What follows belongs to an exercise in optimizing a design on an open flow for small area; a production flow would make more cautious choices.
At most, simulation tests tie the RTL to the original design; equivalence was not proved.
Not every run is shown, and edits may drop behaviour that the tests do not exercise.
Only the layout flow was run in runs 5 to 9; the RTL was not checked for function there.
Power is estimated from default activity; no workload was simulated.

`design/flow/config.mk`:
```
export PLATFORM = sky130hd
export DESIGN_NAME = pim_system
export DESIGN_NICKNAME = pim_system
export VERILOG_FILES = /design/flow/design.v
export SDC_FILE = /design/flow/constraint.sdc
export NUM_CORES = 4
export LEC_CHECK = 0
export CAP_MARGIN = 20
export CORE_MARGIN = 2
export CORE_UTILIZATION = 40
export SLEW_MARGIN = 20
```
`design/flow/constraint.sdc`:
```
create_clock -name core_clock -period 5.0 [get_ports {clk}]
set_input_delay 1.0000 -clock core_clock [delete_from_list [all_inputs] [get_ports {clk}]]
set_output_delay 1.0000 -clock core_clock [all_outputs]
set_load 0.01 [all_outputs]
```
`design/flow/design.v`:
```
localparam logic [7:0] OPC_NOP           = 8'h00;
localparam logic [7:0] OPC_FETCH_INPUT   = 8'h01;
localparam logic [7:0] OPC_FETCH_WEIGHTS = 8'h02;
localparam logic [7:0] OPC_COMPUTE       = 8'h03;
localparam logic [7:0] OPC_STORE_OUTPUT  = 8'h04;
localparam logic [7:0] OPC_HALT          = 8'hFF;  
typedef struct packed {
    logic [7:0]  opcode;
    logic [7:0]  flags;
    logic [31:0] addr;
    logic [15:0] mac_count;
} pim_cmd_t;
`timescale 1ns / 1ps
module priority_arbiter #(
    parameter int MASTERS = 2
) (
    input  logic [MASTERS-1:0] req,
    output logic [MASTERS-1:0] gnt
);
    always_comb begin
        gnt = '0;
        for (int i = 0; i < MASTERS; i++) begin
            if (req[i]) begin
                gnt = '0;
                gnt[i] = 1'b1;
            end
        end
    end
endmodule
`timescale 1ns / 1ps
module memory_model #(
    parameter int MEM_DEPTH_WORDS = 1024,  
    parameter int BUS_WIDTH_BITS     = 64,
    parameter int ADDR_WIDTH_BITS    = 64,
    parameter int READ_LATENCY   = 2
)(
    input  logic clk,
    input  logic rst_n,
    input  logic [ADDR_WIDTH_BITS-1:0] addr,
    input  logic [BUS_WIDTH_BITS-1:0]  wdata,
    input  logic                     wen,
    output logic [BUS_WIDTH_BITS-1:0] rdata,
    output logic                     rvalid
);
    logic rvalid_reg;
    assign rdata = '0;
    assign rvalid = rvalid_reg;
    always_ff @(posedge clk or negedge rst_n) begin
        if (!rst_n) begin
            rvalid_reg <= 1'b0;
        end else begin
            rvalid_reg <= !wen;
        end
    end
endmodule
`timescale 1ns / 1ps
module bus_interface #(
    parameter int BUS_WIDTH_BITS       = 64,
    parameter int CMD_SIZE_BITS        = 64,
    parameter int ADDR_WIDTH_BITS      = 64
)(
    input  logic clk,
    input  logic rst_n,
    input  logic              req_valid,
    output logic              req_ready,
    input  logic [1:0]        req_type,
    input  logic [ADDR_WIDTH_BITS-1:0] req_addr,
    input  logic [CMD_SIZE_BITS-1:0] req_data,
    input  logic [7:0]        req_len,
    output logic              bus_req,
    input  logic              bus_grant,
    output logic [ADDR_WIDTH_BITS-1:0] bus_addr,
    output logic [BUS_WIDTH_BITS-1:0] bus_write_data,
    output logic              bus_write_en,
    input  logic [BUS_WIDTH_BITS-1:0] bus_read_data,
    input  logic              bus_read_valid,
    output logic              bus_op_done
);
    typedef enum logic [1:0] { IDLE, ARBITRATING, TRANSFERRING } bus_state_e;
    bus_state_e bus_state_q, bus_state_d;
    logic [7:0] transfer_count_q, transfer_count_d;
    logic [7:0] current_req_len_q, current_req_len_d;
    logic [1:0] current_req_type_q, current_req_type_d;
    logic [ADDR_WIDTH_BITS-1:0] current_req_addr_q, current_req_addr_d;
    logic [CMD_SIZE_BITS-1:0] current_req_data_q, current_req_data_d;
    logic bus_op_done_r;
    localparam int CYCLES_PER_CMD_TRANSFER = (CMD_SIZE_BITS + BUS_WIDTH_BITS - 1) / BUS_WIDTH_BITS;
    assign req_ready      = (bus_state_q == IDLE);
    assign bus_req        = (bus_state_q == ARBITRATING);
    assign bus_write_en   = (bus_state_q == TRANSFERRING) && bus_grant && ((current_req_type_q == 2'b00) || (current_req_type_q == 2'b10));
    assign bus_write_data = current_req_data_q[BUS_WIDTH_BITS-1:0];
    assign bus_addr       = current_req_addr_q + (transfer_count_q * (BUS_WIDTH_BITS/8));
    assign bus_op_done    = bus_op_done_r;
    always_ff @(posedge clk or negedge rst_n) begin
        if (!rst_n) begin
            bus_state_q <= IDLE;
            transfer_count_q <= '0;
            current_req_len_q <= '0;
            bus_op_done_r <= 1'b0;
        end else begin
            bus_state_q <= bus_state_d;
            transfer_count_q <= transfer_count_d;
            current_req_len_q <= current_req_len_d;
            if (req_valid && req_ready) begin
                current_req_type_q <= req_type;
                current_req_addr_q <= req_addr;
                current_req_data_q <= req_data;
            end
            bus_op_done_r <= (bus_state_q == TRANSFERRING) && (bus_state_d == IDLE);
        end
    end
    always_comb begin
        bus_state_d = bus_state_q;
        transfer_count_d = transfer_count_q;
        current_req_len_d = current_req_len_q;
        case (bus_state_q)
            IDLE: begin
                if (req_valid) begin
                    bus_state_d = ARBITRATING;
                    current_req_len_d = (req_type == 2'b00) ? CYCLES_PER_CMD_TRANSFER : req_len;
                    transfer_count_d = '0;
                end
            end
            ARBITRATING: begin
                if (bus_grant) begin
                    bus_state_d = TRANSFERRING;
                end
            end
            TRANSFERRING: begin
                if (bus_grant) begin
                    if ((current_req_type_q == 2'b01) && !bus_read_valid) begin
                    end else begin
                        if (transfer_count_q == current_req_len_q - 1) begin
                            bus_state_d = IDLE;
                        end else begin
                            transfer_count_d = transfer_count_q + 1;
                        end
                    end
                end
            end
            default: bus_state_d = IDLE;
        endcase
    end
endmodule
`timescale 1ns / 1ps
module sequencer_fifo #(
    parameter int FIFO_DEPTH = 4,
    parameter int MICROPROG_LEN_WORDS = 4,
    parameter int CMD_SIZE_BITS = 64
) (
    input  logic clk,
    input  logic rst_n,
    input  logic write_en,    
    input  logic [CMD_SIZE_BITS*MICROPROG_LEN_WORDS-1:0] write_data,
    output logic write_ack,   
    input  logic read_en,     
    output logic [CMD_SIZE_BITS*MICROPROG_LEN_WORDS-1:0] read_data,  
    output logic empty,
    output logic full,
    output logic [$clog2(FIFO_DEPTH+1)-1:0] current_depth
);
    localparam int ENTRY_BITS = CMD_SIZE_BITS * MICROPROG_LEN_WORDS;
    localparam int PTR_W = (FIFO_DEPTH > 1) ? $clog2(FIFO_DEPTH) : 1;
    localparam int DEPTH_W = $clog2(FIFO_DEPTH + 1);  
    logic [ENTRY_BITS-1:0] mem [0:FIFO_DEPTH-1];
    logic [PTR_W-1:0] wr_ptr_q, wr_ptr_d;
    logic [PTR_W-1:0] rd_ptr_q, rd_ptr_d;
    logic [DEPTH_W-1:0] depth_count_q, depth_count_d;
    logic [ENTRY_BITS-1:0] read_data_r;
    logic do_write;
    logic do_read;
    assign read_data = read_data_r;
    assign empty = (depth_count_q == 0);
    assign full  = (depth_count_q == FIFO_DEPTH);
    assign current_depth = depth_count_q;
    always_ff @(posedge clk or negedge rst_n) begin
        if (!rst_n) begin
            wr_ptr_q     <= '0;
            rd_ptr_q     <= '0;
            depth_count_q<= '0;
            read_data_r  <= '0;  
            write_ack    <= 1'b0;  
        end else begin
            wr_ptr_q     <= wr_ptr_d;
            rd_ptr_q     <= rd_ptr_d;
            depth_count_q<= depth_count_d;
            write_ack    <= 1'b0;
            read_data_r  <= read_data_r;  
            if (do_write) begin  
                mem[wr_ptr_q] <= write_data;
                write_ack <= 1'b1;  
            end
            if (do_read) begin  
                read_data_r <= mem[rd_ptr_q];  
            end
        end
    end
    always_comb begin
        wr_ptr_d      = wr_ptr_q;
        rd_ptr_d      = rd_ptr_q;
        depth_count_d = depth_count_q;
        do_write = write_en && !full;
        do_read  = read_en  && !empty;
        if (do_write) begin
            wr_ptr_d = wr_ptr_q + 1;
        end
        if (do_read) begin
            rd_ptr_d = rd_ptr_q + 1;
        end
        if (do_write && !do_read) begin
            depth_count_d = depth_count_q + 1;
        end else if (!do_write && do_read) begin
            depth_count_d = depth_count_q - 1;
        end
    end
endmodule
`timescale 1ns / 1ps
module sequencer_fsm #(
    parameter int MICROPROG_LEN_WORDS      = 4,
    parameter int CMD_SIZE_BITS            = 64,
    parameter int SEQUENCER_EXECUTE_OVERHEAD = 8,
    parameter int SEQUENCER_PER_MICRO_CYCLES = 1
) (
    input  logic clk,
    input  logic rst_n,
    input  logic [CMD_SIZE_BITS*MICROPROG_LEN_WORDS-1:0] fifo_read_data,
    input  logic fifo_empty,
    output logic fifo_read_en,
    output logic cmd_to_pim_valid,
    output logic [CMD_SIZE_BITS-1:0] cmd_to_pim_data,
    input  logic cmd_to_pim_ready,
    input  logic pim_op_done,
    output logic sequencer_busy,
    output logic sequencer_done
);
    localparam int OP_IDX_W = (MICROPROG_LEN_WORDS > 1) ? $clog2(MICROPROG_LEN_WORDS) : 1;
    typedef enum logic [2:0] {
        S_IDLE, S_START_OVERHEAD, S_READ_FIFO_REQ, S_READ_FIFO_WAIT,
        S_ISSUE_MICRO_OP, S_WAIT_PIM_OP, S_CLEANUP
    } seq_state_e;
    seq_state_e state_q, state_d;
    logic [CMD_SIZE_BITS*MICROPROG_LEN_WORDS-1:0] microprog_q;
    logic [OP_IDX_W-1:0] micro_op_idx_q, micro_op_idx_d;
    logic [7:0] overhead_timer_q, overhead_timer_d;  
    logic sequencer_done_r;
    function automatic logic [CMD_SIZE_BITS-1:0] get_micro_op (
        input logic [CMD_SIZE_BITS*MICROPROG_LEN_WORDS-1:0] mp,
        input int index
    );
        get_micro_op = mp[(index*CMD_SIZE_BITS) +: CMD_SIZE_BITS];
    endfunction
    assign cmd_to_pim_data = get_micro_op(microprog_q, micro_op_idx_q);
    assign sequencer_busy = (state_q != S_IDLE);
    assign sequencer_done = sequencer_done_r;
    always_ff @(posedge clk or negedge rst_n) begin
        if (!rst_n) begin
            state_q <= S_IDLE;
            microprog_q <= '0;
            micro_op_idx_q <= '0;
            overhead_timer_q <= '0;
            sequencer_done_r <= 1'b0;
        end else begin
            state_q <= state_d;
            micro_op_idx_q <= micro_op_idx_d;
            overhead_timer_q <= overhead_timer_d;
            if (state_q == S_READ_FIFO_WAIT) begin
                microprog_q <= fifo_read_data;
            end else if (state_d == S_IDLE) begin
                microprog_q <= '0;  
            end
            sequencer_done_r <= (state_q == S_CLEANUP);  
        end
    end
    always_comb begin
        state_d = state_q;
        micro_op_idx_d = micro_op_idx_q;
        overhead_timer_d = overhead_timer_q;
        fifo_read_en = 1'b0;
        cmd_to_pim_valid = 1'b0;
        case (state_q)
            S_IDLE: begin
                if (!fifo_empty) begin
                    state_d = S_START_OVERHEAD;
                    overhead_timer_d = SEQUENCER_EXECUTE_OVERHEAD;
                end
            end
            S_START_OVERHEAD: begin
                if (overhead_timer_q <= 1) state_d = S_READ_FIFO_REQ;
                else overhead_timer_d = overhead_timer_q - 1;
            end
            S_READ_FIFO_REQ: begin
                fifo_read_en = 1'b1;
                state_d = S_READ_FIFO_WAIT;
            end
            S_READ_FIFO_WAIT: begin
                state_d = S_ISSUE_MICRO_OP;
                micro_op_idx_d = '0;
            end
            S_ISSUE_MICRO_OP: begin
                cmd_to_pim_valid = 1'b1;
                if (cmd_to_pim_ready) begin
                    state_d = S_WAIT_PIM_OP;
                    overhead_timer_d = SEQUENCER_PER_MICRO_CYCLES;
                end
            end
            S_WAIT_PIM_OP: begin
                if (overhead_timer_q > 1) overhead_timer_d = overhead_timer_q - 1;
                else overhead_timer_d = '0;
                if (pim_op_done) begin
                    if (micro_op_idx_q == MICROPROG_LEN_WORDS - 1) begin
                        state_d = S_CLEANUP;
                    end else begin
                        micro_op_idx_d = micro_op_idx_q + 1;
                        state_d = S_ISSUE_MICRO_OP;
                    end
                end
            end
            S_CLEANUP: begin
                state_d = S_IDLE;
            end
            default: state_d = S_IDLE;
        endcase
    end
endmodule
`timescale 1ns / 1ps
module pim_controller #(
    parameter int CMD_SIZE_BITS         = 64,
    parameter int MACS_PER_CYCLE        = 16,
    parameter int PIM_BASE_LATENCY_CYCLES = 20,
    parameter int FETCH_CYCLES          = 5,
    parameter int STORE_CYCLES          = 5,
    parameter int FETCH_BUS_TRANSFERS   = 128,  
    parameter int CONTROLLER_DECODE_CYCLES = 5,
    parameter int ADDR_WIDTH_BITS       = 64
)(
    input  logic                   clk,
    input  logic                   rst_n,
    input  logic                   cmd_valid,
    input  logic [CMD_SIZE_BITS-1:0] cmd_data,
    output logic                   cmd_ready,
    output logic                   bus_req_valid,
    output logic [1:0]             bus_req_type,
    output logic [ADDR_WIDTH_BITS-1:0] bus_req_addr,
    output logic [7:0]             bus_req_len,
    output logic [CMD_SIZE_BITS-1:0] bus_req_data,  
    input  logic                   bus_req_ready,
    input  logic                   bus_op_done,
    output logic                   pim_busy,
    output logic                   pim_op_done
);
    typedef enum logic [2:0] {
        S_IDLE, S_DECODE, S_ISSUE_BUS_REQ,
        S_WAIT_BUS_COMPLETE, S_LOCAL_MEM, S_PERFORM_COMPUTE
    } state_e;
    state_e state_q, state_d;
    pim_cmd_t current_cmd_q, current_cmd_d;
    logic [$clog2(CONTROLLER_DECODE_CYCLES+1):0] decode_timer_q, decode_timer_d;
    logic [15:0] op_timer_q, op_timer_d;
    logic [15:0] mac_ops_q, mac_ops_d;
    logic pim_op_done_r;
    assign cmd_ready = (state_q == S_IDLE);
    assign pim_busy = (state_q != S_IDLE);
    assign bus_req_type = (current_cmd_q.opcode == OPC_STORE_OUTPUT) ? 2'b10 : 2'b01;
    assign bus_req_addr = {{(ADDR_WIDTH_BITS-32){1'b0}}, current_cmd_q.addr};
    assign bus_req_len  = FETCH_BUS_TRANSFERS[7:0];
    assign bus_req_data = '0;  
    assign pim_op_done = pim_op_done_r;
    always_ff @(posedge clk or negedge rst_n) begin
        if (!rst_n) begin
            state_q <= S_IDLE;
            current_cmd_q <= '0;
            decode_timer_q <= '0;
            op_timer_q <= '0;
            mac_ops_q <= '0;
            pim_op_done_r <= 1'b0;
        end else begin
            state_q <= state_d;
            current_cmd_q <= current_cmd_d;
            decode_timer_q <= decode_timer_d;
            op_timer_q <= op_timer_d;
            mac_ops_q <= mac_ops_d;
            pim_op_done_r <= (state_q != S_IDLE) && (state_d == S_IDLE);
        end
    end
    always_comb begin
        state_d = state_q;
        current_cmd_d = current_cmd_q;
        decode_timer_d = decode_timer_q;
        op_timer_d = op_timer_q;
        mac_ops_d = mac_ops_q;
        bus_req_valid = 1'b0;
        case (state_q)
            S_IDLE: begin
                if (cmd_valid) begin
                    current_cmd_d = pim_cmd_t'(cmd_data);
                    mac_ops_d = current_cmd_d.mac_count;
                    decode_timer_d = CONTROLLER_DECODE_CYCLES;
                    state_d = S_DECODE;
                end
            end
            S_DECODE: begin
                if (decode_timer_q <= 1) begin
                    decode_timer_d = '0;
                    if ((current_cmd_q.opcode == OPC_FETCH_INPUT) ||
                        (current_cmd_q.opcode == OPC_FETCH_WEIGHTS) ||
                        (current_cmd_q.opcode == OPC_STORE_OUTPUT)) begin
                        state_d = S_ISSUE_BUS_REQ;
                    end else if (current_cmd_q.opcode == OPC_COMPUTE) begin
                        op_timer_d = PIM_BASE_LATENCY_CYCLES + ((mac_ops_q + MACS_PER_CYCLE - 1) / MACS_PER_CYCLE);
                        state_d = S_PERFORM_COMPUTE;
                    end else begin
                        state_d = S_IDLE;
                    end
                end else begin
                    decode_timer_d = decode_timer_q - 1;
                end
            end
            S_ISSUE_BUS_REQ: begin
                bus_req_valid = 1'b1;
                if (bus_req_ready) begin
                    state_d = S_WAIT_BUS_COMPLETE;
                end
            end
            S_WAIT_BUS_COMPLETE: begin
                if (bus_op_done) begin
                    op_timer_d = (current_cmd_q.opcode == OPC_STORE_OUTPUT) ? STORE_CYCLES : FETCH_CYCLES;
                    state_d = S_LOCAL_MEM;
                end
            end
            S_LOCAL_MEM: begin
                if (op_timer_q <= 1) begin
                    state_d = S_IDLE;
                end else begin
                    op_timer_d = op_timer_q - 1;
                end
            end
            S_PERFORM_COMPUTE: begin
                if (op_timer_q <= 1) begin
                    state_d = S_IDLE;
                end else begin
                    op_timer_d = op_timer_q - 1;
                end
            end
            default: begin
                state_d = S_IDLE;
            end
        endcase
    end
endmodule
`timescale 1ns / 1ps
module pim_system #(
    parameter int BUS_WIDTH_BITS           = 64,
    parameter int CMD_SIZE_BITS            = 64,
    parameter int FETCH_BUS_TRANSFERS      = 128,
    parameter int MACS_PER_CYCLE           = 16,
    parameter int PIM_BASE_LATENCY_CYCLES  = 20,
    parameter int FETCH_CYCLES             = 5,
    parameter int STORE_CYCLES             = 5,
    parameter int SEQUENCER_FIFO_DEPTH     = 4,
    parameter int MICROPROG_LEN_WORDS      = 4,
    parameter int ADDR_WIDTH_BITS          = 64,
    parameter int MEM_DEPTH_WORDS          = 1024
)(
    input  logic clk,
    input  logic rst_n,
    input  logic cpu_cmd_valid,
    input  logic [CMD_SIZE_BITS-1:0]  cpu_cmd_data,
    output logic cpu_cmd_ready,
    input  logic cpu_microprog_valid,
    input  logic [CMD_SIZE_BITS*MICROPROG_LEN_WORDS-1:0] cpu_microprog_data,
    output logic cpu_microprog_ack,
    input  logic cpu_execute_seq_valid,
    output logic cpu_execute_seq_ready,
    output logic pim_system_idle,
    output logic sequencer_busy_out
);
    logic       seq_cmd_valid, seq_cmd_ready;
    logic [CMD_SIZE_BITS-1:0] seq_cmd_data;
    logic [1:0] cmd_arb_req, cmd_arb_gnt;
    logic       seq_cmd_gnt, cpu_cmd_gnt;
    logic       pim_ctrl_cmd_valid;
    logic [CMD_SIZE_BITS-1:0] pim_ctrl_cmd_data;
    logic       pim_ctrl_cmd_ready, pim_ctrl_pim_busy, pim_ctrl_pim_op_done;
    logic       pim_bus_req_valid, pim_bus_req_ready;
    logic [1:0] pim_bus_req_type;
    logic [ADDR_WIDTH_BITS-1:0] pim_bus_req_addr;
    logic [7:0] pim_bus_req_len;
    logic [CMD_SIZE_BITS-1:0] pim_bus_req_data;
    logic       bus_if_op_done;
    logic       bus_grant;
    assign bus_grant = 1'b1;
    logic       fifo_empty, fifo_full, fifo_read_en;
    logic [CMD_SIZE_BITS*MICROPROG_LEN_WORDS-1:0] fifo_read_data;
    logic [ADDR_WIDTH_BITS-1:0]  mem_bus_addr;
    logic [BUS_WIDTH_BITS-1:0]   mem_bus_wdata;
    logic                        mem_bus_wen;
    logic [BUS_WIDTH_BITS-1:0]   mem_bus_rdata;
    logic                        mem_bus_rvalid;
    logic       bus_req_sink, sequencer_done_sink;
    priority_arbiter #(.MASTERS(2)) i_cmd_arb (  
        .req({seq_cmd_valid, cpu_cmd_valid}),
        .gnt({seq_cmd_gnt, cpu_cmd_gnt})
    );
    assign pim_ctrl_cmd_valid = (seq_cmd_gnt && seq_cmd_valid) || (cpu_cmd_gnt && cpu_cmd_valid);
    assign pim_ctrl_cmd_data  = seq_cmd_gnt ? seq_cmd_data : cpu_cmd_data;
    assign seq_cmd_ready = seq_cmd_gnt && pim_ctrl_cmd_ready;
    assign cpu_cmd_ready = cpu_cmd_gnt && pim_ctrl_cmd_ready;
    bus_interface #( .ADDR_WIDTH_BITS(ADDR_WIDTH_BITS) ) i_bus_if (
        .clk(clk), .rst_n(rst_n),
        .req_valid(pim_bus_req_valid), .req_ready(pim_bus_req_ready),
        .req_type(pim_bus_req_type), .req_addr(pim_bus_req_addr),
        .req_len(pim_bus_req_len), .req_data(pim_bus_req_data),
        .bus_grant(bus_grant),
        .bus_req(bus_req_sink),
        .bus_addr(mem_bus_addr), .bus_write_en(mem_bus_wen), .bus_write_data(mem_bus_wdata),
        .bus_read_data(mem_bus_rdata), .bus_read_valid(mem_bus_rvalid),
        .bus_op_done(bus_if_op_done)
    );
    sequencer_fifo #(.FIFO_DEPTH(SEQUENCER_FIFO_DEPTH)) i_fifo (
        .clk(clk), .rst_n(rst_n),
        .write_en(cpu_microprog_valid), .write_data(cpu_microprog_data),
        .write_ack(cpu_microprog_ack),
        .read_en(fifo_read_en), .read_data(fifo_read_data),
        .empty(fifo_empty), .full(fifo_full), .current_depth()
    );
    sequencer_fsm i_seq_fsm (
        .clk(clk), .rst_n(rst_n),
        .fifo_read_data(fifo_read_data), .fifo_empty(fifo_empty),
        .fifo_read_en(fifo_read_en),
        .cmd_to_pim_valid(seq_cmd_valid), .cmd_to_pim_data(seq_cmd_data),
        .cmd_to_pim_ready(seq_cmd_ready),
        .pim_op_done(pim_ctrl_pim_op_done),
        .sequencer_busy(sequencer_busy_out),
        .sequencer_done(sequencer_done_sink)
    );
    pim_controller #( .ADDR_WIDTH_BITS(ADDR_WIDTH_BITS) ) i_pim_ctrl (
        .clk(clk), .rst_n(rst_n),
        .cmd_valid(pim_ctrl_cmd_valid), .cmd_data(pim_ctrl_cmd_data),
        .cmd_ready(pim_ctrl_cmd_ready),
        .bus_req_valid(pim_bus_req_valid), .bus_req_ready(pim_bus_req_ready),
        .bus_req_type(pim_bus_req_type), .bus_req_addr(pim_bus_req_addr),
        .bus_req_len(pim_bus_req_len), .bus_req_data(pim_bus_req_data),
        .bus_op_done(bus_if_op_done),
        .pim_busy(pim_ctrl_pim_busy),
        .pim_op_done(pim_ctrl_pim_op_done)
    );
    memory_model #( .MEM_DEPTH_WORDS(MEM_DEPTH_WORDS), .ADDR_WIDTH_BITS(ADDR_WIDTH_BITS) ) i_mem (  
        .clk(clk), .rst_n(rst_n),
        .addr(mem_bus_addr), .wen(mem_bus_wen), .wdata(mem_bus_wdata),
        .rdata(mem_bus_rdata), .rvalid(mem_bus_rvalid)
    );
    assign pim_system_idle = !pim_ctrl_pim_busy && !sequencer_busy_out && fifo_empty;
    assign cpu_execute_seq_ready = !fifo_empty && !sequencer_busy_out;
endmodule
```
`design/flow/run.sh`:
```
#!/bin/bash
# synth_recipe.tcl (not shown) runs the flow's synth.tcl, then flattens the netlist and writes it again
# the make line also repeats each setting of config.mk as NAME=value (left out here)
make -C /OpenROAD-flow-scripts/flow DESIGN_CONFIG=/design/flow/config.mk WORK_HOME=/design/flow/orfs CLKGATE_MAP_FILE= SYNTH_SCRIPT=/design/flow/synth_recipe.tcl finish
```
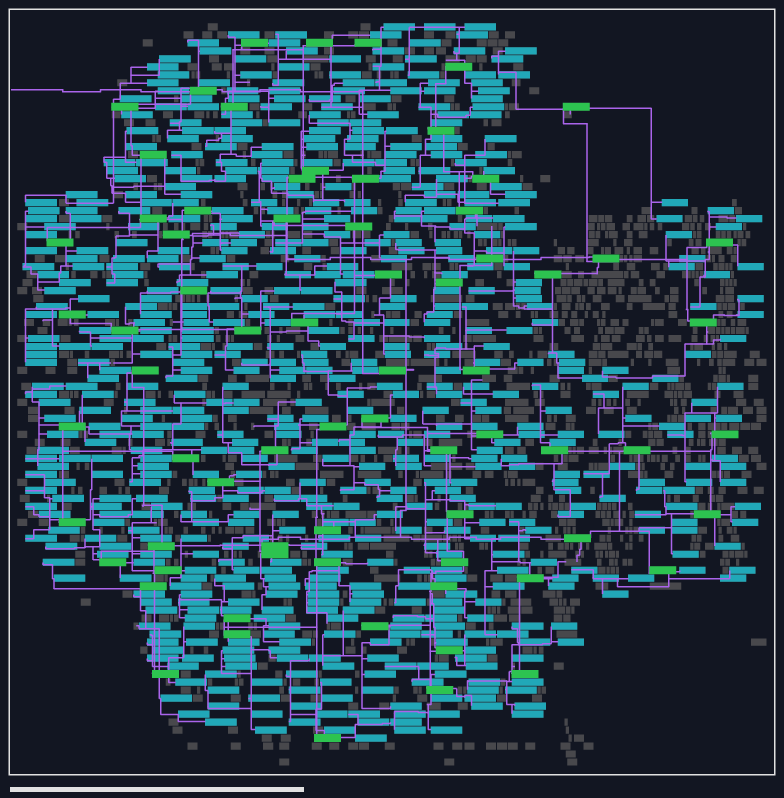
Fig. 1. Clock wires, drivers and flops (run 1).
The bar under the picture is 100 um long.
- green: cells driving clock nets (count 71)
- cyan: flip-flops (count 660)
- purple: clock wires (length 7710 um)
- routed clock nets: 72
Power Clock: 5.13 mW
Clk pwr share: 29.4%
skew final: 0.0301 ns
Worst-Skew Late Latency: 0.60 ns

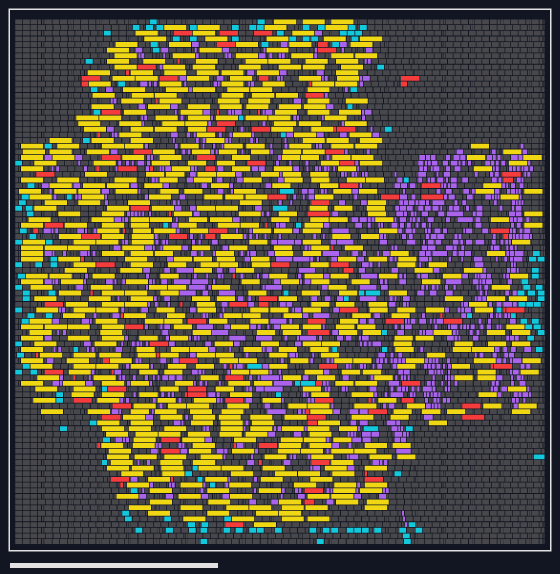
Fig. 2. Placed cells, one color a class (run 1).
The bar under the picture is 100 um long. Fill, decap, tap and diode cells in gray.
- red: clock drivers and dummy loads (cells 130; share of their area 7.8%)
- purple: all other logic (cells 1111; share of their area 25%)
- yellow: flip-flops (cells 660; share of their area 62%)
- cyan: other buffers and delay cells (cells 158; share of their area 5.3%)

==> run notes, run 1 <==
status = finished clean
post-CTS resize count = 0
max reg flops = 384
Final Max Tran Viols = 0
row count = 93
Critical Path Start Type = register
Reg clk slew, reported paths = 0.06 ns
DRC = 0
slowest stage delay, CP = 0.59 ns
Leakage = 11.3 nW
crit end category = output pin
hold-fix buffers at CTS = 0
vias in the first global route = 15900
Total Wirelength = 62.4 mm
Starting DRT DRC Count = 1829
CP Max Fanout = 27
Syn Nets = 2249
grt total ovfl = 0
clk buf depth = 3
largest net degree at the start of global routing = 182
slowest CP cell = clkdlybuf4s50_1
DRT antenna net count = 0
cts bufs inserted = 71
GRT Overall Usage = 18.6%
Worst Setup SP = i_seq_fsm.state_q[2]
# diodes = 0
Yosys reg bits = 660
Fmax = 0.277 GHz
H-tree depth = 3
Setup crit end = cpu_cmd_ready
Die ar. = 0.0676 mm2
CP Class = reg -> out
Post-DP HPWL = 39.0 mm
Critical Path AT = 2.62 ns
normalized max-slew margin = 31.0%
port buffer count = 128
R2R Setup Slk = 1.48 ns
Gate Count Post-Synth = 1903
Least-Margin Pin Slew = 1.04 ns
fill count = 5597
max-cap viol count = 0
Pwr per Cell Area = 568 mW/mm2
DR vias = 16100
Reg with most FFs = i_fifo.mem
vias per inst = 5.54
sequential area share after synthesis = 70.3%
syn_area_per_cell = 13.8 um2
Yosys cell types = 70
Initial Utilization = 40.6%
Reg2Reg Depth = 9
layout cells sized above 1 = 9.18%
first-pass GRT wire length = 96.0 mm
post-CTS setup repair buffer count = 0
Die Y = 260 um
worst r2r dst = i_pim_ctrl.op_timer_q[13]
RSZ-0062 raised after global routing = false
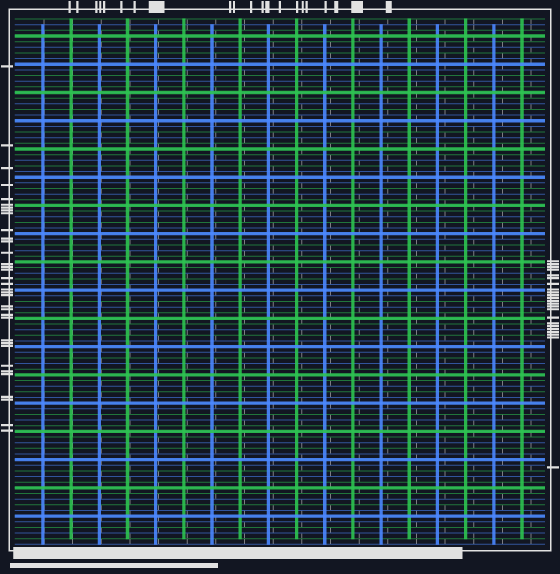
Fig. 3. Floorplan with the power grid (run 1).
The bar under the picture is 100 um long. Pins as bars on the die edge. Tap cells in gray.
- blue: VSS
- green: VDD
- met5 straps: 18
- signal pins: 330
- met1 rails: 94
- met4 straps: 18
- tap cells: 855

run 1: layout make-up:
cell class | count | area, um2 | share of cell area, %
inverters | 19 | 71.3 | 0.232
clock buffers | 103 | 2030 | 6.60
well taps | 855 | 1070 | 3.48
repair buffers | 158 | 1590 | 5.16
flip-flops and latches | 660 | 18400 | 59.9
clock inverters | 27 | 277 | 0.899
multi-input cells | 1092 | 7290 | 23.7
run 1: placed cells by master, fill, tap and decap left out, drive strengths merged, types with 10 or more instances in the layout:
| cell type | count |
|---|---|
| clkinv | 18 |
| mux2i | 26 |
| buf | 31 |
| edfxtp | 386 |
| clkdlybuf4s50 | 127 |
| a22o | 101 |
| dfrtp | 274 |
| nand4 | 10 |
| nand2 | 171 |
| nand2b | 10 |
| mux4 | 24 |
| a21oi | 119 |
| nor4 | 15 |
| xnor2 | 27 |
| o21ai | 168 |
| ha | 20 |
| nand3 | 29 |
| xor2 | 16 |
| nor3 | 21 |
| a222oi | 96 |
| inv | 23 |
| clkbuf | 103 |
| nor2 | 140 |
run 1: power by group:
part | internal (mW) | total [mW] | leakage, nW | switching (mW)
clock network | 3.00 | 5.13 | 1.12 | 2.13
logic | 1.76 | 4.51 | 2.98 | 2.75
registers | 6.96 | 7.84 | 7.18 | 0.877
total | 11.7 | 17.5 | 11.3 | 5.76
run 1: logic make-up (layout without fill, tap and decap cells):
family | count (synthesis) | count (layout) | share of synthesized area [%]
XOR/XNOR | 43 | 43 | 1.46
adder cells (fa/ha/maj) | 21 | 21 | 1.03
buffers and inverters | 151 | 307 | 2.24
multiplexers | 52 | 52 | 3.19
flip-flops | 660 | 660 | 70.3
AND/OR/NAND/NOR | 448 | 448 | 7.82
AO/OA/AOI/OAI | 528 | 528 | 13.9
run 1: synthesized netlist by cell type, types with 24 or more instances:
library cell	number	area [um2]
mux4_2	24	541
mux2i_1	25	250
a22o_1	101	885
a222oi_1	96	961
dfrtp_1	274	6860
edfxtp_1	386	11600
o21ai_0	165	826
nand2_1	171	642
nand3_1	27	135
a21oi_1	119	596
nor2_1	140	526
xnor2_1	26	228
clkbuf_1	107	402
run 1: routing by layer:
layer | wire (um) | part of all wire (%) | up-vias | GRT usage [%]
met1 | 27500 | 44 | 8071 | 26.2
met3 | 3520 | 5.6 | 87 | 3.45
met4 | 1400 | 2.2 | 2 | 5.06
li1 | - | - | 7520 | -
met2 | 30000 | 48 | 469 | 29.7
met5 | 13 | 0.021 | - | 0
run 1: worst min path at each step:
stage                                   startpoint                            end  slack [ns]  cells after the start
CTS                                          rst_n  i_bus_if.current_req_len_q[7]        0.34                      1
floorplan            i_bus_if.current_req_len_q[7]  i_bus_if.current_req_len_q[7]        0.43                      1
detailed placement  i_bus_if.current_req_type_q[0]               i_mem.rvalid_reg        0.45                      1
finish                                       rst_n   i_bus_if.transfer_count_q[4]        0.34                      1
global placement    i_bus_if.current_req_type_q[0]               i_mem.rvalid_reg        0.44                      1
global route                                 rst_n   i_bus_if.transfer_count_q[4]        0.35                      1
run 1: through the flow:
| stage | worst slack, ns | power [mW] | instance area, um2 | hold WS (ns) | utilization (%) |
|---|---|---|---|---|---|
| 2_1_floorplan | 0.795 | 10.8 | 26200 | 0.430 | - |
| 3_3_place_gp | 1.46 | 12.4 | 28500 | 0.442 | 44.1 |
| 3_5_place_dp | 1.37 | 12.5 | 28500 | 0.450 | 44.1 |
| 4_1_cts | 1.38 | 17.7 | 30800 | 0.336 | 47.6 |
| 5_1_grt | 1.15 | 18.5 | 30800 | 0.346 | 47.6 |
| 6_report | 1.38 | 17.5 | 30800 | 0.342 | 47.6 |
run 1: worst max-delay path: cells and delay by family (launching register included):
| kind | cells | cell delay, ns |
|---|---|---|
| buffers and inverters | 3 | 1.03 |
| flip-flops | 1 | 0.49 |
| AND/OR/NAND/NOR | 3 | 0.49 |
--- run 2 (changed files replaced; the others as in run 1) ---
removed: design/flow/run.sh
==> design/flow/design.v <==
`timescale 1ns / 1ps
module pim_system #(
    parameter int BUS_WIDTH_BITS           = 64,
    parameter int CMD_SIZE_BITS            = 64,
    parameter int FETCH_BUS_TRANSFERS      = 128,
    parameter int MACS_PER_CYCLE           = 16,
    parameter int PIM_BASE_LATENCY_CYCLES  = 20,
    parameter int FETCH_CYCLES             = 5,
    parameter int STORE_CYCLES             = 5,
    parameter int SEQUENCER_FIFO_DEPTH     = 4,
    parameter int MICROPROG_LEN_WORDS      = 4,
    parameter int ADDR_WIDTH_BITS          = 64,
    parameter int MEM_DEPTH_WORDS          = 1024
)(
    input  logic clk,
    input  logic rst_n,
    input  logic cpu_cmd_valid,
    input  logic [CMD_SIZE_BITS-1:0]  cpu_cmd_data,
    output logic cpu_cmd_ready,
    input  logic cpu_microprog_valid,
    input  logic [CMD_SIZE_BITS*MICROPROG_LEN_WORDS-1:0] cpu_microprog_data,
    output logic cpu_microprog_ack,
    input  logic cpu_execute_seq_valid,
    output logic cpu_execute_seq_ready,
    output logic pim_system_idle,
    output logic sequencer_busy_out
);
    localparam int CW = 14;    
    localparam int EW = 4*CW;  
    function automatic logic [CW-1:0] encode(input logic [63:0] w);
        logic c, b;
        c = (w[63:56] == 8'h03);
        b = (w[63:56] == 8'h01) || (w[63:56] == 8'h02) || (w[63:56] == 8'h04);
        encode = {c, w[15:4], c ? (|w[3:0]) : b};
    endfunction
    logic [EW-1:0] mem [0:3];
    logic [1:0] wr_ptr_q, rd_ptr_q;
    logic [2:0] count_q;
    logic       ack_q;
    logic       empty, full, do_write, do_read;
    logic [EW-1:0] wdata;
    assign wdata = {encode(cpu_microprog_data[255:192]), encode(cpu_microprog_data[191:128]),
                    encode(cpu_microprog_data[127:64]),  encode(cpu_microprog_data[63:0])};
    assign empty    = (count_q == 3'd0);
    assign full     = count_q[2];
    assign do_write = cpu_microprog_valid && !full;
    always_ff @(posedge clk) begin
        if (do_write) mem[wr_ptr_q] <= wdata;
    end
    always_ff @(posedge clk or negedge rst_n) begin
        if (!rst_n) begin
            wr_ptr_q <= '0;
            rd_ptr_q <= '0;
            count_q  <= '0;
            ack_q    <= 1'b0;
        end else begin
            ack_q <= do_write;
            if (do_write) wr_ptr_q <= wr_ptr_q + 2'd1;
            if (do_read)  rd_ptr_q <= rd_ptr_q + 2'd1;
            if (do_write && !do_read)      count_q <= count_q + 3'd1;
            else if (!do_write && do_read) count_q <= count_q - 3'd1;
        end
    end
    logic       seq_busy_q, seq_pre_q;
    logic [3:0] seq_cnt_q;
    logic [EW-1:0] prog_q;
    logic       seq_issue, seq_wait, seq_cleanup;
    logic       ctrl_busy, accept;
    assign seq_issue   = seq_busy_q && !seq_pre_q && !seq_cnt_q[3] && !seq_cnt_q[2];
    assign seq_wait    = seq_busy_q && !seq_pre_q && seq_cnt_q[2];
    assign seq_cleanup = seq_busy_q && !seq_pre_q && seq_cnt_q[3];
    assign do_read     = seq_busy_q && seq_pre_q && (seq_cnt_q == 4'd8);
    always_ff @(posedge clk) begin
        if (do_read) prog_q <= mem[rd_ptr_q];
    end
    always_ff @(posedge clk or negedge rst_n) begin
        if (!rst_n) begin
            seq_busy_q <= 1'b0;
            seq_pre_q  <= 1'b0;
            seq_cnt_q  <= '0;
        end else if (!seq_busy_q) begin
            if (!empty) begin
                seq_busy_q <= 1'b1;
                seq_pre_q  <= 1'b1;
                seq_cnt_q  <= '0;
            end
        end else if (seq_pre_q) begin
            if (seq_cnt_q == 4'd9) begin
                seq_pre_q <= 1'b0;
                seq_cnt_q <= '0;
            end else begin
                seq_cnt_q <= seq_cnt_q + 4'd1;
            end
        end else if (seq_cleanup) begin
            seq_busy_q <= 1'b0;
            seq_cnt_q  <= '0;
        end else if (seq_issue) begin
            if (!ctrl_busy) seq_cnt_q[2] <= 1'b1;
        end else begin  
            if (!ctrl_busy) begin
                seq_cnt_q[2] <= 1'b0;
                if (seq_cnt_q[1:0] == 2'd3) seq_cnt_q[3] <= 1'b1;
                else seq_cnt_q[1:0] <= seq_cnt_q[1:0] + 2'd1;
            end
        end
    end
    logic [12:0] ctr_q;
    logic        rnd_q;
    logic [CW-1:0] code;
    logic [12:0]   start;
    assign code = seq_issue ? prog_q[seq_cnt_q[1:0]*CW +: CW] : encode(cpu_cmd_data);
    assign start = code[CW-1] ? {1'b1, ~code[CW-2:1]} :
                   code[0]    ? 13'd8075 : 13'd19;
    assign ctrl_busy = (ctr_q != {8'd0, 4'b1100, rnd_q});
    assign accept    = !ctrl_busy && (seq_issue || cpu_cmd_valid);
    always_ff @(posedge clk or negedge rst_n) begin
        if (!rst_n) begin
            ctr_q <= 13'd24;
            rnd_q <= 1'b0;
        end else if (accept) begin
            ctr_q <= start;
            rnd_q <= code[CW-1] & code[0];
        end else if (ctrl_busy) begin
            ctr_q <= ctr_q + 13'd1;
        end
    end
    assign cpu_cmd_ready         = cpu_cmd_valid && !seq_issue && !ctrl_busy;
    assign cpu_microprog_ack     = ack_q;
    assign cpu_execute_seq_ready = !empty && !seq_busy_q;
    assign pim_system_idle       = !ctrl_busy && !seq_busy_q && empty;
    assign sequencer_busy_out    = seq_busy_q;
endmodule
==> design/flow/flow/run.sh <==
#!/bin/bash
# Standard layout, with two changes: the port buffers are the smallest
# buffer (buf_1), and clock tree synthesis uses smaller clock buffers and
# no dummy loads.
set -euo pipefail
export BUFFER_PORTS_ARGS="-buffer_cell sky130_fd_sc_hd__buf_1"
export CTS_ARGS="-sink_clustering_enable -repair_clock_nets -dont_use_dummy_load -buf_list {sky130_fd_sc_hd__clkbuf_4} -sink_clustering_size 12 -sink_clustering_max_diameter 50"
bash standard.sh > standard.log 2>&1
==> design/flow/standard.sh <==
#!/bin/bash
# synth_recipe.tcl (not shown) runs the flow's synth.tcl, then flattens the netlist and writes it again
# the make line also repeats each setting of config.mk as NAME=value (left out here)
make -C /OpenROAD-flow-scripts/flow DESIGN_CONFIG=/design/flow/config.mk WORK_HOME=/design/flow/orfs CLKGATE_MAP_FILE= SYNTH_SCRIPT=/design/flow/synth_recipe.tcl "${@:-finish}"
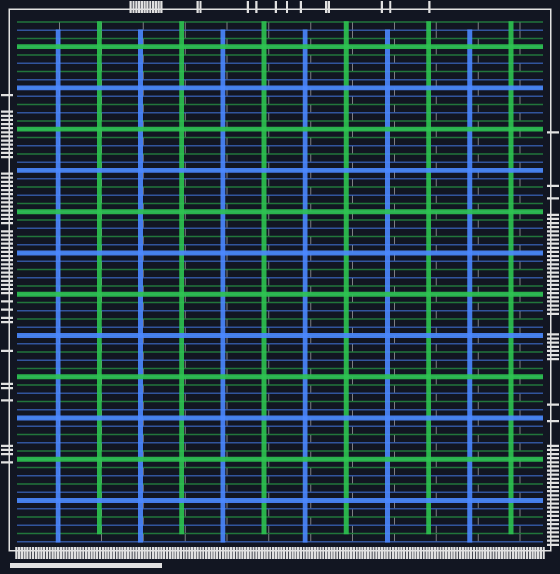
Fig. 4. Floorplan with the power grid (run 2).
The bar under the picture is 50 um long. Pins as bars on the die edge. Tap cells in gray.
- green: VDD
- blue: VSS
- signal pins: 330
- met1 rails: 64
- rows: 63
- tap cells: 390
- met4 straps: 12
Worst VDD drop: 0.000184 V
Die Y: 178 um
CORE AREA: 0.0297 mm2
Die Wd: 178 um

==> run 2 against run 1 <==
Compared with the run above:
- still clean on timing, DRC and antenna
- synthesized area decreased by 54%
- sequential share of layout area increased by 8.4 points
- global-route usage down 3.4 points
- register-to-register slack gained 0.73 ns
- power decreased by 66%
- via count decreased by 62%
- utilization down 2.8 points
- die area fell by 53%
- sequential cell count decreased by 352
- clock power down about 80%
- synthesized cell count fell by 68%
- count of clock-buffer cells in the layout down 69
- largest power group unchanged
- highest routed layer unchanged
==> run notes, run 2 <==
grt total ovfl = 0 (unchanged)
Leakage = 4.16 nW (was 11.3 nW)
Post-DP HPWL = 14.8 mm (was 39.0 mm)
Final Max Tran Viols = 0 (unchanged)
top cell type's share of synthesized area = 69.4% (was 44.2%)
hold-fix buffers at CTS = 0 (unchanged)
Placement Cell Area = 0.0131 mm2 (was 0.0285 mm2)
Post-Synth XOR/XNOR Area = 1.52% (was 1.46%)
Initial Utilization = 40.8% (was 40.6%)
Pwr per Cell Area = 452 mW/mm2 (was 568 mW/mm2)
slowest stage delay, CP = 0.63 ns (was 0.59 ns)
DRC = 0 (unchanged)
DRT antenna net count = 0 (unchanged)
gr busiest metal = met2 (unchanged)
layout cells sized above 1 = 16.5% (was 9.18%)
H-tree depth = 2 (was 3)
post-synthesis mux area share = 13.7% (was 3.19%)
Gate Count Post-Synth = 612 (was 1903)
Reg with most FFs = mem (was i_fifo.mem)
normalized max-slew margin = 37.1% (was 31.0%)
Reg clk slew, reported paths = 0.11 ns (was 0.06 ns)
largest net degree at the start of global routing = 59 (was 182)
crit end category = output pin (unchanged)
clk buf depth = 3 (unchanged)
max-cap viol count = 0 (unchanged)
vias in the first global route = 6529 (was 15900)
RSZ-0062 raised after global routing = false (unchanged)
Worst-Skew Late Latency = 0.66 ns (was 0.60 ns)
commonest non-fill, non-tap cells in the layout = edfxtp_1 (280), buf_1 (128), mux4_2 (66), nand2_1 (37), clkbuf_4 (34) (was edfxtp_1 (386), dfrtp_1 (274), nand2_1 (171), o21ai_0 (164), nor2_1 (140))
Total Wirelength = 23.4 mm (was 62.4 mm)
top-count cell post-synth = edfxtp_1 (unchanged)
CP Max Fanout = 14 (was 27)
Die ar. = 0.0317 mm2 (was 0.0676 mm2)
sequential area share after synthesis = 75.2% (was 70.3%)
skew final = 0.0700 ns (was 0.0301 ns)
Fmax = 0.280 GHz (was 0.277 GHz)
vias per inst = 5.34 (was 5.54)
post-route total power = 6.02 mW (was 17.5 mW)
Critical Path AT = 2.57 ns (was 2.62 ns)
status = finished clean (unchanged)
Critical Path Start Type = register (unchanged)
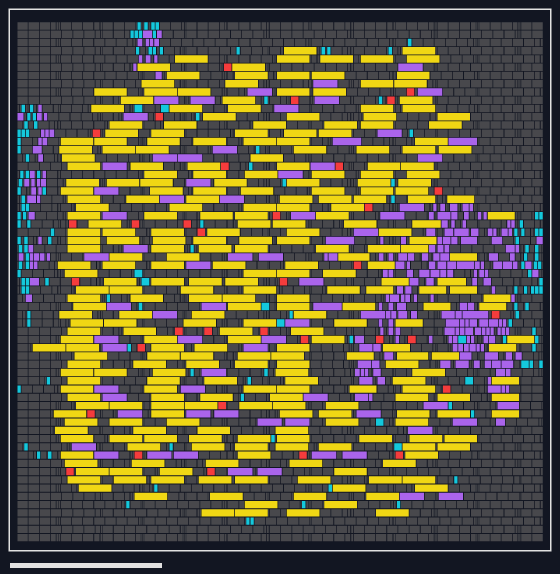
Fig. 5. Placed cells, one color a class (run 2).
The bar under the picture is 50 um long. Fill, decap, tap and diode cells in gray.
- cyan: other buffers and delay cells (cells 139; share of their area 4.4%)
- purple: all other logic (cells 281; share of their area 23%)
- red: cells driving clock nets (cells 34; share of their area 2.0%)
- yellow: flip-flops (cells 308; share of their area 71%)
sequential cell area share: 68.3%
finished layout cell area: 0.0133 mm2
row count: 63
final core utilization: 44.9%

==> run 2: layer usage <==
layer  part of all wire, %  up-vias
met2                    48      207
met5                 0.056        -
met4                   2.1        2
li1                      -     2771
met1                    43     3138
met3                   6.4       47
==> run 2: cells by family after synthesis <==
group	count (synthesis)
buffers and inverters	33
AO/OA/AOI/OAI	49
multiplexers	76
XOR/XNOR	21
adder cells (fa/ha/maj)	10
AND/OR/NAND/NOR	115
flip-flops	308
==> run 2: layout make-up <==
cell class	count	area, um2
Fill cell	2561	16400
Tap cell	390	488
Multi-Input combinational cell	271	2870
Sequential cell	308	9120
Timing Repair Buffer	139	563
Antenna cell	3	7.51
Inverter	10	37.5
Clock buffer	34	255
==> run 2: critical path, delay by kind of cell (launching register included) <==
family / cells / cell delay, ns
and+or+nand+nor: 3 / 1.22
DFF: 1 / 0.59
buffers and inverters: 1 / 0.18
==> run 2: where the power goes <==
part	internal [mW]	total [mW]	switching, mW
sequential	3.27	3.55	0.289
clock	0.316	1.04	0.719
combinational	0.710	1.43	0.724
==> run 2: final timing paths <==
check / from / to / slack [ns] / cells past startpoint
min in group core_clock: count_q[2] / count_q[2] / 0.53 / 1
max: ctr_q[3] / pim_system_idle / 1.43 / 4
min reg2reg: count_q[2] / count_q[2] / 0.53 / 1
max in group asynchronous: rst_n / ctr_q[4] / 4.27 / 2
max reg2reg: seq_cnt_q[0] / count_q[2] / 2.21 / 12
min: rst_n / wr_ptr_q[0] / 0.38 / 2
==> run 2: stage by stage <==
step	utilization [%]	hold slack (ns)
detailed placement	44.0	0.505
CTS	44.9	0.348
finish	44.9	0.379
global route	44.9	0.353
global placement	44.0	0.499
floorplan	-	0.483
==> run 3, diff against run 2 <==
==> design/flow/flow/run.sh (replaced) <==
#!/bin/bash
# Standard layout, with two changes: the port buffers are the smallest
# buffer (buf_1), and clock tree synthesis uses smaller clock buffers and
# no dummy loads.
set -euo pipefail
export BUFFER_PORTS_ARGS="-buffer_cell sky130_fd_sc_hd__buf_1"
export CTS_ARGS="-sink_clustering_enable -repair_clock_nets -dont_use_dummy_load -buf_list {sky130_fd_sc_hd__clkbuf_4 sky130_fd_sc_hd__clkbuf_8}"
bash standard.sh > standard.log 2>&1
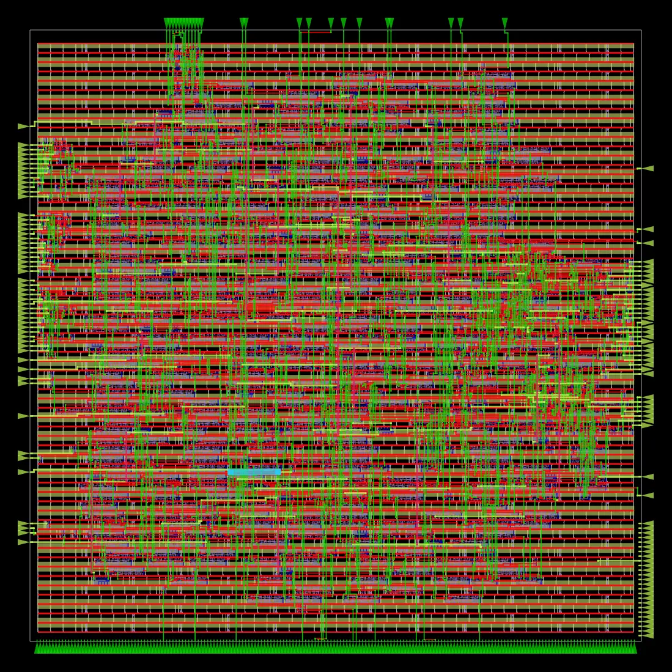
Fig. 6. Routing view (run 3).
wire length on met1: 9.95 mm
Top Layer Used: met5

==> run 3 against run 2 <==
Compared with the run above:
- sequential share of layout area is 2.1 points lower
- register-to-register slack hardly changed
- largest cell class unchanged
- still clean on timing, DRC and antenna
- utilization is 1.4 points higher
- critical path depth stayed put
- clock power is 63% higher
- synthesized cell count stayed put
- worst hold slack better by 0.080 ns
- highest routed layer unchanged
- critical endpoint is now cpu_cmd_ready
- worst setup slack better by 0.14 ns
- critical path type unchanged
- global-route usage is 0.15 points higher
- fmax is 4.0% higher
==> run notes, run 3 <==
GRT Overall Usage = 15.3% (was 15.2%)
top-count cell post-synth = edfxtp_1 (unchanged)
layout cells sized above 1 = 18.3% (was 16.5%)
max reg flops = 224 (unchanged)
Die ar. = 0.0317 mm2 (unchanged)
Pwr per Cell Area = 486 mW/mm2 (was 452 mW/mm2)
most common cell after layout, fill and taps aside = edfxtp_1 (unchanged)
port buffer count = 128 (unchanged)
fill count = 2510 (was 2561)
NetSw = 1.83 mW (was 1.73 mW)
hold-fix buffers at CTS = 0 (unchanged)
status = finished clean (unchanged)
share of power burned in registers = 53.2% (was 59.0%)
Gate Count Post-Synth = 612 (unchanged)
post-CTS resize count = 0 (unchanged)
Final Max Tran Viols = 0 (unchanged)
DRC = 0 (unchanged)
commonest non-fill, non-tap cells in the layout = edfxtp_1 (280), buf_1 (128), mux4_2 (66), clkbuf_8 (50), nand2_1 (37) (was edfxtp_1 (280), buf_1 (128), mux4_2 (66), nand2_1 (37), clkbuf_4 (34))
Synth area leader = edfxtp_1 (unchanged)
first-pass GRT wire length = 36.5 mm (was 36.1 mm)
Reg with most FFs = mem (unchanged)
top cell type's share of synthesized area = 69.4% (unchanged)
Die Wd = 178 um (unchanged)
skew final = 0.0509 ns (was 0.0700 ns)
sequential area share after synthesis = 75.2% (unchanged)
Yosys reg bits = 308 (unchanged)
vias per inst = 5.29 (was 5.34)
Fmax = 0.291 GHz (was 0.280 GHz)
final worst slack = 1.56 ns (was 1.43 ns)
Initial Utilization = 40.8% (unchanged)
max-cap viol count = 0 (unchanged)
Least-Margin Pin Slew = 0.931 ns (was 0.943 ns)
met2 wire len = 11.3 mm (was 11.2 mm)
Internal Pwr Total = 4.86 mW (was 4.29 mW)
row count = 63 (unchanged)
Clk pwr share = 25.4% (was 17.2%)
Yosys cell types = 49 (unchanged)
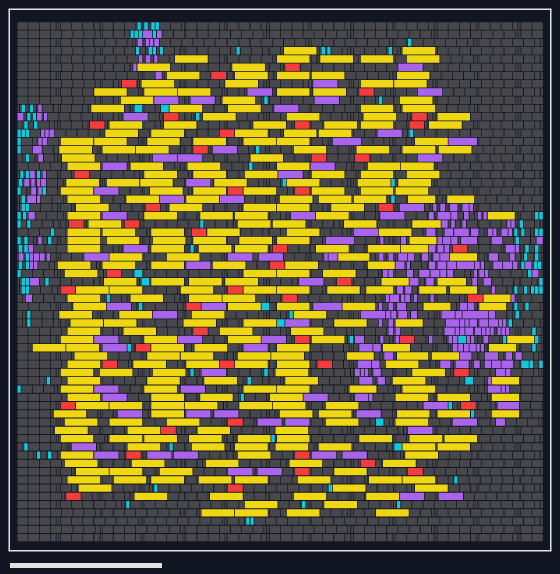
Fig. 7. Placed cells, one color a class (run 3).
The bar under the picture is 50 um long. Fill, decap, tap and diode cells in gray.
- purple: all other logic (cells 281; share of their area 22%)
- yellow: flip-flops (cells 308; share of their area 69%)
- cyan: other buffers and delay cells (cells 139; share of their area 4.2%)
- red: cells driving clock nets (cells 50; share of their area 5.2%)

-- run 3: per-stage QoR --
stage          hold WS, ns  instance area (um2)  utilization (%)  cells  total power [mW]
3_3_place_gp         0.499                13100             44.0   1118              5.02
5_1_grt              0.460                13800             46.3   1168              7.05
3_5_place_dp         0.505                13100             44.0   1118              5.09
2_1_floorplan        0.483                12100                -    612              4.61
6_report             0.459                13800             46.3   1170              6.69
4_1_cts              0.442                13800             46.3   1168              6.80
-- run 3: worst max-delay path, stage by stage (launching register included) --
cell,delay (ns)
dfstp_2,0.58
nor4bb_1,0.29
nand4_1,0.58
nor2_1,0.28
buf_1,0.17
-- run 3: cells by family after synthesis --
| group | Yosys count | share of synthesized area (%) |
|---|---|---|
| DFF | 308 | 75.2 |
| and+or+nand+nor | 115 | 4.82 |
| muxes | 76 | 13.7 |
| AOI/OAI and AO/OA | 49 | 2.45 |
| buffers and inverters | 33 | 1.17 |
| xor gates and xnor gates | 21 | 1.52 |
| adders and majority gates | 10 | 1.10 |
-- run 3: layer usage --
| metal | track usage [%] | vias up |
|---|---|---|
| met4 | 4.44 | 2 |
| met5 | 0 | - |
| met1 | 20.4 | 3126 |
| met3 | 4.01 | 47 |
| li1 | - | 2786 |
| met2 | 25.0 | 234 |
-- run 3: layout make-up --
cell class,count,area share [%]
Inverter,10,0.273
Clock buffer,50,5.00
Multi-Input combinational cell,271,20.9
Antenna cell,2,0.0363
Timing Repair Buffer,139,4.09
Sequential cell,308,66.2
Tap cell,390,3.54
-- run 3: path summary, 6_finish.rpt --
| path | start | endpoint | slack [ns] | cells after the start |
|---|---|---|---|---|
| max in group asynchronous | rst_n | ctr_q[4] | 4.21 | 2 |
| min reg2reg | ctr_q[12] | ctr_q[12] | 0.52 | 2 |
| min | rst_n | seq_cnt_q[0] | 0.46 | 2 |
| max | ctr_q[3] | cpu_cmd_ready | 1.56 | 4 |
| max reg2reg | seq_cnt_q[0] | count_q[2] | 2.21 | 12 |
| min in group core_clock | ctr_q[12] | ctr_q[12] | 0.52 | 2 |
-- run 3: power by group through the flow --
stage / Sequential [mW] / Combinational (mW) / Clock, mW
4_1_cts: 3.58 / 1.47 / 1.75
6_report: 3.56 / 1.43 / 1.70
3_5_place_dp: 3.63 / 1.46 / 0
2_1_floorplan: 3.43 / 1.19 / 0
3_3_place_gp: 3.60 / 1.42 / 0
5_1_grt: 3.61 / 1.57 / 1.86
==> run 4, diff against run 3 <==
==> design/flow/run.sh (new file) <==
#!/bin/bash
# synth_recipe.tcl (not shown) runs the flow's synth.tcl, then flattens the netlist and writes it again
# the make line also repeats each setting of config.mk as NAME=value (left out here)
make -C /OpenROAD-flow-scripts/flow DESIGN_CONFIG=/design/flow/config.mk WORK_HOME=/design/flow/orfs CLKGATE_MAP_FILE= SYNTH_SCRIPT=/design/flow/synth_recipe.tcl finish
removed: design/flow/flow/run.sh
removed: design/flow/standard.sh
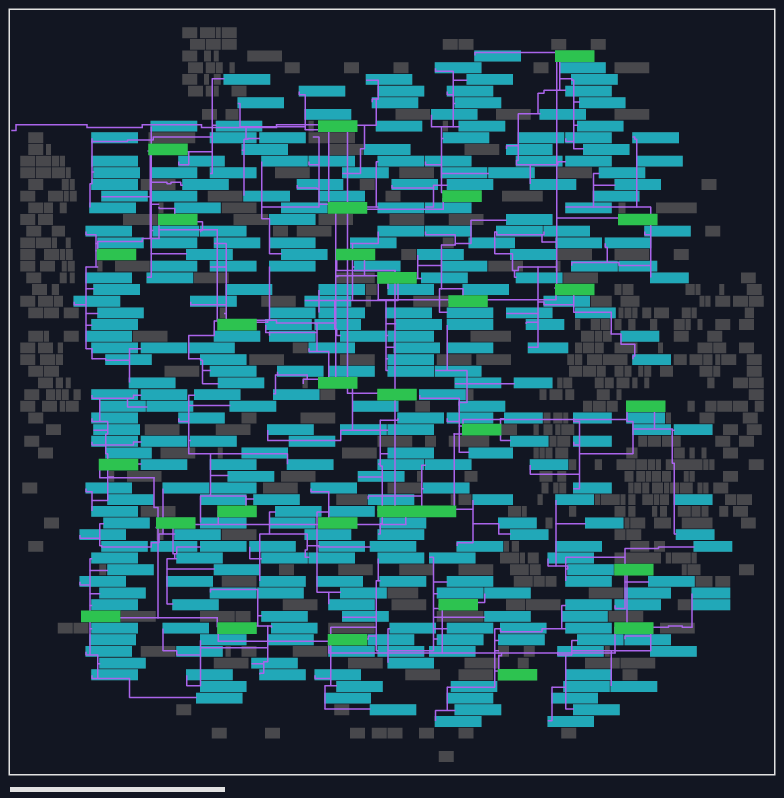
Fig. 8. Clock wires, drivers and flops (run 4).
The bar under the picture is 50 um long.
- purple: clock wires (length 3330 um)
- cyan: flip-flops (count 308)
- green: cells driving clock nets (count 30)
- routed clock nets: 31
- flops lie: spread over the die

==> run 4 against run 3 <==
Compared with the run above:
- still clean
- utilization is 3.9 points higher
- wire length is 0.16% higher
- combinational power is 9% higher
- final cell count is 0.51% higher
- count of clock-buffer cells in the layout is 15 lower
- sequential cell count stayed put
- largest power group unchanged
==> run notes, run 4 <==
status = finished clean (unchanged)
max reg flops = 224 (unchanged)
largest net degree at the start of global routing = 59 (unchanged)
Switching Fraction = 26.2% (was 27.3%)
Reg with most FFs = mem (unchanged)
Yosys cell types = 49 (unchanged)
slowest stage delay, CP = 0.63 ns (was 0.58 ns)
grt total ovfl = 0 (unchanged)
most common cell after layout, fill and taps aside = edfxtp_1 (unchanged)
NetSw = 1.93 mW (was 1.83 mW)
Die Y = 178 um (unchanged)
Critical Path AT = 2.90 ns (was 2.44 ns)
Placement Setup Slack = 1.50 ns (was 1.71 ns)
first-pass GRT wire length = 36.4 mm (was 36.5 mm)
instance count on the critical path = 4 (unchanged)
H-tree depth = 1 (was 2)
Post-Synth XOR/XNOR Area = 1.52% (unchanged)
top cell type's share of synthesized area = 69.4% (unchanged)
Placement Cell Area = 0.0139 mm2 (was 0.0131 mm2)
layout cells sized above 1 = 17.3% (was 18.3%)
Yosys reg bits = 308 (unchanged)
Total Wirelength = 23.6 mm (about the same)
Initial Utilization = 40.8% (unchanged)
Hold Crit Start = rnd_q
top-count cell post-synth = edfxtp_1 (unchanged)
Critical Path Start Type = register (unchanged)
post-synthesis mux area share = 13.7% (unchanged)
vias in the first global route = 6585 (was 6662)
CP Class = reg -> out (unchanged)
syn_area_per_cell = 19.8 um2 (unchanged)
row count = 63 (unchanged)
Syn Nets = 947 (unchanged)
Worst VDD drop = 0.000314 V (was 0.000177 V)
CP Max Fanout = 14 (unchanged)
Top delay family on crit path = simple AND/OR/NAND/NOR gates (unchanged)
combinational power share = 21.2% (was 21.4%)
final core utilization = 50.2% (was 46.3%)
commonest non-fill, non-tap cells in the layout = edfxtp_1 (280), clkdlybuf4s50_1 (128), mux4_2 (66), nand2_1 (37), clkbuf_16 (31) (was edfxtp_1 (280), buf_1 (128), mux4_2 (66), clkbuf_8 (50), nand2_1 (37))
slowest CP cell = nand4_1 (was dfstp_2)
Fmax = 0.256 GHz (was 0.291 GHz)
Internal Pwr Total = 5.44 mW (was 4.86 mW)
Reg-to-Reg Start = ctr_q[9] (was seq_cnt_q[0])
share of power burned in registers = 47.6% (was 53.2%)
CP cell instances = nor4_1 > nand4_1 > nor2_1 > clkdlybuf4s50_1 (was nor4bb_1 > nand4_1 > nor2_1 > buf_1)
post-CTS setup repair buffer count = 0 (unchanged)
Pwr per Cell Area = 494 mW/mm2 (was 486 mW/mm2)
cts bufs inserted = 30 (was 50)
normalized max-slew margin = 45.9% (was 38.0%)
Synth area leader = edfxtp_1 (unchanged)
Synth area leaders = edfxtp_1 (69%), mux4_2 (12%), dfrtp_1 (5.4%) (unchanged)
finished layout cell area = 0.0149 mm2 (was 0.0138 mm2)
crit end category = output pin (unchanged)
max-cap viol count = 0 (unchanged)
port buffer count = 128 (unchanged)
hold-fix buffers at CTS = 0 (unchanged)
Gate Count Post-Synth = 612 (unchanged)
vias per inst = 5.26 (was 5.29)
post-CTS resize count = 0 (unchanged)
CORE AREA = 0.0297 mm2 (unchanged)
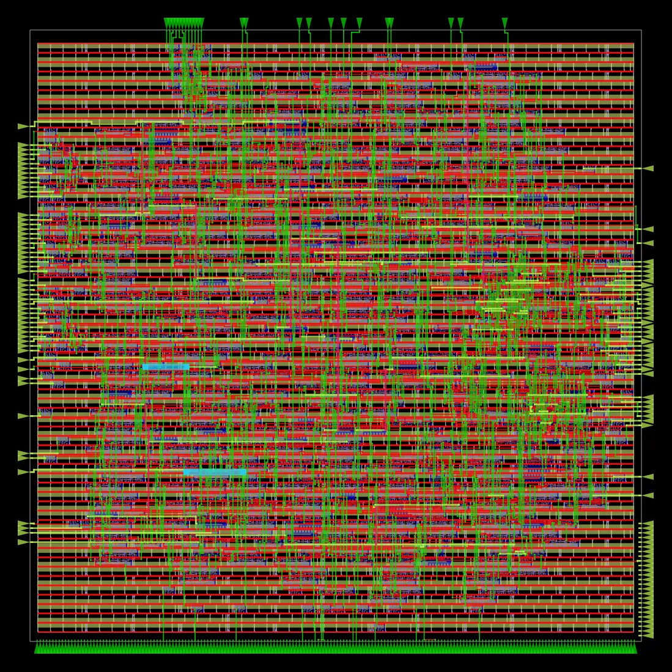
Fig. 9. Routing view (run 4).
DR vias: 6182
GRT Overall Usage: 15.2%

[run 4: cell types whose count changed in the layout (fill, tap and decap cells not counted), moves of 2 or more]
cell	previous run	this run
buf_4	11	9
clkinv_1	0	8
clkinvlp_4	0	3
buf_1	128	0
clkdlybuf4s50_1	0	128
buf_12	0	2
clkbuf_8	50	0
clkinv_2	0	5
bufinv_16	0	5
clkbuf_1	0	4
clkbuf_16	0	31
[run 4: layout make-up]
type | count | area [um2]
fillers | 2392 | 14800
diodes | 2 | 5.00
repair buffers | 139 | 1390
inverters | 10 | 37.5
well taps | 390 | 488
multi-input cells | 271 | 2870
clock inverters | 21 | 228
clock buffers | 35 | 791
flip-flops and latches | 308 | 9120
[run 4: final timing paths]
path / to / slack [ns]
setup / recovery: pim_system_idle / 1.10
hold / removal: rnd_q / 0.52
setup reg to reg: ctr_q[3] / 2.52
hold reg to reg: rnd_q / 0.52
max in group asynchronous: ctr_q[3] / 3.84
min in group asynchronous: ack_q / 0.84
[run 4: tightest hold or removal path: cells and delay by family, from the launching register on]
family | cells | cell delay (ns)
flip-flops | 1 | 0.35
AND/OR/NAND/NOR | 1 | 0.05
AO/OA/AOI/OAI | 1 | 0.08
[run 4: per-layer routing]
| metal | wire, um | global-route usage [%] |
|---|---|---|
| met4 | 325 | 3.35 |
| met1 | 9820 | 19.9 |
| met2 | 11700 | 26.0 |
| met5 | 28 | 0 |
| met3 | 1710 | 3.47 |
[run 4: logic make-up after synthesis]
group | after synthesis
AOI/OAI and AO/OA | 49
xor gates and xnor gates | 21
buffers and inverters | 33
adders and majority gates | 10
and+or+nand+nor | 115
muxes | 76
DFF | 308
[run 4: through the flow]
step                hold WS, ns  instances
global placement          0.499       1118
floorplan                 0.483        612
CTS                       0.520       1174
global route              0.545       1174
detailed placement        0.506       1118
finish                    0.518       1176
[run 4: power groups by stage]
| stage | Combinational (mW) | Clock, mW | Sequential (mW) |
|---|---|---|---|
| 2_1_floorplan | 1.19 | 0 | 3.43 |
| 3_3_place_gp | 1.54 | 0 | 3.55 |
| 3_5_place_dp | 1.60 | 0 | 3.58 |
| 4_1_cts | 1.60 | 2.35 | 3.53 |
| 5_1_grt | 1.70 | 2.45 | 3.56 |
| 6_report | 1.56 | 2.29 | 3.51 |
==> run 5, diff against run 4 <==
--- a/design/flow/design.v
+++ b/design/flow/design.v
@@ -27,9 +27,13 @@
 );
-    localparam int CW = 14;    
+    localparam int CW = 13;    
     localparam int EW = 4*CW;  
     function automatic logic [CW-1:0] encode(input logic [63:0] w);
-        logic c, b;
+        logic c, b, z, r;
         c = (w[63:56] == 8'h03);
         b = (w[63:56] == 8'h01) || (w[63:56] == 8'h02) || (w[63:56] == 8'h04);
-        encode = {c, w[15:4], c ? (|w[3:0]) : b};
+        z = (w[15:4] == 12'd0);
+        r = |w[3:0];
+        if (c) encode = (z && r) ? {1'b0, 12'd1} : {r, w[15:4]};
+        else if (b) encode = {1'b0, 12'd116};
+        else encode = {1'b1, 12'd0};
     endfunction
@@ -37,3 +41,3 @@
     logic [1:0] wr_ptr_q, rd_ptr_q;
-    logic [2:0] count_q;
+    logic       full_q;    
     logic       ack_q;
@@ -43,4 +47,4 @@
                     encode(cpu_microprog_data[127:64]),  encode(cpu_microprog_data[63:0])};
-    assign empty    = (count_q == 3'd0);
-    assign full     = count_q[2];
+    assign empty    = (wr_ptr_q == rd_ptr_q) && !full_q;
+    assign full     = full_q;
     assign do_write = cpu_microprog_valid && !full;
@@ -53,3 +57,3 @@
             rd_ptr_q <= '0;
-            count_q  <= '0;
+            full_q   <= 1'b0;
             ack_q    <= 1'b0;
@@ -59,4 +63,4 @@
             if (do_read)  rd_ptr_q <= rd_ptr_q + 2'd1;
-            if (do_write && !do_read)      count_q <= count_q + 3'd1;
-            else if (!do_write && do_read) count_q <= count_q - 3'd1;
+            if (do_read)       full_q <= 1'b0;
+            else if (do_write) full_q <= (wr_ptr_q + 2'd1 == rd_ptr_q);
         end
@@ -72,4 +76,10 @@
     assign do_read     = seq_busy_q && seq_pre_q && (seq_cnt_q == 4'd8);
+    logic [EW-1:0] head;
+    always_comb begin
+        head = '0;
+        for (int k = 0; k < 4; k++)
+            head = head | (mem[k] & {EW{rd_ptr_q == 2'(k)}});
+    end
     always_ff @(posedge clk) begin
-        if (do_read) prog_q <= mem[rd_ptr_q];
+        if (do_read) prog_q <= head;
     end
@@ -110,5 +120,10 @@
     logic [12:0]   start;
-    assign code = seq_issue ? prog_q[seq_cnt_q[1:0]*CW +: CW] : encode(cpu_cmd_data);
-    assign start = code[CW-1] ? {1'b1, ~code[CW-2:1]} :
-                   code[0]    ? 13'd8075 : 13'd19;
+    always_comb begin
+        code = encode(cpu_cmd_data) & {CW{!seq_issue}};
+        for (int k = 0; k < 4; k++)
+            code = code | (prog_q[k*CW +: CW] & {CW{seq_issue && seq_cnt_q[1:0] == 2'(k)}});
+    end
+    logic other;
+    assign other = code[12] && (code[11:0] == 12'd0);
+    assign start = other ? 13'd19 : {1'b1, ~code[11:0]};
     assign ctrl_busy = (ctr_q != {8'd0, 4'b1100, rnd_q});
@@ -121,3 +136,3 @@
             ctr_q <= start;
-            rnd_q <= code[CW-1] & code[0];
+            rnd_q <= code[12] && !other;
         end else if (ctrl_busy) begin
==> design/flow/flow/run.sh (new file) <==
#!/bin/bash
# Standard layout, with two changes: the port buffers are the smallest
# buffer (buf_1), and clock tree synthesis uses smaller clock buffers and
# no dummy loads.
set -euo pipefail
export BUFFER_PORTS_ARGS="-buffer_cell sky130_fd_sc_hd__buf_1"
export CTS_ARGS="-sink_clustering_enable -repair_clock_nets -dont_use_dummy_load -buf_list {sky130_fd_sc_hd__clkbuf_4} -sink_clustering_size 12 -sink_clustering_max_diameter 40"
bash standard.sh > standard.log 2>&1
==> design/flow/standard.sh (new file) <==
#!/bin/bash
# synth_recipe.tcl (not shown) runs the flow's synth.tcl, then flattens the netlist and writes it again
# the make line also repeats each setting of config.mk as NAME=value (left out here)
make -C /OpenROAD-flow-scripts/flow DESIGN_CONFIG=/design/flow/config.mk WORK_HOME=/design/flow/orfs CLKGATE_MAP_FILE= SYNTH_SCRIPT=/design/flow/synth_recipe.tcl "${@:-finish}"
--- a/design/flow/config.mk
+++ b/design/flow/config.mk
@@ -9,3 +9,4 @@
 export CORE_MARGIN = 2
-export CORE_UTILIZATION = 40
+export CORE_UTILIZATION = 70
+export PLACE_DENSITY = 0.8
 export SLEW_MARGIN = 20
removed: design/flow/run.sh
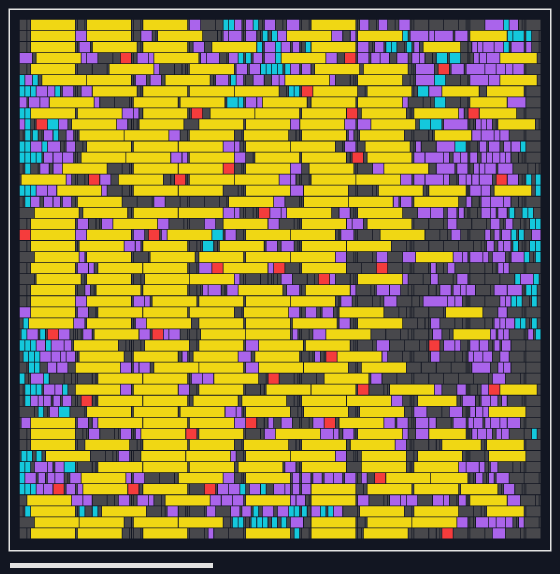
Fig. 10. Placed cells, one color a class (run 5).
The bar under the picture is 50 um long. Fill, decap, tap and diode cells in gray.
- purple: all other logic (cells 470; share of their area 24%)
- yellow: flip-flops (cells 286; share of their area 69%)
- red: cells driving clock nets (cells 36; share of their area 2.2%)
- cyan: other buffers and delay cells (cells 143; share of their area 4.8%)
CORE AREA: 0.0164 mm2
final core utilization: 76.8%
row count: 47

==> run 5 against run 4 <==
Compared with the run above:
- largest cell class unchanged
- critical endpoint unchanged
- non-clock buffer count is 4 higher
- clock skew increased by 0.051 ns
- first-iteration DRC count grew 67%
- utilization up 27 points
- highest routed layer is now met4
- via count rose by 22%
- global-route usage rose by 14 points
==> run notes, run 5 <==
syn_area_per_cell = 14.6 um2 (was 19.8 um2)
Gate Count Post-Synth = 798 (was 612)
largest net degree at the start of global routing = 57 (was 59)
Yosys reg bits = 286 (was 308)
Fmax = 0.244 GHz (was 0.256 GHz)
Buf+Inv Stages, Crit Path = 1 (unchanged)
clk buf depth = 3 (unchanged)
status = finished clean (unchanged)
commonest non-fill, non-tap cells in the layout = edfxtp_1 (260), buf_1 (128), a22oi_1 (107), nand2_1 (88), clkbuf_4 (36) (was edfxtp_1 (280), clkdlybuf4s50_1 (128), mux4_2 (66), nand2_1 (37), clkbuf_16 (31))
Yosys cell types = 46 (was 49)
Critical Path Start Type = register (unchanged)
Initial Utilization = 70.9% (was 40.8%)
Total Wirelength = 25.4 mm (was 23.6 mm)
post-CTS setup repair buffer count = 0 (unchanged)
fill count = 956 (was 2392)
Clk pwr share = 17.5% (was 31.1%)
max-cap viol count = 0 (unchanged)
combinational power share = 27.9% (was 21.2%)
Placement Cell Area = 0.0123 mm2 (was 0.0139 mm2)
largest family of logic cells by synthesized area = compound AO/OA/AOI/OAI gates (was multiplexers)
Worst VDD drop = 0.000358 V (was 0.000314 V)
top-count cell post-synth = edfxtp_1 (unchanged)
hold-fix buffers at CTS = 0 (unchanged)
DRT antenna net count = 0 (unchanged)
CP Class = reg -> out (unchanged)
most common cell after layout, fill and taps aside = edfxtp_1 (unchanged)
H-tree depth = 2 (was 1)
vias per inst = 6.54 (was 5.26)
slowest CP cell = or4_1 (was nand4_1)
DRC = 0 (unchanged)
Post-Synth XOR/XNOR Area = 1.58% (was 1.52%)
crit end category = output pin (unchanged)
Starting DRT DRC Count = 644 (was 385)
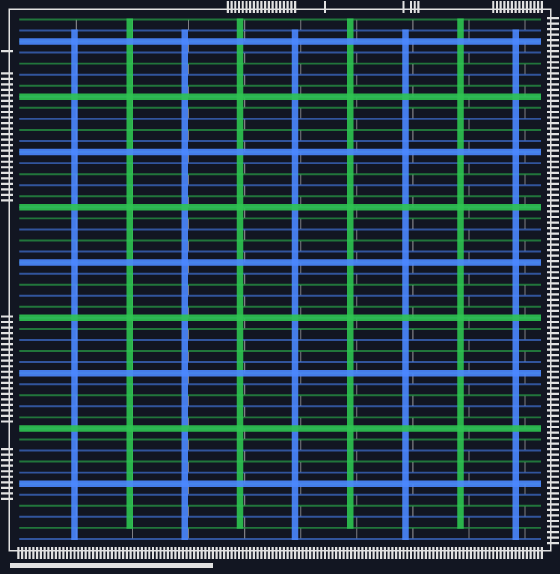
Fig. 11. Floorplan with the power grid (run 5).
The bar under the picture is 50 um long. Pins as bars on the die edge. Tap cells in gray.
- blue: VSS
- green: VDD
- met4 straps: 9
- signal pins: 330
- rows: 47

[run 5: cell count changes in the layout (fill, tap and decap cells not counted), moves of 31 or more]
cell / previous run / this run
mux4_2: 66 / 0
a22oi_1: 0 / 107
clkbuf_16: 31 / 0
buf_1: 0 / 128
clkbuf_4: 0 / 36
clkdlybuf4s50_1: 128 / 0
nand2_1: 37 / 88
[run 5: logic make-up after synthesis]
| kind of cell | count (synthesis) |
|---|---|
| buf+inv | 49 |
| simple gates | 217 |
| compound gates | 212 |
| xor+xnor | 21 |
| fa+ha+maj | 13 |
| flops | 286 |
[run 5: final timing paths]
| check | slack, ns | depth (start not counted) | from | to |
|---|---|---|---|---|
| setup / recovery | 0.91 | 5 | ctr_q[8] | pim_system_idle |
| hold / removal | 0.37 | 2 | rst_n | rnd_q |
| min in group core_clock | 0.52 | 2 | ctr_q[12] | ctr_q[12] |
| hold reg to reg | 0.52 | 2 | ctr_q[12] | ctr_q[12] |
| max in group asynchronous | 4.30 | 2 | rst_n | ctr_q[4] |
| setup reg to reg | 1.95 | 6 | ctr_q[8] | ctr_q[7] |
[run 5: layout make-up]
| cell class | count | share of cell area, % |
|---|---|---|
| sequential | 286 | 67.1 |
| multi-input combinational | 463 | 23.6 |
| timing repair buffer | 143 | 4.70 |
| tap | 220 | 2.18 |
| clock buffer | 36 | 2.14 |
| inverter | 7 | 0.208 |
| antenna | 1 | 0.0198 |
[run 5: power groups by stage]
stage                     combinational [mW]  sequential, mW  clock [mW]
after detailed placement                1.59            3.19           0
after floorplan                         1.12            3.14           0
after CTS                               1.59            3.14        1.03
after global routing                    1.76            3.17        1.11
after global placement                  1.55            3.17           0
final                                   1.60            3.14        1.01
[run 5: worst register-to-register path, delay by kind of cell, from the launching register on]
family | cells | cell delay (ns)
simple gates | 4 | 2.10
compound gates | 2 | 0.42
flops | 1 | 0.44
[run 5: routing by layer]
metal | global-route usage (%) | vias to the layer above | share of wire (%) | wire length (um)
li1 | - | 3416 | - | -
met1 | 40.2 | 3666 | 39 | 9900
met2 | 48.5 | 424 | 50 | 12700
met3 | 5.06 | 50 | 8.8 | 2220
met4 | 9.32 | 0 | 2.1 | 525
met5 | 0 | - | 0 | 0
[run 5: stage by stage]
step                hold slack [ns]  setup slack [ns]  std cells  util (%)  power (mW)
floorplan                     0.474              1.32        798         -        4.25
global placement              0.492              1.50       1119      75.2        4.72
detailed placement            0.505              1.53       1119      75.2        4.78
CTS                           0.343             0.824       1155      76.8        5.76
global route                  0.367             0.647       1156      76.8        6.05
finish                        0.373             0.908       1156      76.8        5.76
==> run 6, diff against run 5 <==
==> design/flow/flow/run.sh (replaced) <==
#!/bin/bash
# Standard layout, with two changes: the port buffers are the smallest
# buffer (buf_1), and clock tree synthesis uses smaller clock buffers and
# no dummy loads.
set -euo pipefail
export BUFFER_PORTS_ARGS="-buffer_cell sky130_fd_sc_hd__buf_1"
export CTS_ARGS="-sink_clustering_enable -repair_clock_nets -dont_use_dummy_load -buf_list {sky130_fd_sc_hd__clkbuf_16} -sink_clustering_size 40 -sink_clustering_max_diameter 60"
bash standard.sh > standard.log 2>&1
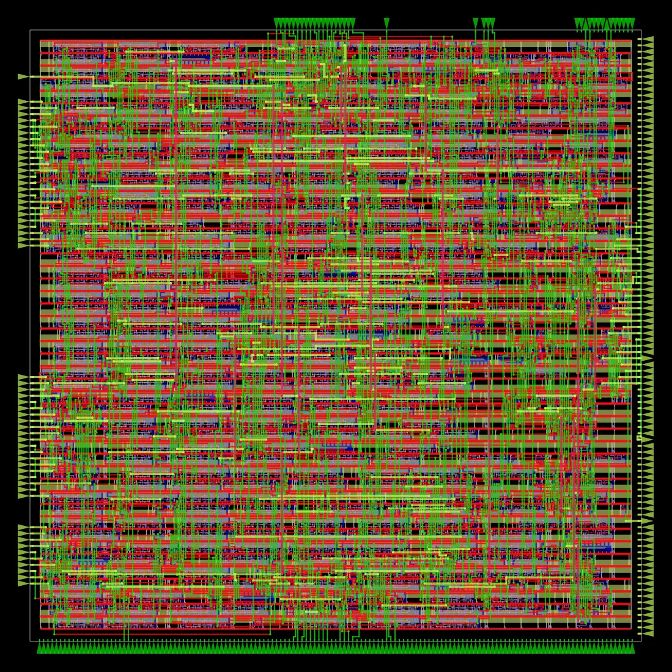
Fig. 12. Routing view (run 6).
GRT Overall Usage: 29.1%
wire length on met1: 9.90 mm

==> run 6 against run 5 <==
Compared with the run above:
- via count fell by 0.32%
- die area did not move
- critical path type unchanged
- largest cell class unchanged
- combinational power barely moved
- fmax rose by 4.6%
- synthesized area did not move
- design area rose by 1.0%
- wire length barely moved
- worst setup slack improved by 0.18 ns
- critical endpoint unchanged
- count of clock-buffer cells in the layout fell by 20
- clock skew rose by 0.034 ns
- critical path depth did not move
==> run notes, run 6 <==
Die Wd = 133 um (unchanged)
CP Class = reg -> out (unchanged)
Gate Count Post-Synth = 798 (unchanged)
Reg-to-Reg Start = ctr_q[8] (unchanged)
hold-fix buffers at CTS = 0 (unchanged)
post-CTS setup repair buffer count = 0 (unchanged)
Initial Utilization = 70.9% (unchanged)
clk buf depth = 3 (unchanged)
Syn Nets = 1136 (unchanged)
R2R Setup Slk = 1.98 ns (was 1.95 ns)
Critical Path Start Type = register (unchanged)
H-tree depth = 1 (was 2)
Synth Area in Compound Gates = 13.2% (unchanged)
post-synthesis mux area share = 0% (unchanged)
Final Max Tran Viols = 0 (unchanged)
grt total ovfl = 0 (unchanged)
Starting DRT DRC Count = 661 (was 644)
CP Max Fanout = 12 (unchanged)
Die ar. = 0.0177 mm2 (unchanged)
Post-Synth XOR/XNOR Area = 1.58% (unchanged)
most frequent cells after synthesis = edfxtp_1 (260), a22oi_1 (107), nand2_1 (88) (unchanged)
crit end category = output pin (unchanged)
Synth area leader = edfxtp_1 (unchanged)
row count = 47 (unchanged)
Synth Area in Adders = 1.40% (unchanged)
skew final = 0.0933 ns (was 0.0589 ns)
Die Y = 133 um (unchanged)
CP cell instances = or4_1 > nor4_1 > nand3_1 > nor3_1 > buf_1 (unchanged)
Reg2Reg Depth = 6 (unchanged)
status = finished clean (unchanged)
final core utilization = 77.6% (was 76.8%)
final worst slack = 1.09 ns (was 0.908 ns)
Clk pwr share = 20.8% (was 17.5%)
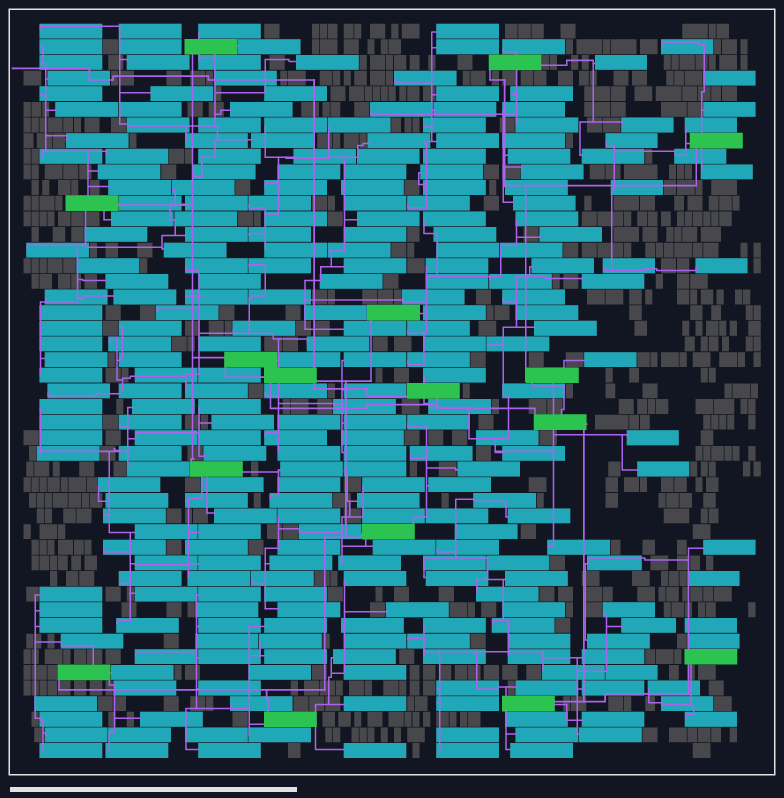
Fig. 13. Clock wires, drivers and flops (run 6).
The bar under the picture is 50 um long.
- green: cells driving clock nets (count 16)
- purple: clock wires (length 2510 um)
- cyan: flip-flops (count 286)
- routed clock nets: 17

==> run 6: changes by cell type in the layout (fill, tap and decap cells not counted) <==
cell and change:
clkbuf_4 -36, clkbuf_16 +16, diode_2 -1
==> run 6: worst max path at each step <==
stage,start,end,slack (ns),cells past startpoint
after CTS,ctr_q[8],pim_system_idle,1.05,5
after floorplan,seq_cnt_q[0],prog_q[0],1.32,5
after detailed placement,ctr_q[8],pim_system_idle,1.53,5
after global placement,ctr_q[8],pim_system_idle,1.50,5
after global routing,ctr_q[8],pim_system_idle,0.86,5
final,ctr_q[8],pim_system_idle,1.09,5
==> run 6: area by class of cell <==
type,instances,area (um2)
tap,220,275
fill,916,3670
clock buffer,16,400
multi-input combinational,463,2980
sequential,286,8460
inverter,7,26.3
timing repair buffer,143,593
==> run 6: logic make-up after synthesis <==
kind of cell	count (synthesis)
xor+xnor	21
flops	286
compound gates	212
simple gates	217
buf+inv	49
fa+ha+maj	13
==> run 6: routing by layer <==
metal | part of all wire, % | wire, um
met1 | 39 | 9900
met2 | 50 | 12800
met3 | 8.5 | 2160
met4 | 2.4 | 622
met5 | 0 | 0
==> run 6: critical path: cells and delay by family, from the launching register on <==
family	cells	cell delay, ns
buf+inv	1	0.18
flops	1	0.42
simple gates	4	1.87
==> run 6: power by group through the flow <==
stage / Sequential (mW) / Clock, mW / Combinational (mW)
2_1_floorplan: 3.14 / 0 / 1.12
3_3_place_gp: 3.17 / 0 / 1.55
3_5_place_dp: 3.19 / 0 / 1.59
4_1_cts: 3.14 / 1.26 / 1.60
5_1_grt: 3.17 / 1.33 / 1.77
6_report: 3.15 / 1.25 / 1.60
==> run 6: per-stage QoR <==
step	hold slack, ns	cell area, um2
detailed placement	0.505	12300
finish	0.503	12700
floorplan	0.474	11600
CTS	0.508	12700
global placement	0.492	12300
global route	0.525	12700
==> run 7, diff against run 6 <==
==> design/flow/flow/run.sh (replaced) <==
#!/bin/bash
# Standard layout, with two changes: the port buffers are the smallest
# buffer (buf_1), and clock tree synthesis uses smaller clock buffers and
# no dummy loads.
set -euo pipefail
export BUFFER_PORTS_ARGS="-buffer_cell sky130_fd_sc_hd__buf_1"
export CTS_ARGS="-sink_clustering_enable -repair_clock_nets -dont_use_dummy_load -buf_list {sky130_fd_sc_hd__clkbuf_8} -sink_clustering_size 20 -sink_clustering_max_diameter 50"
bash standard.sh > standard.log 2>&1
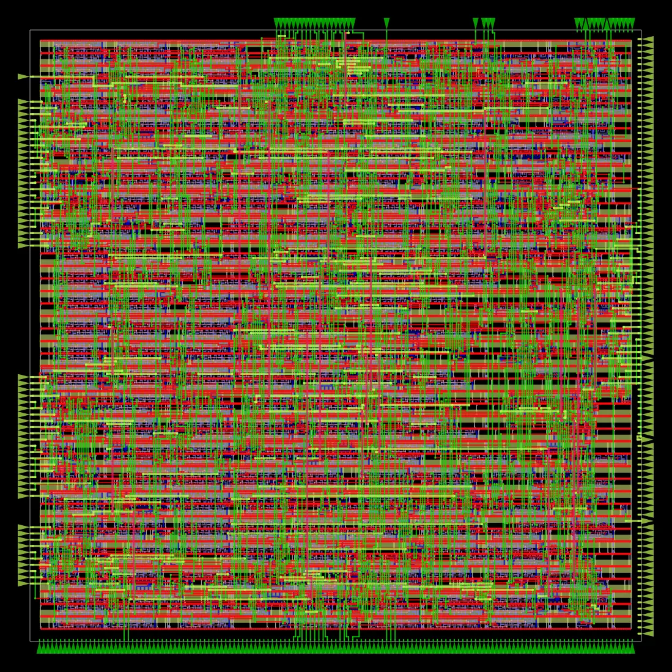
Fig. 14. Routing view (run 7).
wire length on met1: 9.73 mm
GRT Overall Usage: 28.5%
wire per inst: 22.0 um

==> run 7 against run 6 <==
Compared with the run above:
- first-iteration DRC count is 10% higher
- non-clock buffer count stayed put
- worst hold slack worse by 0.036 ns
- global-route usage is 0.58 points lower
- final cell count is 0.62% higher
- combinational power hardly changed
- wire length is 1.4% lower
- clock skew is 0.023 ns lower
- design area is 0.66% lower
- register-to-register slack hardly changed
- critical path type unchanged
- highest routed layer unchanged
==> run notes, run 7 <==
Yosys cell types = 46 (unchanged)
hold slack = 0.467 ns (was 0.503 ns)
CP cell instances = or4_1 > nor4_1 > nand3_1 > nor3_1 > buf_1 (unchanged)
slowest CP cell = or4_1 (unchanged)
Die ar. = 0.0177 mm2 (unchanged)
Reg with most FFs = mem (unchanged)
CP Max Fanout = 12 (unchanged)
hold-fix buffers at CTS = 0 (unchanged)
Reg clk slew, reported paths = 0.07 ns (was 0.11 ns)
Die Wd = 133 um (unchanged)
Reg-to-Reg Start = ctr_q[8] (unchanged)
Synth area leaders = edfxtp_1 (67%), a22oi_1 (6.9%), dfrtp_1 (5.2%) (unchanged)
fill count = 941 (was 916)
H-tree depth = 1 (unchanged)
Switching Fraction = 32.9% (was 32.2%)
Critical Path Start Type = register (unchanged)
Synth area leader = edfxtp_1 (unchanged)
commonest non-fill, non-tap cells in the layout = edfxtp_1 (260), buf_1 (128), a22oi_1 (107), nand2_1 (88), and2_1 (28) (unchanged)
DRC = 0 (unchanged)
Post-DP HPWL = 15.9 mm (unchanged)
layout cells sized above 1 = 4.99% (was 4.26%)
CP Class = reg -> out (unchanged)
grt total ovfl = 0 (unchanged)
most frequent cells after synthesis = edfxtp_1 (260), a22oi_1 (107), nand2_1 (88) (unchanged)
Internal Pwr Total = 3.90 mW (was 4.06 mW)
# diodes = 0 (unchanged)
final worst slack = 0.998 ns (was 1.09 ns)
Leakage = 4.46 nW (was 4.49 nW)
row count = 47 (unchanged)
syn_area_per_cell = 14.6 um2 (unchanged)
largest net degree at the start of global routing = 57 (unchanged)
share of power burned in registers = 54.0% (was 52.5%)
Clk pwr share = 18.5% (was 20.8%)
vias per inst = 6.57 (was 6.64)
Placement Setup Slack = 1.53 ns (unchanged)
top cell type's share of synthesized area = 67.2% (unchanged)
Initial Utilization = 70.9% (unchanged)
Yosys reg bits = 286 (unchanged)
Gate Count Post-Synth = 798 (unchanged)
Starting DRT DRC Count = 729 (was 661)
RSZ-0062 raised after global routing = false (unchanged)
status = finished clean (unchanged)
R2R Setup Slk = 1.98 ns (about the same)
top-count cell post-synth = edfxtp_1 (unchanged)
Worst VDD drop = 0.000388 V (was 0.000358 V)
vias in the first global route = 7471 (was 7450)
skew final = 0.0705 ns (was 0.0933 ns)
DR vias = 7508 (was 7532)
Syn Nets = 1136 (unchanged)
Fmax = 0.250 GHz (was 0.256 GHz)
sequential area share after synthesis = 72.8% (unchanged)
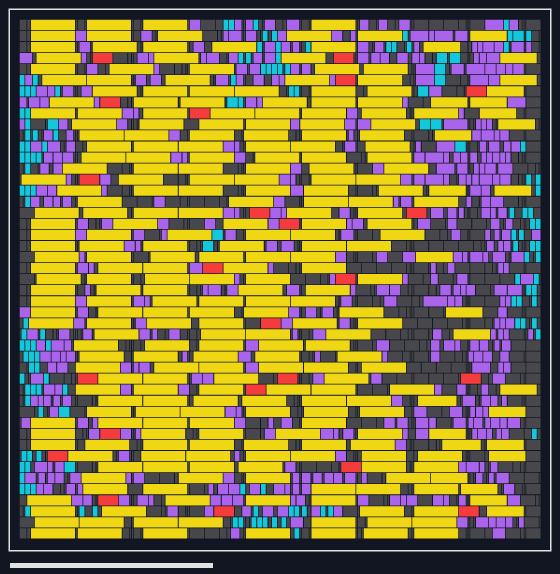
Fig. 15. Placed cells, one color a class (run 7).
The bar under the picture is 50 um long. Fill, decap, tap and diode cells in gray.
- yellow: flip-flops (cells 286; share of their area 68%)
- red: cells driving clock nets (cells 23; share of their area 2.6%)
- cyan: other buffers and delay cells (cells 143; share of their area 4.8%)
- purple: all other logic (cells 470; share of their area 24%)
finished layout cell area: 0.0127 mm2
final core utilization: 77.1%
sequential cell area share: 66.9%

## run 7: layout make-up
| type | instances | area, um2 | share of cell area [%] |
|---|---|---|---|
| sequential | 286 | 8460 | 66.9 |
| timing repair buffer | 143 | 593 | 4.69 |
| inverter | 7 | 26.3 | 0.208 |
| clock buffer | 23 | 317 | 2.50 |
| multi-input combinational | 463 | 2980 | 23.5 |
| tap | 220 | 275 | 2.18 |
## run 7: stage by stage
stage | instance area (um2) | power (mW)
6_report | 12700 | 5.82
5_1_grt | 12700 | 6.09
4_1_cts | 12700 | 5.82
3_5_place_dp | 12300 | 4.78
3_3_place_gp | 12300 | 4.72
2_1_floorplan | 11600 | 4.25
## run 7: logic make-up after synthesis
kind of cell,after synthesis,synth area share (%)
AOI/OAI and AO/OA,212,13.2
xor gates and xnor gates,21,1.58
adders and majority gates,13,1.40
buffers and inverters,49,1.74
DFF,286,72.8
and+or+nand+nor,217,9.27
## run 7: worst max path at each step
stage                      start               to  slack [ns]
detailed placement      ctr_q[8]  pim_system_idle        1.53
global placement        ctr_q[8]  pim_system_idle        1.50
global route            ctr_q[8]  pim_system_idle        0.75
floorplan           seq_cnt_q[0]        prog_q[0]        1.32
finish                  ctr_q[8]  pim_system_idle         1.0
CTS                     ctr_q[8]  pim_system_idle        0.93
## run 7: per-layer routing
layer / wire (um) / vias up / GRT usage (%) / part of all wire [%]
met1: 9730 / 3689 / 39.9 / 39
met3: 2100 / 44 / 2.95 / 8.4
met2: 12600 / 394 / 48.2 / 50
li1: - / 3381 / - / -
met5: 0 / - / 0 / 0
met4: 594 / 0 / 9.08 / 2.4
## run 7: power groups by stage
stage	Sequential (mW)	Clock (mW)	Combinational, mW
2_1_floorplan	3.14	0	1.12
3_5_place_dp	3.19	0	1.59
5_1_grt	3.17	1.16	1.76
6_report	3.14	1.07	1.60
3_3_place_gp	3.17	0	1.55
4_1_cts	3.14	1.08	1.60
## run 7: worst max-delay path, delay by kind of cell, from the launching register on
family	cells	cell delay, ns
AND/OR/NAND/NOR	4	1.86
buffers and inverters	1	0.18
flip-flops	1	0.43
==> run 8, diff against run 7 <==
--- a/design/flow/design.v
+++ b/design/flow/design.v
@@ -30,10 +30,7 @@
     function automatic logic [CW-1:0] encode(input logic [63:0] w);
-        logic c, b, z, r;
+        logic c, b, r;
         c = (w[63:56] == 8'h03);
         b = (w[63:56] == 8'h01) || (w[63:56] == 8'h02) || (w[63:56] == 8'h04);
-        z = (w[15:4] == 12'd0);
         r = |w[3:0];
-        if (c) encode = (z && r) ? {1'b0, 12'd1} : {r, w[15:4]};
-        else if (b) encode = {1'b0, 12'd116};
-        else encode = {1'b1, 12'd0};
+        encode = {!c || (w[4] && r), w[15:6], c ? w[5] : b, c && (w[4] || r)};
     endfunction
@@ -67,11 +64,9 @@
     end
-    logic       seq_busy_q, seq_pre_q;
-    logic [3:0] seq_cnt_q;
+    logic [4:0] seq_q;
     logic [EW-1:0] prog_q;
-    logic       seq_issue, seq_wait, seq_cleanup;
+    logic       seq_busy, seq_issue;
     logic       ctrl_busy, accept;
-    assign seq_issue   = seq_busy_q && !seq_pre_q && !seq_cnt_q[3] && !seq_cnt_q[2];
-    assign seq_wait    = seq_busy_q && !seq_pre_q && seq_cnt_q[2];
-    assign seq_cleanup = seq_busy_q && !seq_pre_q && seq_cnt_q[3];
-    assign do_read     = seq_busy_q && seq_pre_q && (seq_cnt_q == 4'd8);
+    assign seq_busy  = (seq_q != 5'd0);
+    assign seq_issue = seq_q[4] && !seq_q[3] && !seq_q[0];
+    assign do_read   = (seq_q == 5'd14);
     logic [EW-1:0] head;
@@ -86,31 +81,10 @@
     always_ff @(posedge clk or negedge rst_n) begin
-        if (!rst_n) begin
-            seq_busy_q <= 1'b0;
-            seq_pre_q  <= 1'b0;
-            seq_cnt_q  <= '0;
-        end else if (!seq_busy_q) begin
-            if (!empty) begin
-                seq_busy_q <= 1'b1;
-                seq_pre_q  <= 1'b1;
-                seq_cnt_q  <= '0;
-            end
-        end else if (seq_pre_q) begin
-            if (seq_cnt_q == 4'd9) begin
-                seq_pre_q <= 1'b0;
-                seq_cnt_q <= '0;
-            end else begin
-                seq_cnt_q <= seq_cnt_q + 4'd1;
-            end
-        end else if (seq_cleanup) begin
-            seq_busy_q <= 1'b0;
-            seq_cnt_q  <= '0;
-        end else if (seq_issue) begin
-            if (!ctrl_busy) seq_cnt_q[2] <= 1'b1;
-        end else begin  
-            if (!ctrl_busy) begin
-                seq_cnt_q[2] <= 1'b0;
-                if (seq_cnt_q[1:0] == 2'd3) seq_cnt_q[3] <= 1'b1;
-                else seq_cnt_q[1:0] <= seq_cnt_q[1:0] + 2'd1;
-            end
-        end
+        if (!rst_n)
+            seq_q <= 5'd0;
+        else if (!seq_busy)
+            seq_q <= empty ? 5'd0 : 5'd6;
+        else if (seq_q[4] && seq_q[3])
+            seq_q <= 5'd0;
+        else if (!seq_q[4] || !ctrl_busy)
+            seq_q <= seq_q + 5'd1;
     end
@@ -123,7 +97,7 @@
         for (int k = 0; k < 4; k++)
-            code = code | (prog_q[k*CW +: CW] & {CW{seq_issue && seq_cnt_q[1:0] == 2'(k)}});
+            code = code | (prog_q[k*CW +: CW] & {CW{seq_issue && seq_q[2:1] == 2'(k)}});
     end
-    logic other;
-    assign other = code[12] && (code[11:0] == 12'd0);
-    assign start = other ? 13'd19 : {1'b1, ~code[11:0]};
+    logic special;
+    assign special = code[12] && !code[0];
+    assign start = !special ? {1'b1, ~code[11:0]} : code[1] ? 13'd8075 : 13'd19;
     assign ctrl_busy = (ctr_q != {8'd0, 4'b1100, rnd_q});
@@ -136,3 +110,3 @@
             ctr_q <= start;
-            rnd_q <= code[12] && !other;
+            rnd_q <= code[12] && code[0];
         end else if (ctrl_busy) begin
@@ -143,5 +117,5 @@
     assign cpu_microprog_ack     = ack_q;
-    assign cpu_execute_seq_ready = !empty && !seq_busy_q;
-    assign pim_system_idle       = !ctrl_busy && !seq_busy_q && empty;
-    assign sequencer_busy_out    = seq_busy_q;
+    assign cpu_execute_seq_ready = !empty && !seq_busy;
+    assign pim_system_idle       = !ctrl_busy && !seq_busy && empty;
+    assign sequencer_busy_out    = seq_busy;
 endmodule
==> design/flow/flow/run.sh (replaced) <==
#!/bin/bash
# Standard layout, with two changes: the port buffers are the smallest
# buffer (buf_1), and clock tree synthesis uses smaller clock buffers and
# no dummy loads.
set -euo pipefail
export BUFFER_PORTS_ARGS="-buffer_cell sky130_fd_sc_hd__buf_1"
export CTS_ARGS="-sink_clustering_enable -repair_clock_nets -dont_use_dummy_load -buf_list {sky130_fd_sc_hd__clkbuf_2} -sink_clustering_size 6 -sink_clustering_max_diameter 30"
bash standard.sh > standard.log 2>&1
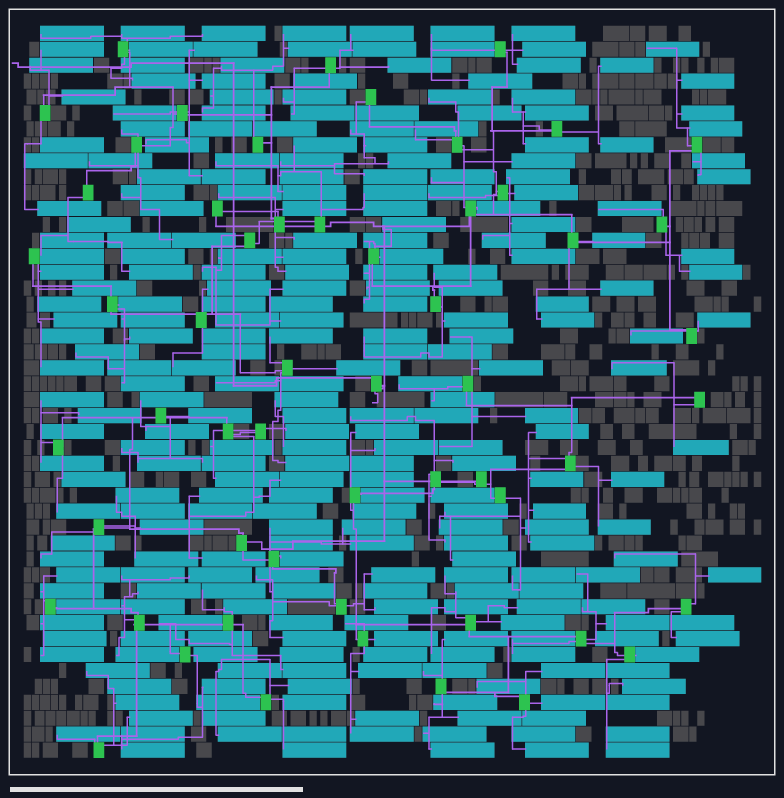
Fig. 16. Clock wires, drivers and flops (run 8).
The bar under the picture is 50 um long.
- purple: clock wires (length 2990 um)
- green: cells driving clock nets (count 56)
- cyan: flip-flops (count 285)
- flops lie: spread over the die
- routed clock nets: 57
skew final: 0.103 ns
Clk pwr share: 18.0%
Worst-Skew Late Latency: 0.81 ns
Power Clock: 1.02 mW

==> run 8 against run 7 <==
Compared with the run above:
- still clean on timing, DRC and antenna
- register-to-register slack better by 0.48 ns
- clock skew is 0.032 ns higher
- clock power is 5% lower
- non-clock buffer count is 2 lower
- sequential share of layout area is 2.1 points higher
- critical path depth is 2 higher
- final cell count is 5.8% lower
- sequential cell count is 1 lower
- worst hold slack worse by 0.31 ns
- global-route usage is 0.24 points higher
- synthesized area is 3.7% lower
- critical endpoint is now cpu_execute_seq_ready
- largest cell class unchanged
- largest power group unchanged
==> run notes, run 8 <==
Yosys cell types = 52 (was 46)
Least-Margin Pin Slew = 1.02 ns (was 0.835 ns)
Die Wd = 130 um (was 133 um)
grt total ovfl = 0 (unchanged)
DR vias = 6861 (was 7508)
Reg clk slew, reported paths = 0.12 ns (was 0.07 ns)
most frequent cells after synthesis = edfxtp_1 (260), a22oi_1 (104), nand2_1 (85) (was edfxtp_1 (260), a22oi_1 (107), nand2_1 (88))
Die Y = 130 um (was 133 um)
clk buf depth = 3 (unchanged)
Leakage = 4.06 nW (was 4.46 nW)
max-cap viol count = 0 (unchanged)
H-tree depth = 2 (was 1)
Initial Utilization = 71.0% (was 70.9%)
Worst VDD drop = 0.000369 V (was 0.000388 V)
post-CTS resize count = 0 (unchanged)
wire length on met1 = 9.16 mm (was 9.73 mm)
GRT Overall Usage = 28.8% (was 28.5%)
vias per inst = 6.38 (was 6.57)
Fmax = 0.268 GHz (was 0.250 GHz)
fill count = 957 (was 941)
CP Max Fanout = 18 (was 12)
syn_area_per_cell = 16.2 um2 (was 14.6 um2)
port buffer count = 128 (unchanged)
hold-fix buffers at CTS = 0 (unchanged)
Reg with most FFs = mem (unchanged)
post-CTS setup repair buffer count = 0 (unchanged)
cts bufs inserted = 56 (was 23)
Placement Cell Area = 0.0119 mm2 (was 0.0123 mm2)
CP Class = reg -> out (unchanged)
max reg flops = 208 (unchanged)
Final Max Tran Viols = 0 (unchanged)
sequential area share after synthesis = 75.3% (was 72.8%)
RSZ-0062 raised after global routing = false (unchanged)
Total Wirelength = 24.1 mm (was 25.1 mm)
DRT antenna net count = 0 (unchanged)
DRC = 0 (unchanged)
first-pass GRT wire length = 35.7 mm (was 39.0 mm)
Critical Path Start Type = register (unchanged)
top cell type's share of synthesized area = 69.7% (was 67.2%)
largest net degree at the start of global routing = 53 (was 57)
met2 wire len = 12.1 mm (was 12.6 mm)
Post-DP HPWL = 14.6 mm (was 15.9 mm)
Synth area leaders = edfxtp_1 (70%), a22oi_1 (7.0%), dfrtp_1 (5.1%) (was edfxtp_1 (67%), a22oi_1 (6.9%), dfrtp_1 (5.2%))
status = finished clean (unchanged)
top-count cell post-synth = edfxtp_1 (unchanged)
final core utilization = 77.5% (was 77.1%)
Starting DRT DRC Count = 693 (was 729)
met3 wire length = 2.33 mm (was 2.10 mm)
crit end category = output pin (unchanged)
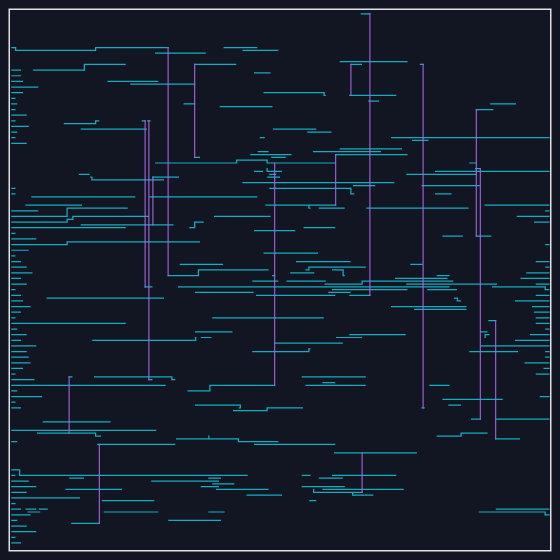
Fig. 17. Wiring by layer (run 8).
Only two layers are drawn.
- cyan: met3 (wire length 2330 um)
- purple: met4 (wire length 578 um)

-- run 8: per-stage QoR --
stage | std cells | setup slack (ns)
floorplan | 691 | 1.98
global placement | 1016 | 1.84
detailed placement | 1016 | 1.72
CTS | 1072 | 1.20
global route | 1075 | 1.11
finish | 1076 | 1.27
-- run 8: worst max-delay path, stage by stage, from the launching register on --
cell	delay, ns
dfrtp_1	0.36
buf_4	0.25
inv_1	0.10
ha_1	0.14
nor4b_1	0.50
inv_1	0.12
nor2_1	0.29
buf_1	0.24
-- run 8: kinds of logic after synthesis --
logic type | Yosys count | synth area share (%)
flops | 285 | 75.3
simple gates | 160 | 7.09
compound gates | 153 | 10.0
buf+inv | 43 | 1.49
mux | 21 | 3.41
xor+xnor | 17 | 1.33
fa+ha+maj | 12 | 1.34
-- run 8: worst paths after layout --
path                                              from                     to  slack [ns]  depth (start not counted)
worst min-delay path                             rst_n               ctr_q[5]        0.16                          2
worst max-delay path                          seq_q[1]  cpu_execute_seq_ready        1.27                          7
max in group asynchronous                        rst_n              ctr_q[11]        4.48                          2
min in group core_clock         cpu_microprog_data[78]             mem[2][23]        0.43                          1
worst max register to register                  full_q             mem[1][46]        2.46                          3
worst min register to register              mem[1][44]             prog_q[44]        0.49                          2
-- run 8: final cells by class --
| class | count | area (um2) | area share, % |
|---|---|---|---|
| multi-input combinational | 363 | 2610 | 21.3 |
| sequential | 285 | 8440 | 69.0 |
| inverter | 11 | 41.3 | 0.338 |
| timing repair buffer | 141 | 578 | 4.73 |
| clock buffer | 56 | 280 | 2.29 |
| tap | 216 | 270 | 2.21 |
| antenna | 4 | 10.0 | 0.0819 |
-- run 8: layer usage --
metal / vias to the layer above / track usage [%]
li1: 3067 / -
met5: - / 0
met4: 0 / 11.8
met1: 3367 / 37.0
met2: 389 / 47.3
met3: 38 / 8.14
-- run 8: report_power, final --
| group | switching, mW | total, mW | leakage (nW) | internal [mW] |
|---|---|---|---|---|
| sequential | 0.147 | 3.09 | 2.62 | 2.94 |
| clock | 0.731 | 1.02 | 0.233 | 0.290 |
| combinational | 1.00 | 1.58 | 1.21 | 0.580 |
==> run 9, diff against run 8 <==
==> design/flow/flow/run.sh (replaced) <==
#!/bin/bash
# Standard layout, with two changes: the port buffers are the smallest
# buffer (buf_1), and clock tree synthesis uses smaller clock buffers and
# no dummy loads.
set -euo pipefail
export BUFFER_PORTS_ARGS="-buffer_cell sky130_fd_sc_hd__buf_1"
export CTS_ARGS="-sink_clustering_enable -repair_clock_nets -dont_use_dummy_load -buf_list {sky130_fd_sc_hd__clkbuf_4} -sink_clustering_size 10 -sink_clustering_max_diameter 35"
bash standard.sh > standard.log 2>&1
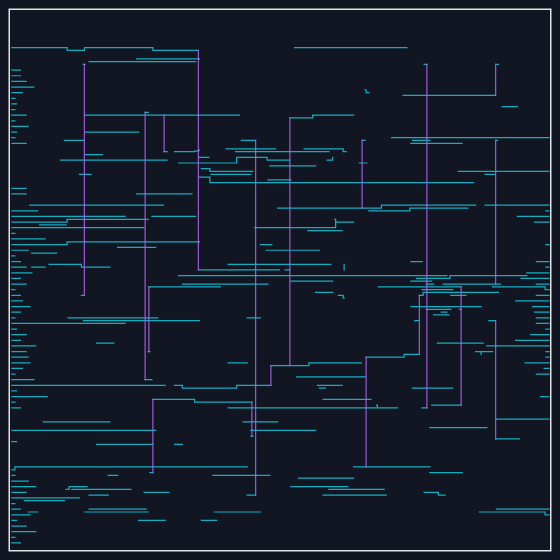
Fig. 18. Wiring by layer (run 9).
Only two layers are drawn.
- cyan: met3 (wire length 2230 um)
- purple: met4 (wire length 613 um)

==> run 9 against run 8 <==
Compared with the run above:
- first-iteration DRC count fell by 12%
- worst setup slack better by 0.15 ns
- worst hold slack better by 0.22 ns
- power is 0.23% higher
- count of clock-buffer cells in the layout shrank 16
- global-route usage shrank 0.23 points
- utilization rose by 0.11 points
- sequential cell count did not move
- synthesized area unchanged
- via count fell by 1.4%
- largest cell class unchanged
==> run notes, run 9 <==
most common cell after layout, fill and taps aside = edfxtp_1 (unchanged)
Die ar. = 0.0170 mm2 (unchanged)
syn_area_per_cell = 16.2 um2 (unchanged)
max reg flops = 208 (unchanged)
CP Class = reg -> out (unchanged)
slowest stage delay, CP = 0.50 ns (about the same)
post-route total power = 5.70 mW (was 5.69 mW)
Initial Utilization = 71.0% (unchanged)
Layout Cells excl Fill = 1059 (was 1076)
vias in the first global route = 6758 (was 6830)
GRT Overall Usage = 28.5% (was 28.8%)
placed instance count = 1016 (unchanged)
Die Y = 130 um (unchanged)
Yosys cell types = 52 (unchanged)
share of power burned in registers = 54.1% (was 54.3%)
Fmax = 0.280 GHz (was 0.268 GHz)
hold-fix buffers at CTS = 0 (unchanged)
skew final = 0.0630 ns (was 0.103 ns)
DRT antenna net count = 0 (unchanged)
row count = 46 (unchanged)
cts bufs inserted = 40 (was 56)
port buffer count = 128 (unchanged)
CP Max Fanout = 18 (unchanged)
Synth area leader = edfxtp_1 (unchanged)
R2R Setup Slk = 2.48 ns (was 2.46 ns)
Die Wd = 130 um (unchanged)
Total Wirelength = 23.6 mm (was 24.1 mm)
Internal Pwr Total = 3.89 mW (was 3.81 mW)
Gate Count Post-Synth = 691 (unchanged)
crit end category = output pin (unchanged)
commonest non-fill, non-tap cells in the layout = edfxtp_1 (260), buf_1 (128), a22oi_1 (104), nand2_1 (85), clkbuf_4 (40) (was edfxtp_1 (260), buf_1 (128), a22oi_1 (104), nand2_1 (85), clkbuf_2 (56))
slowest CP cell = nor4b_1 (unchanged)
top cell type's share of synthesized area = 69.7% (unchanged)
post-CTS resize count = 0 (unchanged)
Final Max Tran Viols = 0 (unchanged)
Synth area leaders = edfxtp_1 (70%), a22oi_1 (7.0%), dfrtp_1 (5.1%) (unchanged)
Worst-Skew Late Latency = 0.64 ns (was 0.81 ns)
sequential area share after synthesis = 75.3% (unchanged)
finished layout cell area = 0.0122 mm2 (about the same)
Syn Nets = 1028 (unchanged)
Post-DP HPWL = 14.6 mm (unchanged)
status = finished clean (unchanged)
Reg with most FFs = mem (unchanged)
most frequent cells after synthesis = edfxtp_1 (260), a22oi_1 (104), nand2_1 (85) (unchanged)
H-tree depth = 2 (unchanged)
final worst slack = 1.42 ns (was 1.27 ns)
top-count cell post-synth = edfxtp_1 (unchanged)
Placement Setup Slack = 1.72 ns (unchanged)
CP most frequent cell = inv_1 (unchanged)
normalized max-slew margin = 32.9% (was 31.8%)
DR vias = 6768 (was 6861)
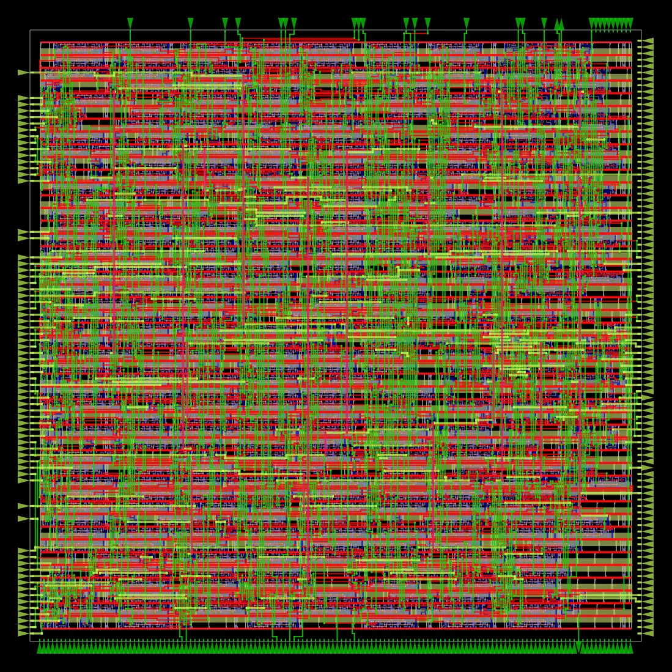
Fig. 19. Routing view (run 9).
wire per inst: 22.3 um
met3 wire length: 2.23 mm

==> run 9: cell counts after synthesis <==
No cell type changed its count.
==> run 9: layout make-up <==
class | instances | area, um2 | share of cell area, %
well taps | 216 | 270 | 2.21
diodes | 3 | 7.51 | 0.0613
inverters | 11 | 41.3 | 0.337
multi-input cells | 363 | 2610 | 21.3
clock buffers | 40 | 300 | 2.45
flip-flops and latches | 285 | 8440 | 68.9
repair buffers | 141 | 578 | 4.72
==> run 9: final timing paths <==
check	cells past startpoint	endpoint	startpoint
worst max-delay path	7	cpu_execute_seq_ready	seq_q[1]
worst min-delay path	2	ctr_q[7]	rst_n
worst max register to register	3	mem[1][24]	full_q
worst min register to register	2	rnd_q	rnd_q
max in group asynchronous	2	ctr_q[3]	rst_n
min in group core_clock	2	rnd_q	rnd_q
==> run 9: stage by stage <==
stage	utilization, %	hold slack (ns)
after floorplan	-	0.476
after global placement	75.7	0.502
after detailed placement	75.7	0.506
after CTS	77.6	0.344
after global routing	77.6	0.343
final	77.6	0.373
==> run 9: logic make-up after synthesis <==
logic type / count (synthesis) / synth area share [%]
flops: 285 / 75.3
buf+inv: 43 / 1.49
simple gates: 160 / 7.09
fa+ha+maj: 12 / 1.34
mux: 21 / 3.41
xor+xnor: 17 / 1.33
compound gates: 153 / 10.0
==> run 9: per-layer routing <==
metal	GRT usage [%]	part of all wire (%)
met2	46.9	50
met1	36.4	38
met4	12.1	2.6
met5	0	0
met3	8.22	9.4
==> run 9: worst max-delay path, delay by kind of cell, from the launching register on <==
kind                       cells  cell delay, ns
and+or+nand+nor                2            0.79
buffers and inverters          4            0.71
DFF                            1            0.35
adders and majority gates      1            0.13
==> run 9: power by group through the flow <==
stage / Sequential (mW) / Clock (mW) / Combinational (mW)
6_report: 3.08 / 1.05 / 1.57
5_1_grt: 3.10 / 1.17 / 1.72
4_1_cts: 3.08 / 1.07 / 1.57
3_5_place_dp: 3.13 / 0 / 1.56
3_3_place_gp: 3.12 / 0 / 1.51
2_1_floorplan: 3.10 / 0 / 1.10
==> run 10, diff against run 9 <==
--- a/design/flow/design.v
+++ b/design/flow/design.v
@@ -79,2 +79,3 @@
         if (do_read) prog_q <= head;
+        else if (seq_issue && !ctrl_busy) prog_q[EW-CW-1:0] <= prog_q[EW-1:CW];
     end
@@ -96,4 +97,3 @@
         code = encode(cpu_cmd_data) & {CW{!seq_issue}};
-        for (int k = 0; k < 4; k++)
-            code = code | (prog_q[k*CW +: CW] & {CW{seq_issue && seq_q[2:1] == 2'(k)}});
+        code = code | (prog_q[CW-1:0] & {CW{seq_issue}});
     end
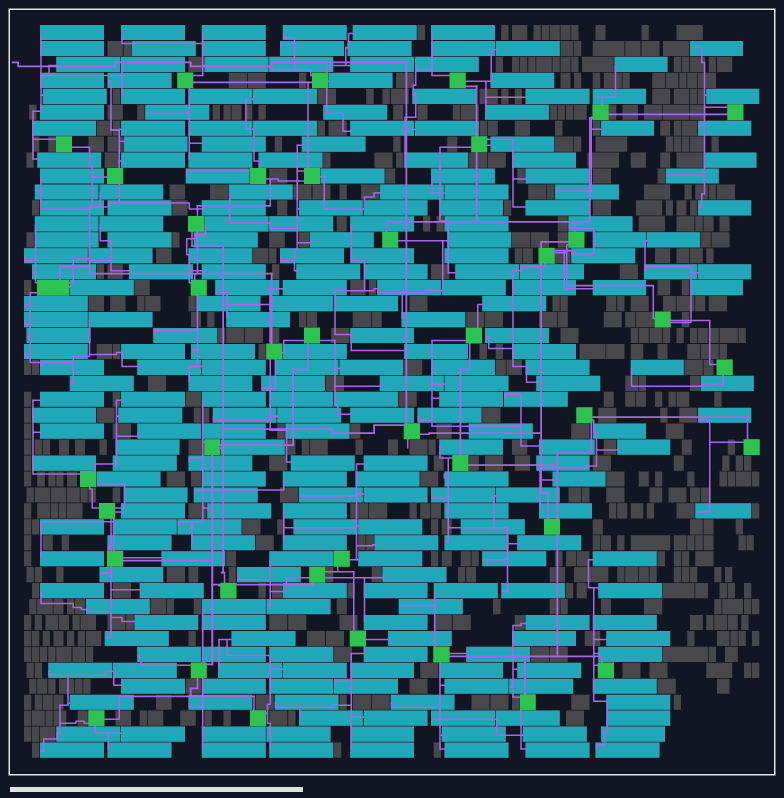
Fig. 20. Clock wires, drivers and flops (run 10).
The bar under the picture is 50 um long.
- purple: clock wires (length 2750 um)
- green: cells driving clock nets (count 41)
- cyan: flip-flops (count 285)
- routed clock nets: 42

==> run 10 against run 9 <==
Compared with the run above:
- critical path depth is 1 lower
- worst hold slack worse by 0.030 ns
- synthesized area fell by 0.22%
- via count rose by 2.0%
- worst setup slack gained 0.094 ns
- count of clock-buffer cells in the layout increased by 1
- power shrank 3.5%
- critical path type unchanged
- largest cell class unchanged
==> run notes, run 10 <==
status = finished clean (unchanged)
normalized max-slew margin = 39.6% (was 32.9%)
first-pass GRT wire length = 35.8 mm (was 35.4 mm)
Leakage = 4.03 nW (was 4.01 nW)
post-CTS setup repair buffer count = 0 (unchanged)
Gate Count Post-Synth = 731 (was 691)
Syn Nets = 1068 (was 1028)
finished layout cell area = 0.0122 mm2 (about the same)
Placement Cell Area = 0.0119 mm2 (about the same)
post-CTS resize count = 0 (unchanged)
Yosys reg bits = 285 (unchanged)
R2R Setup Slk = 2.44 ns (was 2.48 ns)
Reg with most FFs = mem (unchanged)
CP Max Fanout = 5 (was 18)
skew final = 0.0943 ns (was 0.0630 ns)
Initial Utilization = 71.1% (was 71.0%)
most common cell after layout, fill and taps aside = edfxtp_1 (unchanged)
vias in the first global route = 7014 (was 6758)
slowest stage delay, CP = 0.50 ns (about the same)
Reg-to-Reg Start = ctr_q[3] (was full_q)
top-count cell post-synth = edfxtp_1 (unchanged)
post-route total power = 5.50 mW (was 5.70 mW)
CP cell instances = inv_1 > ha_1 > nor4b_1 > inv_1 > nor2_1 > buf_1 (was buf_4 > inv_1 > ha_1 > nor4b_1 > inv_1 > nor2_1 > buf_1)
Critical Path Start Type = register (unchanged)
Worst-Skew Late Latency = 0.65 ns (was 0.64 ns)
final worst slack = 1.52 ns (was 1.42 ns)
Final Max Tran Viols = 0 (unchanged)
top cell type's share of synthesized area = 69.9% (was 69.7%)
Die Wd = 130 um (about the same)
port buffer count = 128 (unchanged)
Pwr per Cell Area = 451 mW/mm2 (was 466 mW/mm2)
Fmax = 0.287 GHz (was 0.280 GHz)
DRT antenna net count = 0 (unchanged)
hold-fix buffers at CTS = 0 (unchanged)
max-cap viol count = 0 (unchanged)
max reg flops = 208 (unchanged)
layout cells sized above 1 = 8.24% (was 11.1%)
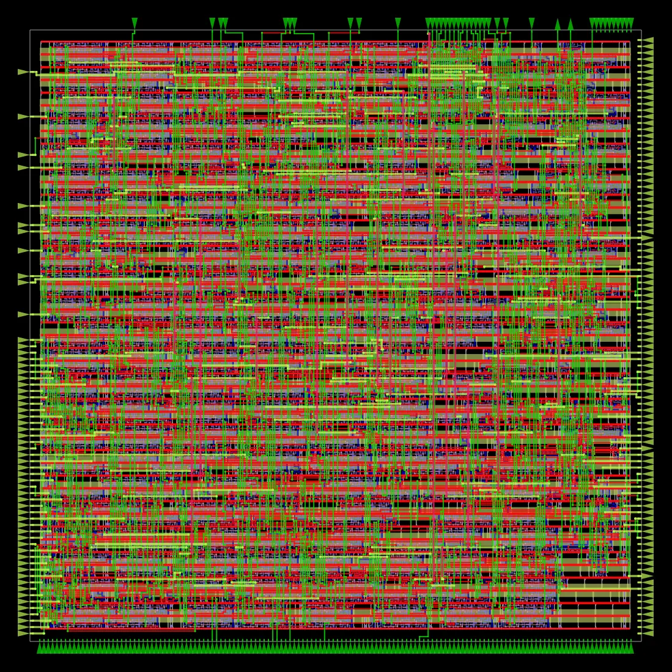
Fig. 21. Routing view (run 10).
Total Wirelength: 23.2 mm
met3 wire length: 1.88 mm
Top Layer Used: met4
DR vias: 6902

==> run 10: cell types whose count changed after synthesis, moves of 7 or more <==
cell      previous run  this run
a221oi_1             0        39
nor2_1               9        22
mux4_2              13         0
a22oi_1            104        26
clkbuf_1            27        35
a22o_1               1        45
mux2_2               7         0
o21ai_0              9        58
==> run 10: per-stage QoR <==
stage	cells	util, %
2_1_floorplan	731	-
3_3_place_gp	1049	75.6
3_5_place_dp	1049	75.6
4_1_cts	1090	77.6
5_1_grt	1092	77.6
6_report	1093	77.6
==> run 10: final cells by class <==
class	count	area, um2	area share [%]
Timing Repair Buffer	139	563	4.61
Inverter	11	41.3	0.338
Tap cell	216	270	2.22
Multi-Input combinational cell	398	2570	21.1
Sequential cell	285	8440	69.1
Clock buffer	41	308	2.52
Antenna cell	3	7.51	0.0615
==> run 10: cell families (layout without fill, tap and decap cells) <==
| logic type | after synthesis | count (layout) | synth area share (%) |
|---|---|---|---|
| other cells | 0 | 3 | 0 |
| simple gates | 173 | 173 | 7.28 |
| fa+ha+maj | 12 | 12 | 1.34 |
| compound gates | 195 | 195 | 12.8 |
| buf+inv | 48 | 191 | 1.69 |
| flops | 285 | 285 | 75.5 |
| xor+xnor | 18 | 18 | 1.41 |
==> run 10: worst max-delay path, delay by kind of cell, from the launching register on <==
| family | cells | cell delay, ns |
|---|---|---|
| fa+ha+maj | 1 | 0.17 |
| simple gates | 2 | 0.75 |
| flops | 1 | 0.43 |
| buf+inv | 3 | 0.52 |
==> run 10: worst paths after layout <==
kind | end | cells after the start
setup / recovery | cpu_execute_seq_ready | 6
hold / removal | ctr_q[12] | 2
setup reg to reg | prog_q[25] | 5
hold reg to reg | prog_q[40] | 2
max in group asynchronous | ctr_q[4] | 2
min in group core_clock | prog_q[40] | 2
==> run 10: power by group <==
group          internal (mW)  switching [mW]
Sequential              2.89           0.148
Combinational          0.527           0.883
Clock                  0.377           0.672
==> run 10: layer usage <==
| layer | global-route usage, % | vias up | wire length [um] |
|---|---|---|---|
| li1 | - | 3148 | - |
| met1 | 37.1 | 3363 | 8950 |
| met2 | 46.0 | 335 | 11600 |
| met3 | 5.99 | 56 | 1880 |
| met4 | 14.1 | 0 | 777 |
| met5 | 0 | - | 0 |
==> run 11, diff against run 10 <==
--- a/design/flow/config.mk
+++ b/design/flow/config.mk
@@ -7,6 +7,7 @@
 export LEC_CHECK = 0
-export CAP_MARGIN = 20
+export CAP_MARGIN = 0
 export CORE_MARGIN = 2
 export CORE_UTILIZATION = 70
+export GPL_TIMING_DRIVEN = 0
 export PLACE_DENSITY = 0.8
-export SLEW_MARGIN = 20
+export SLEW_MARGIN = 0
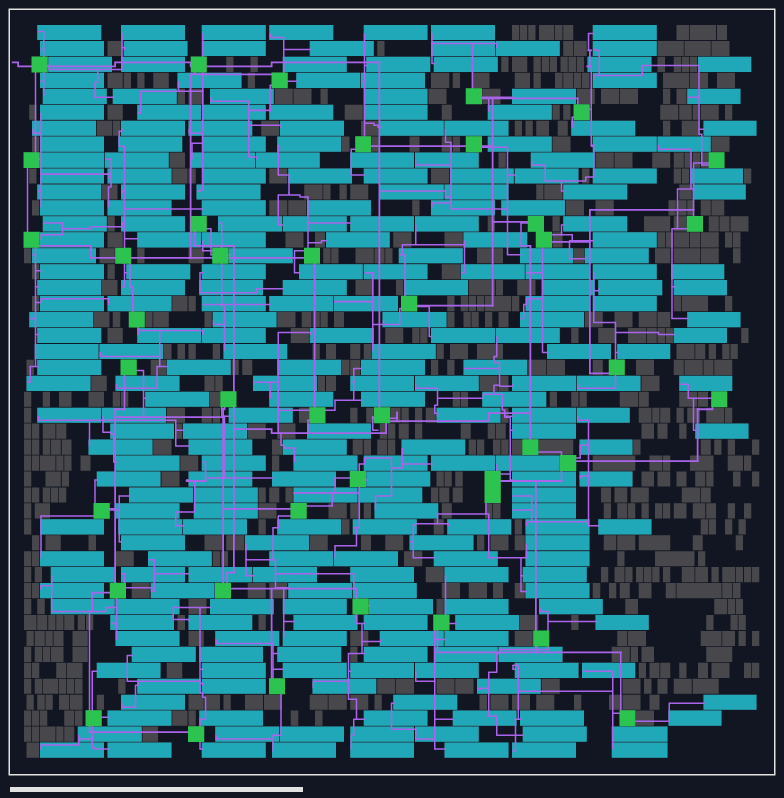
Fig. 22. Clock wires, drivers and flops (run 11).
The bar under the picture is 50 um long.
- purple: clock wires (length 2830 um)
- cyan: flip-flops (count 285)
- green: cells driving clock nets (count 41)
- routed clock nets: 42
- flops lie: spread over the die
Worst-Skew Late Latency: 0.66 ns
Power Clock: 1.06 mW
skew final: 0.107 ns
Clk pwr share: 19.0%

==> run 11 against run 10 <==
Compared with the run above:
- fmax is 0.87% lower
- highest routed layer unchanged
- via count rose by 2.3%
- power up 2.0%
- critical path depth is the same
- sequential power barely moved
==> run notes, run 11 <==
status = finished clean (unchanged)
RSZ-0062 raised after global routing = false (unchanged)
Placement Cell Area = 0.0120 mm2 (was 0.0119 mm2)
met2 Use GR = 47.7% (was 46.0%)
Pwr per Cell Area = 457 mW/mm2 (was 451 mW/mm2)
Fmax = 0.285 GHz (was 0.287 GHz)
CORE AREA = 0.0157 mm2 (unchanged)
largest net degree at the start of global routing = 53 (was 74)
Die Y = 130 um (unchanged)
Die ar. = 0.0170 mm2 (unchanged)
met1 GRT Util = 36.5% (was 37.1%)
Reg with most FFs = mem (unchanged)
first-pass GRT wire length = 35.3 mm (was 35.8 mm)
Least-Margin Pin Slew = 0.865 ns (was 0.906 ns)
max-cap viol count = 0 (unchanged)
finished layout cell area = 0.0123 mm2 (was 0.0122 mm2)
Post-DP HPWL = 15.8 mm (was 14.5 mm)
grt total ovfl = 0 (unchanged)
Reg clk slew, reported paths = 0.10 ns (about the same)
Syn Nets = 1068 (unchanged)
post-synthesis simple-gate area fraction = 7.28% (unchanged)
Worst Setup SP = ctr_q[3] (was seq_q[0])
post-synthesis mux area share = 0% (unchanged)
top-count cell post-synth = edfxtp_1 (unchanged)
port buffer count = 128 (unchanged)
Yosys cell types = 42 (unchanged)
H-tree depth = 2 (unchanged)
syn_area_per_cell = 15.3 um2 (unchanged)
Initial Utilization = 71.1% (unchanged)
vias in the first global route = 6745 (was 7014)
fill count = 981 (was 935)
layout cells sized above 1 = 6.66% (was 8.24%)
sequential area share after synthesis = 75.5% (unchanged)
crit end category = output pin (unchanged)
GRT Overall Usage = 28.4% (was 28.3%)
Die Wd = 130 um (unchanged)
vias per inst = 6.32 (was 6.31)
Starting DRT DRC Count = 610 (was 703)
wire per inst = 21.4 um (was 21.3 um)
max reg flops = 208 (unchanged)
commonest non-fill, non-tap cells in the layout = edfxtp_1 (260), buf_1 (127), nand2_1 (86), o21ai_0 (57), a22o_1 (45) (was edfxtp_1 (260), buf_1 (128), nand2_1 (85), o21ai_0 (57), a22o_1 (45))
Critical Path AT = 2.51 ns (was 2.48 ns)
most common cell after layout, fill and taps aside = edfxtp_1 (unchanged)
Leakage = 4.04 nW (was 4.03 nW)
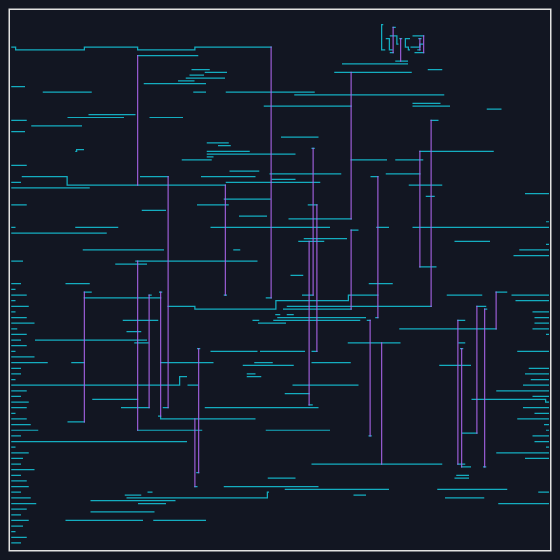
Fig. 23. Wiring by layer (run 11).
Only two layers are drawn.
- purple: met4 (wire length 837 um)
- cyan: met3 (wire length 1980 um)

[run 11: layer usage]
layer	share of wire [%]	vias up	wire length (um)
met5	0	-	0
met4	3.5	0	837
met3	8.3	69	1980
met2	50	380	11900
met1	38	3409	9170
li1	-	3204	-
[run 11: cell families (layout without fill, tap and decap cells)]
| group | after synthesis | count (layout) |
|---|---|---|
| buf+inv | 48 | 218 |
| simple gates | 173 | 173 |
| compound gates | 195 | 195 |
| fa+ha+maj | 12 | 12 |
| other cells | 0 | 1 |
| flops | 285 | 285 |
| xor+xnor | 18 | 18 |
[run 11: layout make-up]
type / count / area [um2] / area share [%]
Multi-Input combinational cell: 398 / 2570 / 20.9
Antenna cell: 1 / 2.50 / 0.0204
Inverter: 11 / 41.3 / 0.336
Tap cell: 216 / 270 / 2.20
Buffer: 37 / 148 / 1.20
Sequential cell: 285 / 8440 / 68.7
Clock buffer: 41 / 308 / 2.51
Timing Repair Buffer: 129 / 502 / 4.09
[run 11: worst paths after layout]
check                                        to  slack, ns  cells past startpoint
worst min-delay path                rd_ptr_q[1]       0.36                      1
worst max-delay path            pim_system_idle       1.49                      6
min in group core_clock              prog_q[30]       0.51                      2
max in group asynchronous              ctr_q[8]       4.12                      1
worst max register to register        prog_q[1]       2.33                      7
worst min register to register       prog_q[30]       0.51                      2
[run 11: stage by stage]
| stage | hold slack, ns | instances | power, mW |
|---|---|---|---|
| floorplan | 0.483 | 731 | 4.04 |
| global placement | 0.500 | 1075 | 4.53 |
| detailed placement | 0.513 | 1076 | 4.58 |
| CTS | 0.515 | 1117 | 5.62 |
| global route | 0.390 | 1118 | 5.86 |
| finish | 0.365 | 1118 | 5.61 |
[run 11: report_power, final]
part | switching [mW] | leakage (nW) | total [mW] | internal [mW]
combinational | 0.955 | 1.24 | 1.50 | 0.546
clock | 0.685 | 0.189 | 1.06 | 0.378
sequential | 0.152 | 2.62 | 3.04 | 2.89
total | 1.79 | 4.04 | 5.61 | 3.82
[run 11: critical path: stages (launching register included)]
cell and delay, ns:
dfstp_2 0.57, nand2_1 0.09, nor3_1 0.27, nand4_1 0.24, clkbuf_1 0.35, nor2_1 0.22
buf_1 0.17

static timing again, ports no longer ideal:
The results above use ideal ports. As a check the final layouts listed here were re-extracted and re-timed, cells and wires unchanged. Step 1: set_driving_cell puts a clkbuf_16 on clk and a buf_2 on each other input, an assumption about the parent block. Step 2 adds t to the input delays and takes it off the output delays; t is the mean of the earliest and latest rising clock arrival at the registers after step 1. Input paths then give back, and output paths get back, about the clock's delay inside the block. a / b / c = no drivers / after step 1 / after step 2; a / b = the first two.
| run | t, ns | slack for setup (ns) | hold WS [ns] | worst register clock-pin slew, ns | worst data-port slew with drivers (ns) |
|---|---|---|---|---|---|
| run 1 | 0.646 | 1.384 / 1.327 / 1.389 | 0.342 / 0.338 / 0.466 | 0.06 / 0.06 | 0.06 |
| run 2 | 0.648 | 1.428 / 1.386 / 1.700 | 0.379 / 0.363 / 0.529 | 0.12 / 0.12 | 0.07 |
| run 3 | 0.582 | 1.565 / 1.523 / 1.700 | 0.459 / 0.443 / 0.523 | 0.06 / 0.06 | 0.07 |
| run 4 | 0.585 | 1.099 / 1.054 / 1.529 | 0.518 / 0.518 / 0.518 | 0.07 / 0.07 | 0.08 |
| run 5 | 0.643 | 0.908 / 0.867 / 1.510 | 0.373 / 0.357 / 0.524 | 0.12 / 0.12 | 0.04 |
| run 6 | 0.530 | 1.088 / 1.042 / 1.572 | 0.503 / 0.481 / 0.515 | 0.12 / 0.12 | 0.05 |
| run 7 | 0.568 | 0.998 / 0.956 / 1.523 | 0.467 / 0.450 / 0.490 | 0.11 / 0.11 | 0.05 |
| run 8 | 0.800 | 1.270 / 1.232 / 1.726 | 0.157 / 0.143 / 0.490 | 0.12 / 0.12 | 0.10 |
| run 9 | 0.649 | 1.425 / 1.384 / 1.741 | 0.373 / 0.356 / 0.517 | 0.10 / 0.10 | 0.10 |
| run 10 | 0.649 | 1.518 / 1.477 / 1.845 | 0.343 / 0.327 / 0.525 | 0.10 / 0.10 | 0.09 |
| run 11 | 0.648 | 1.488 / 1.446 / 2.094 | 0.365 / 0.345 / 0.514 | 0.10 / 0.10 | 0.07 |
After both steps every run listed still meets setup and hold.
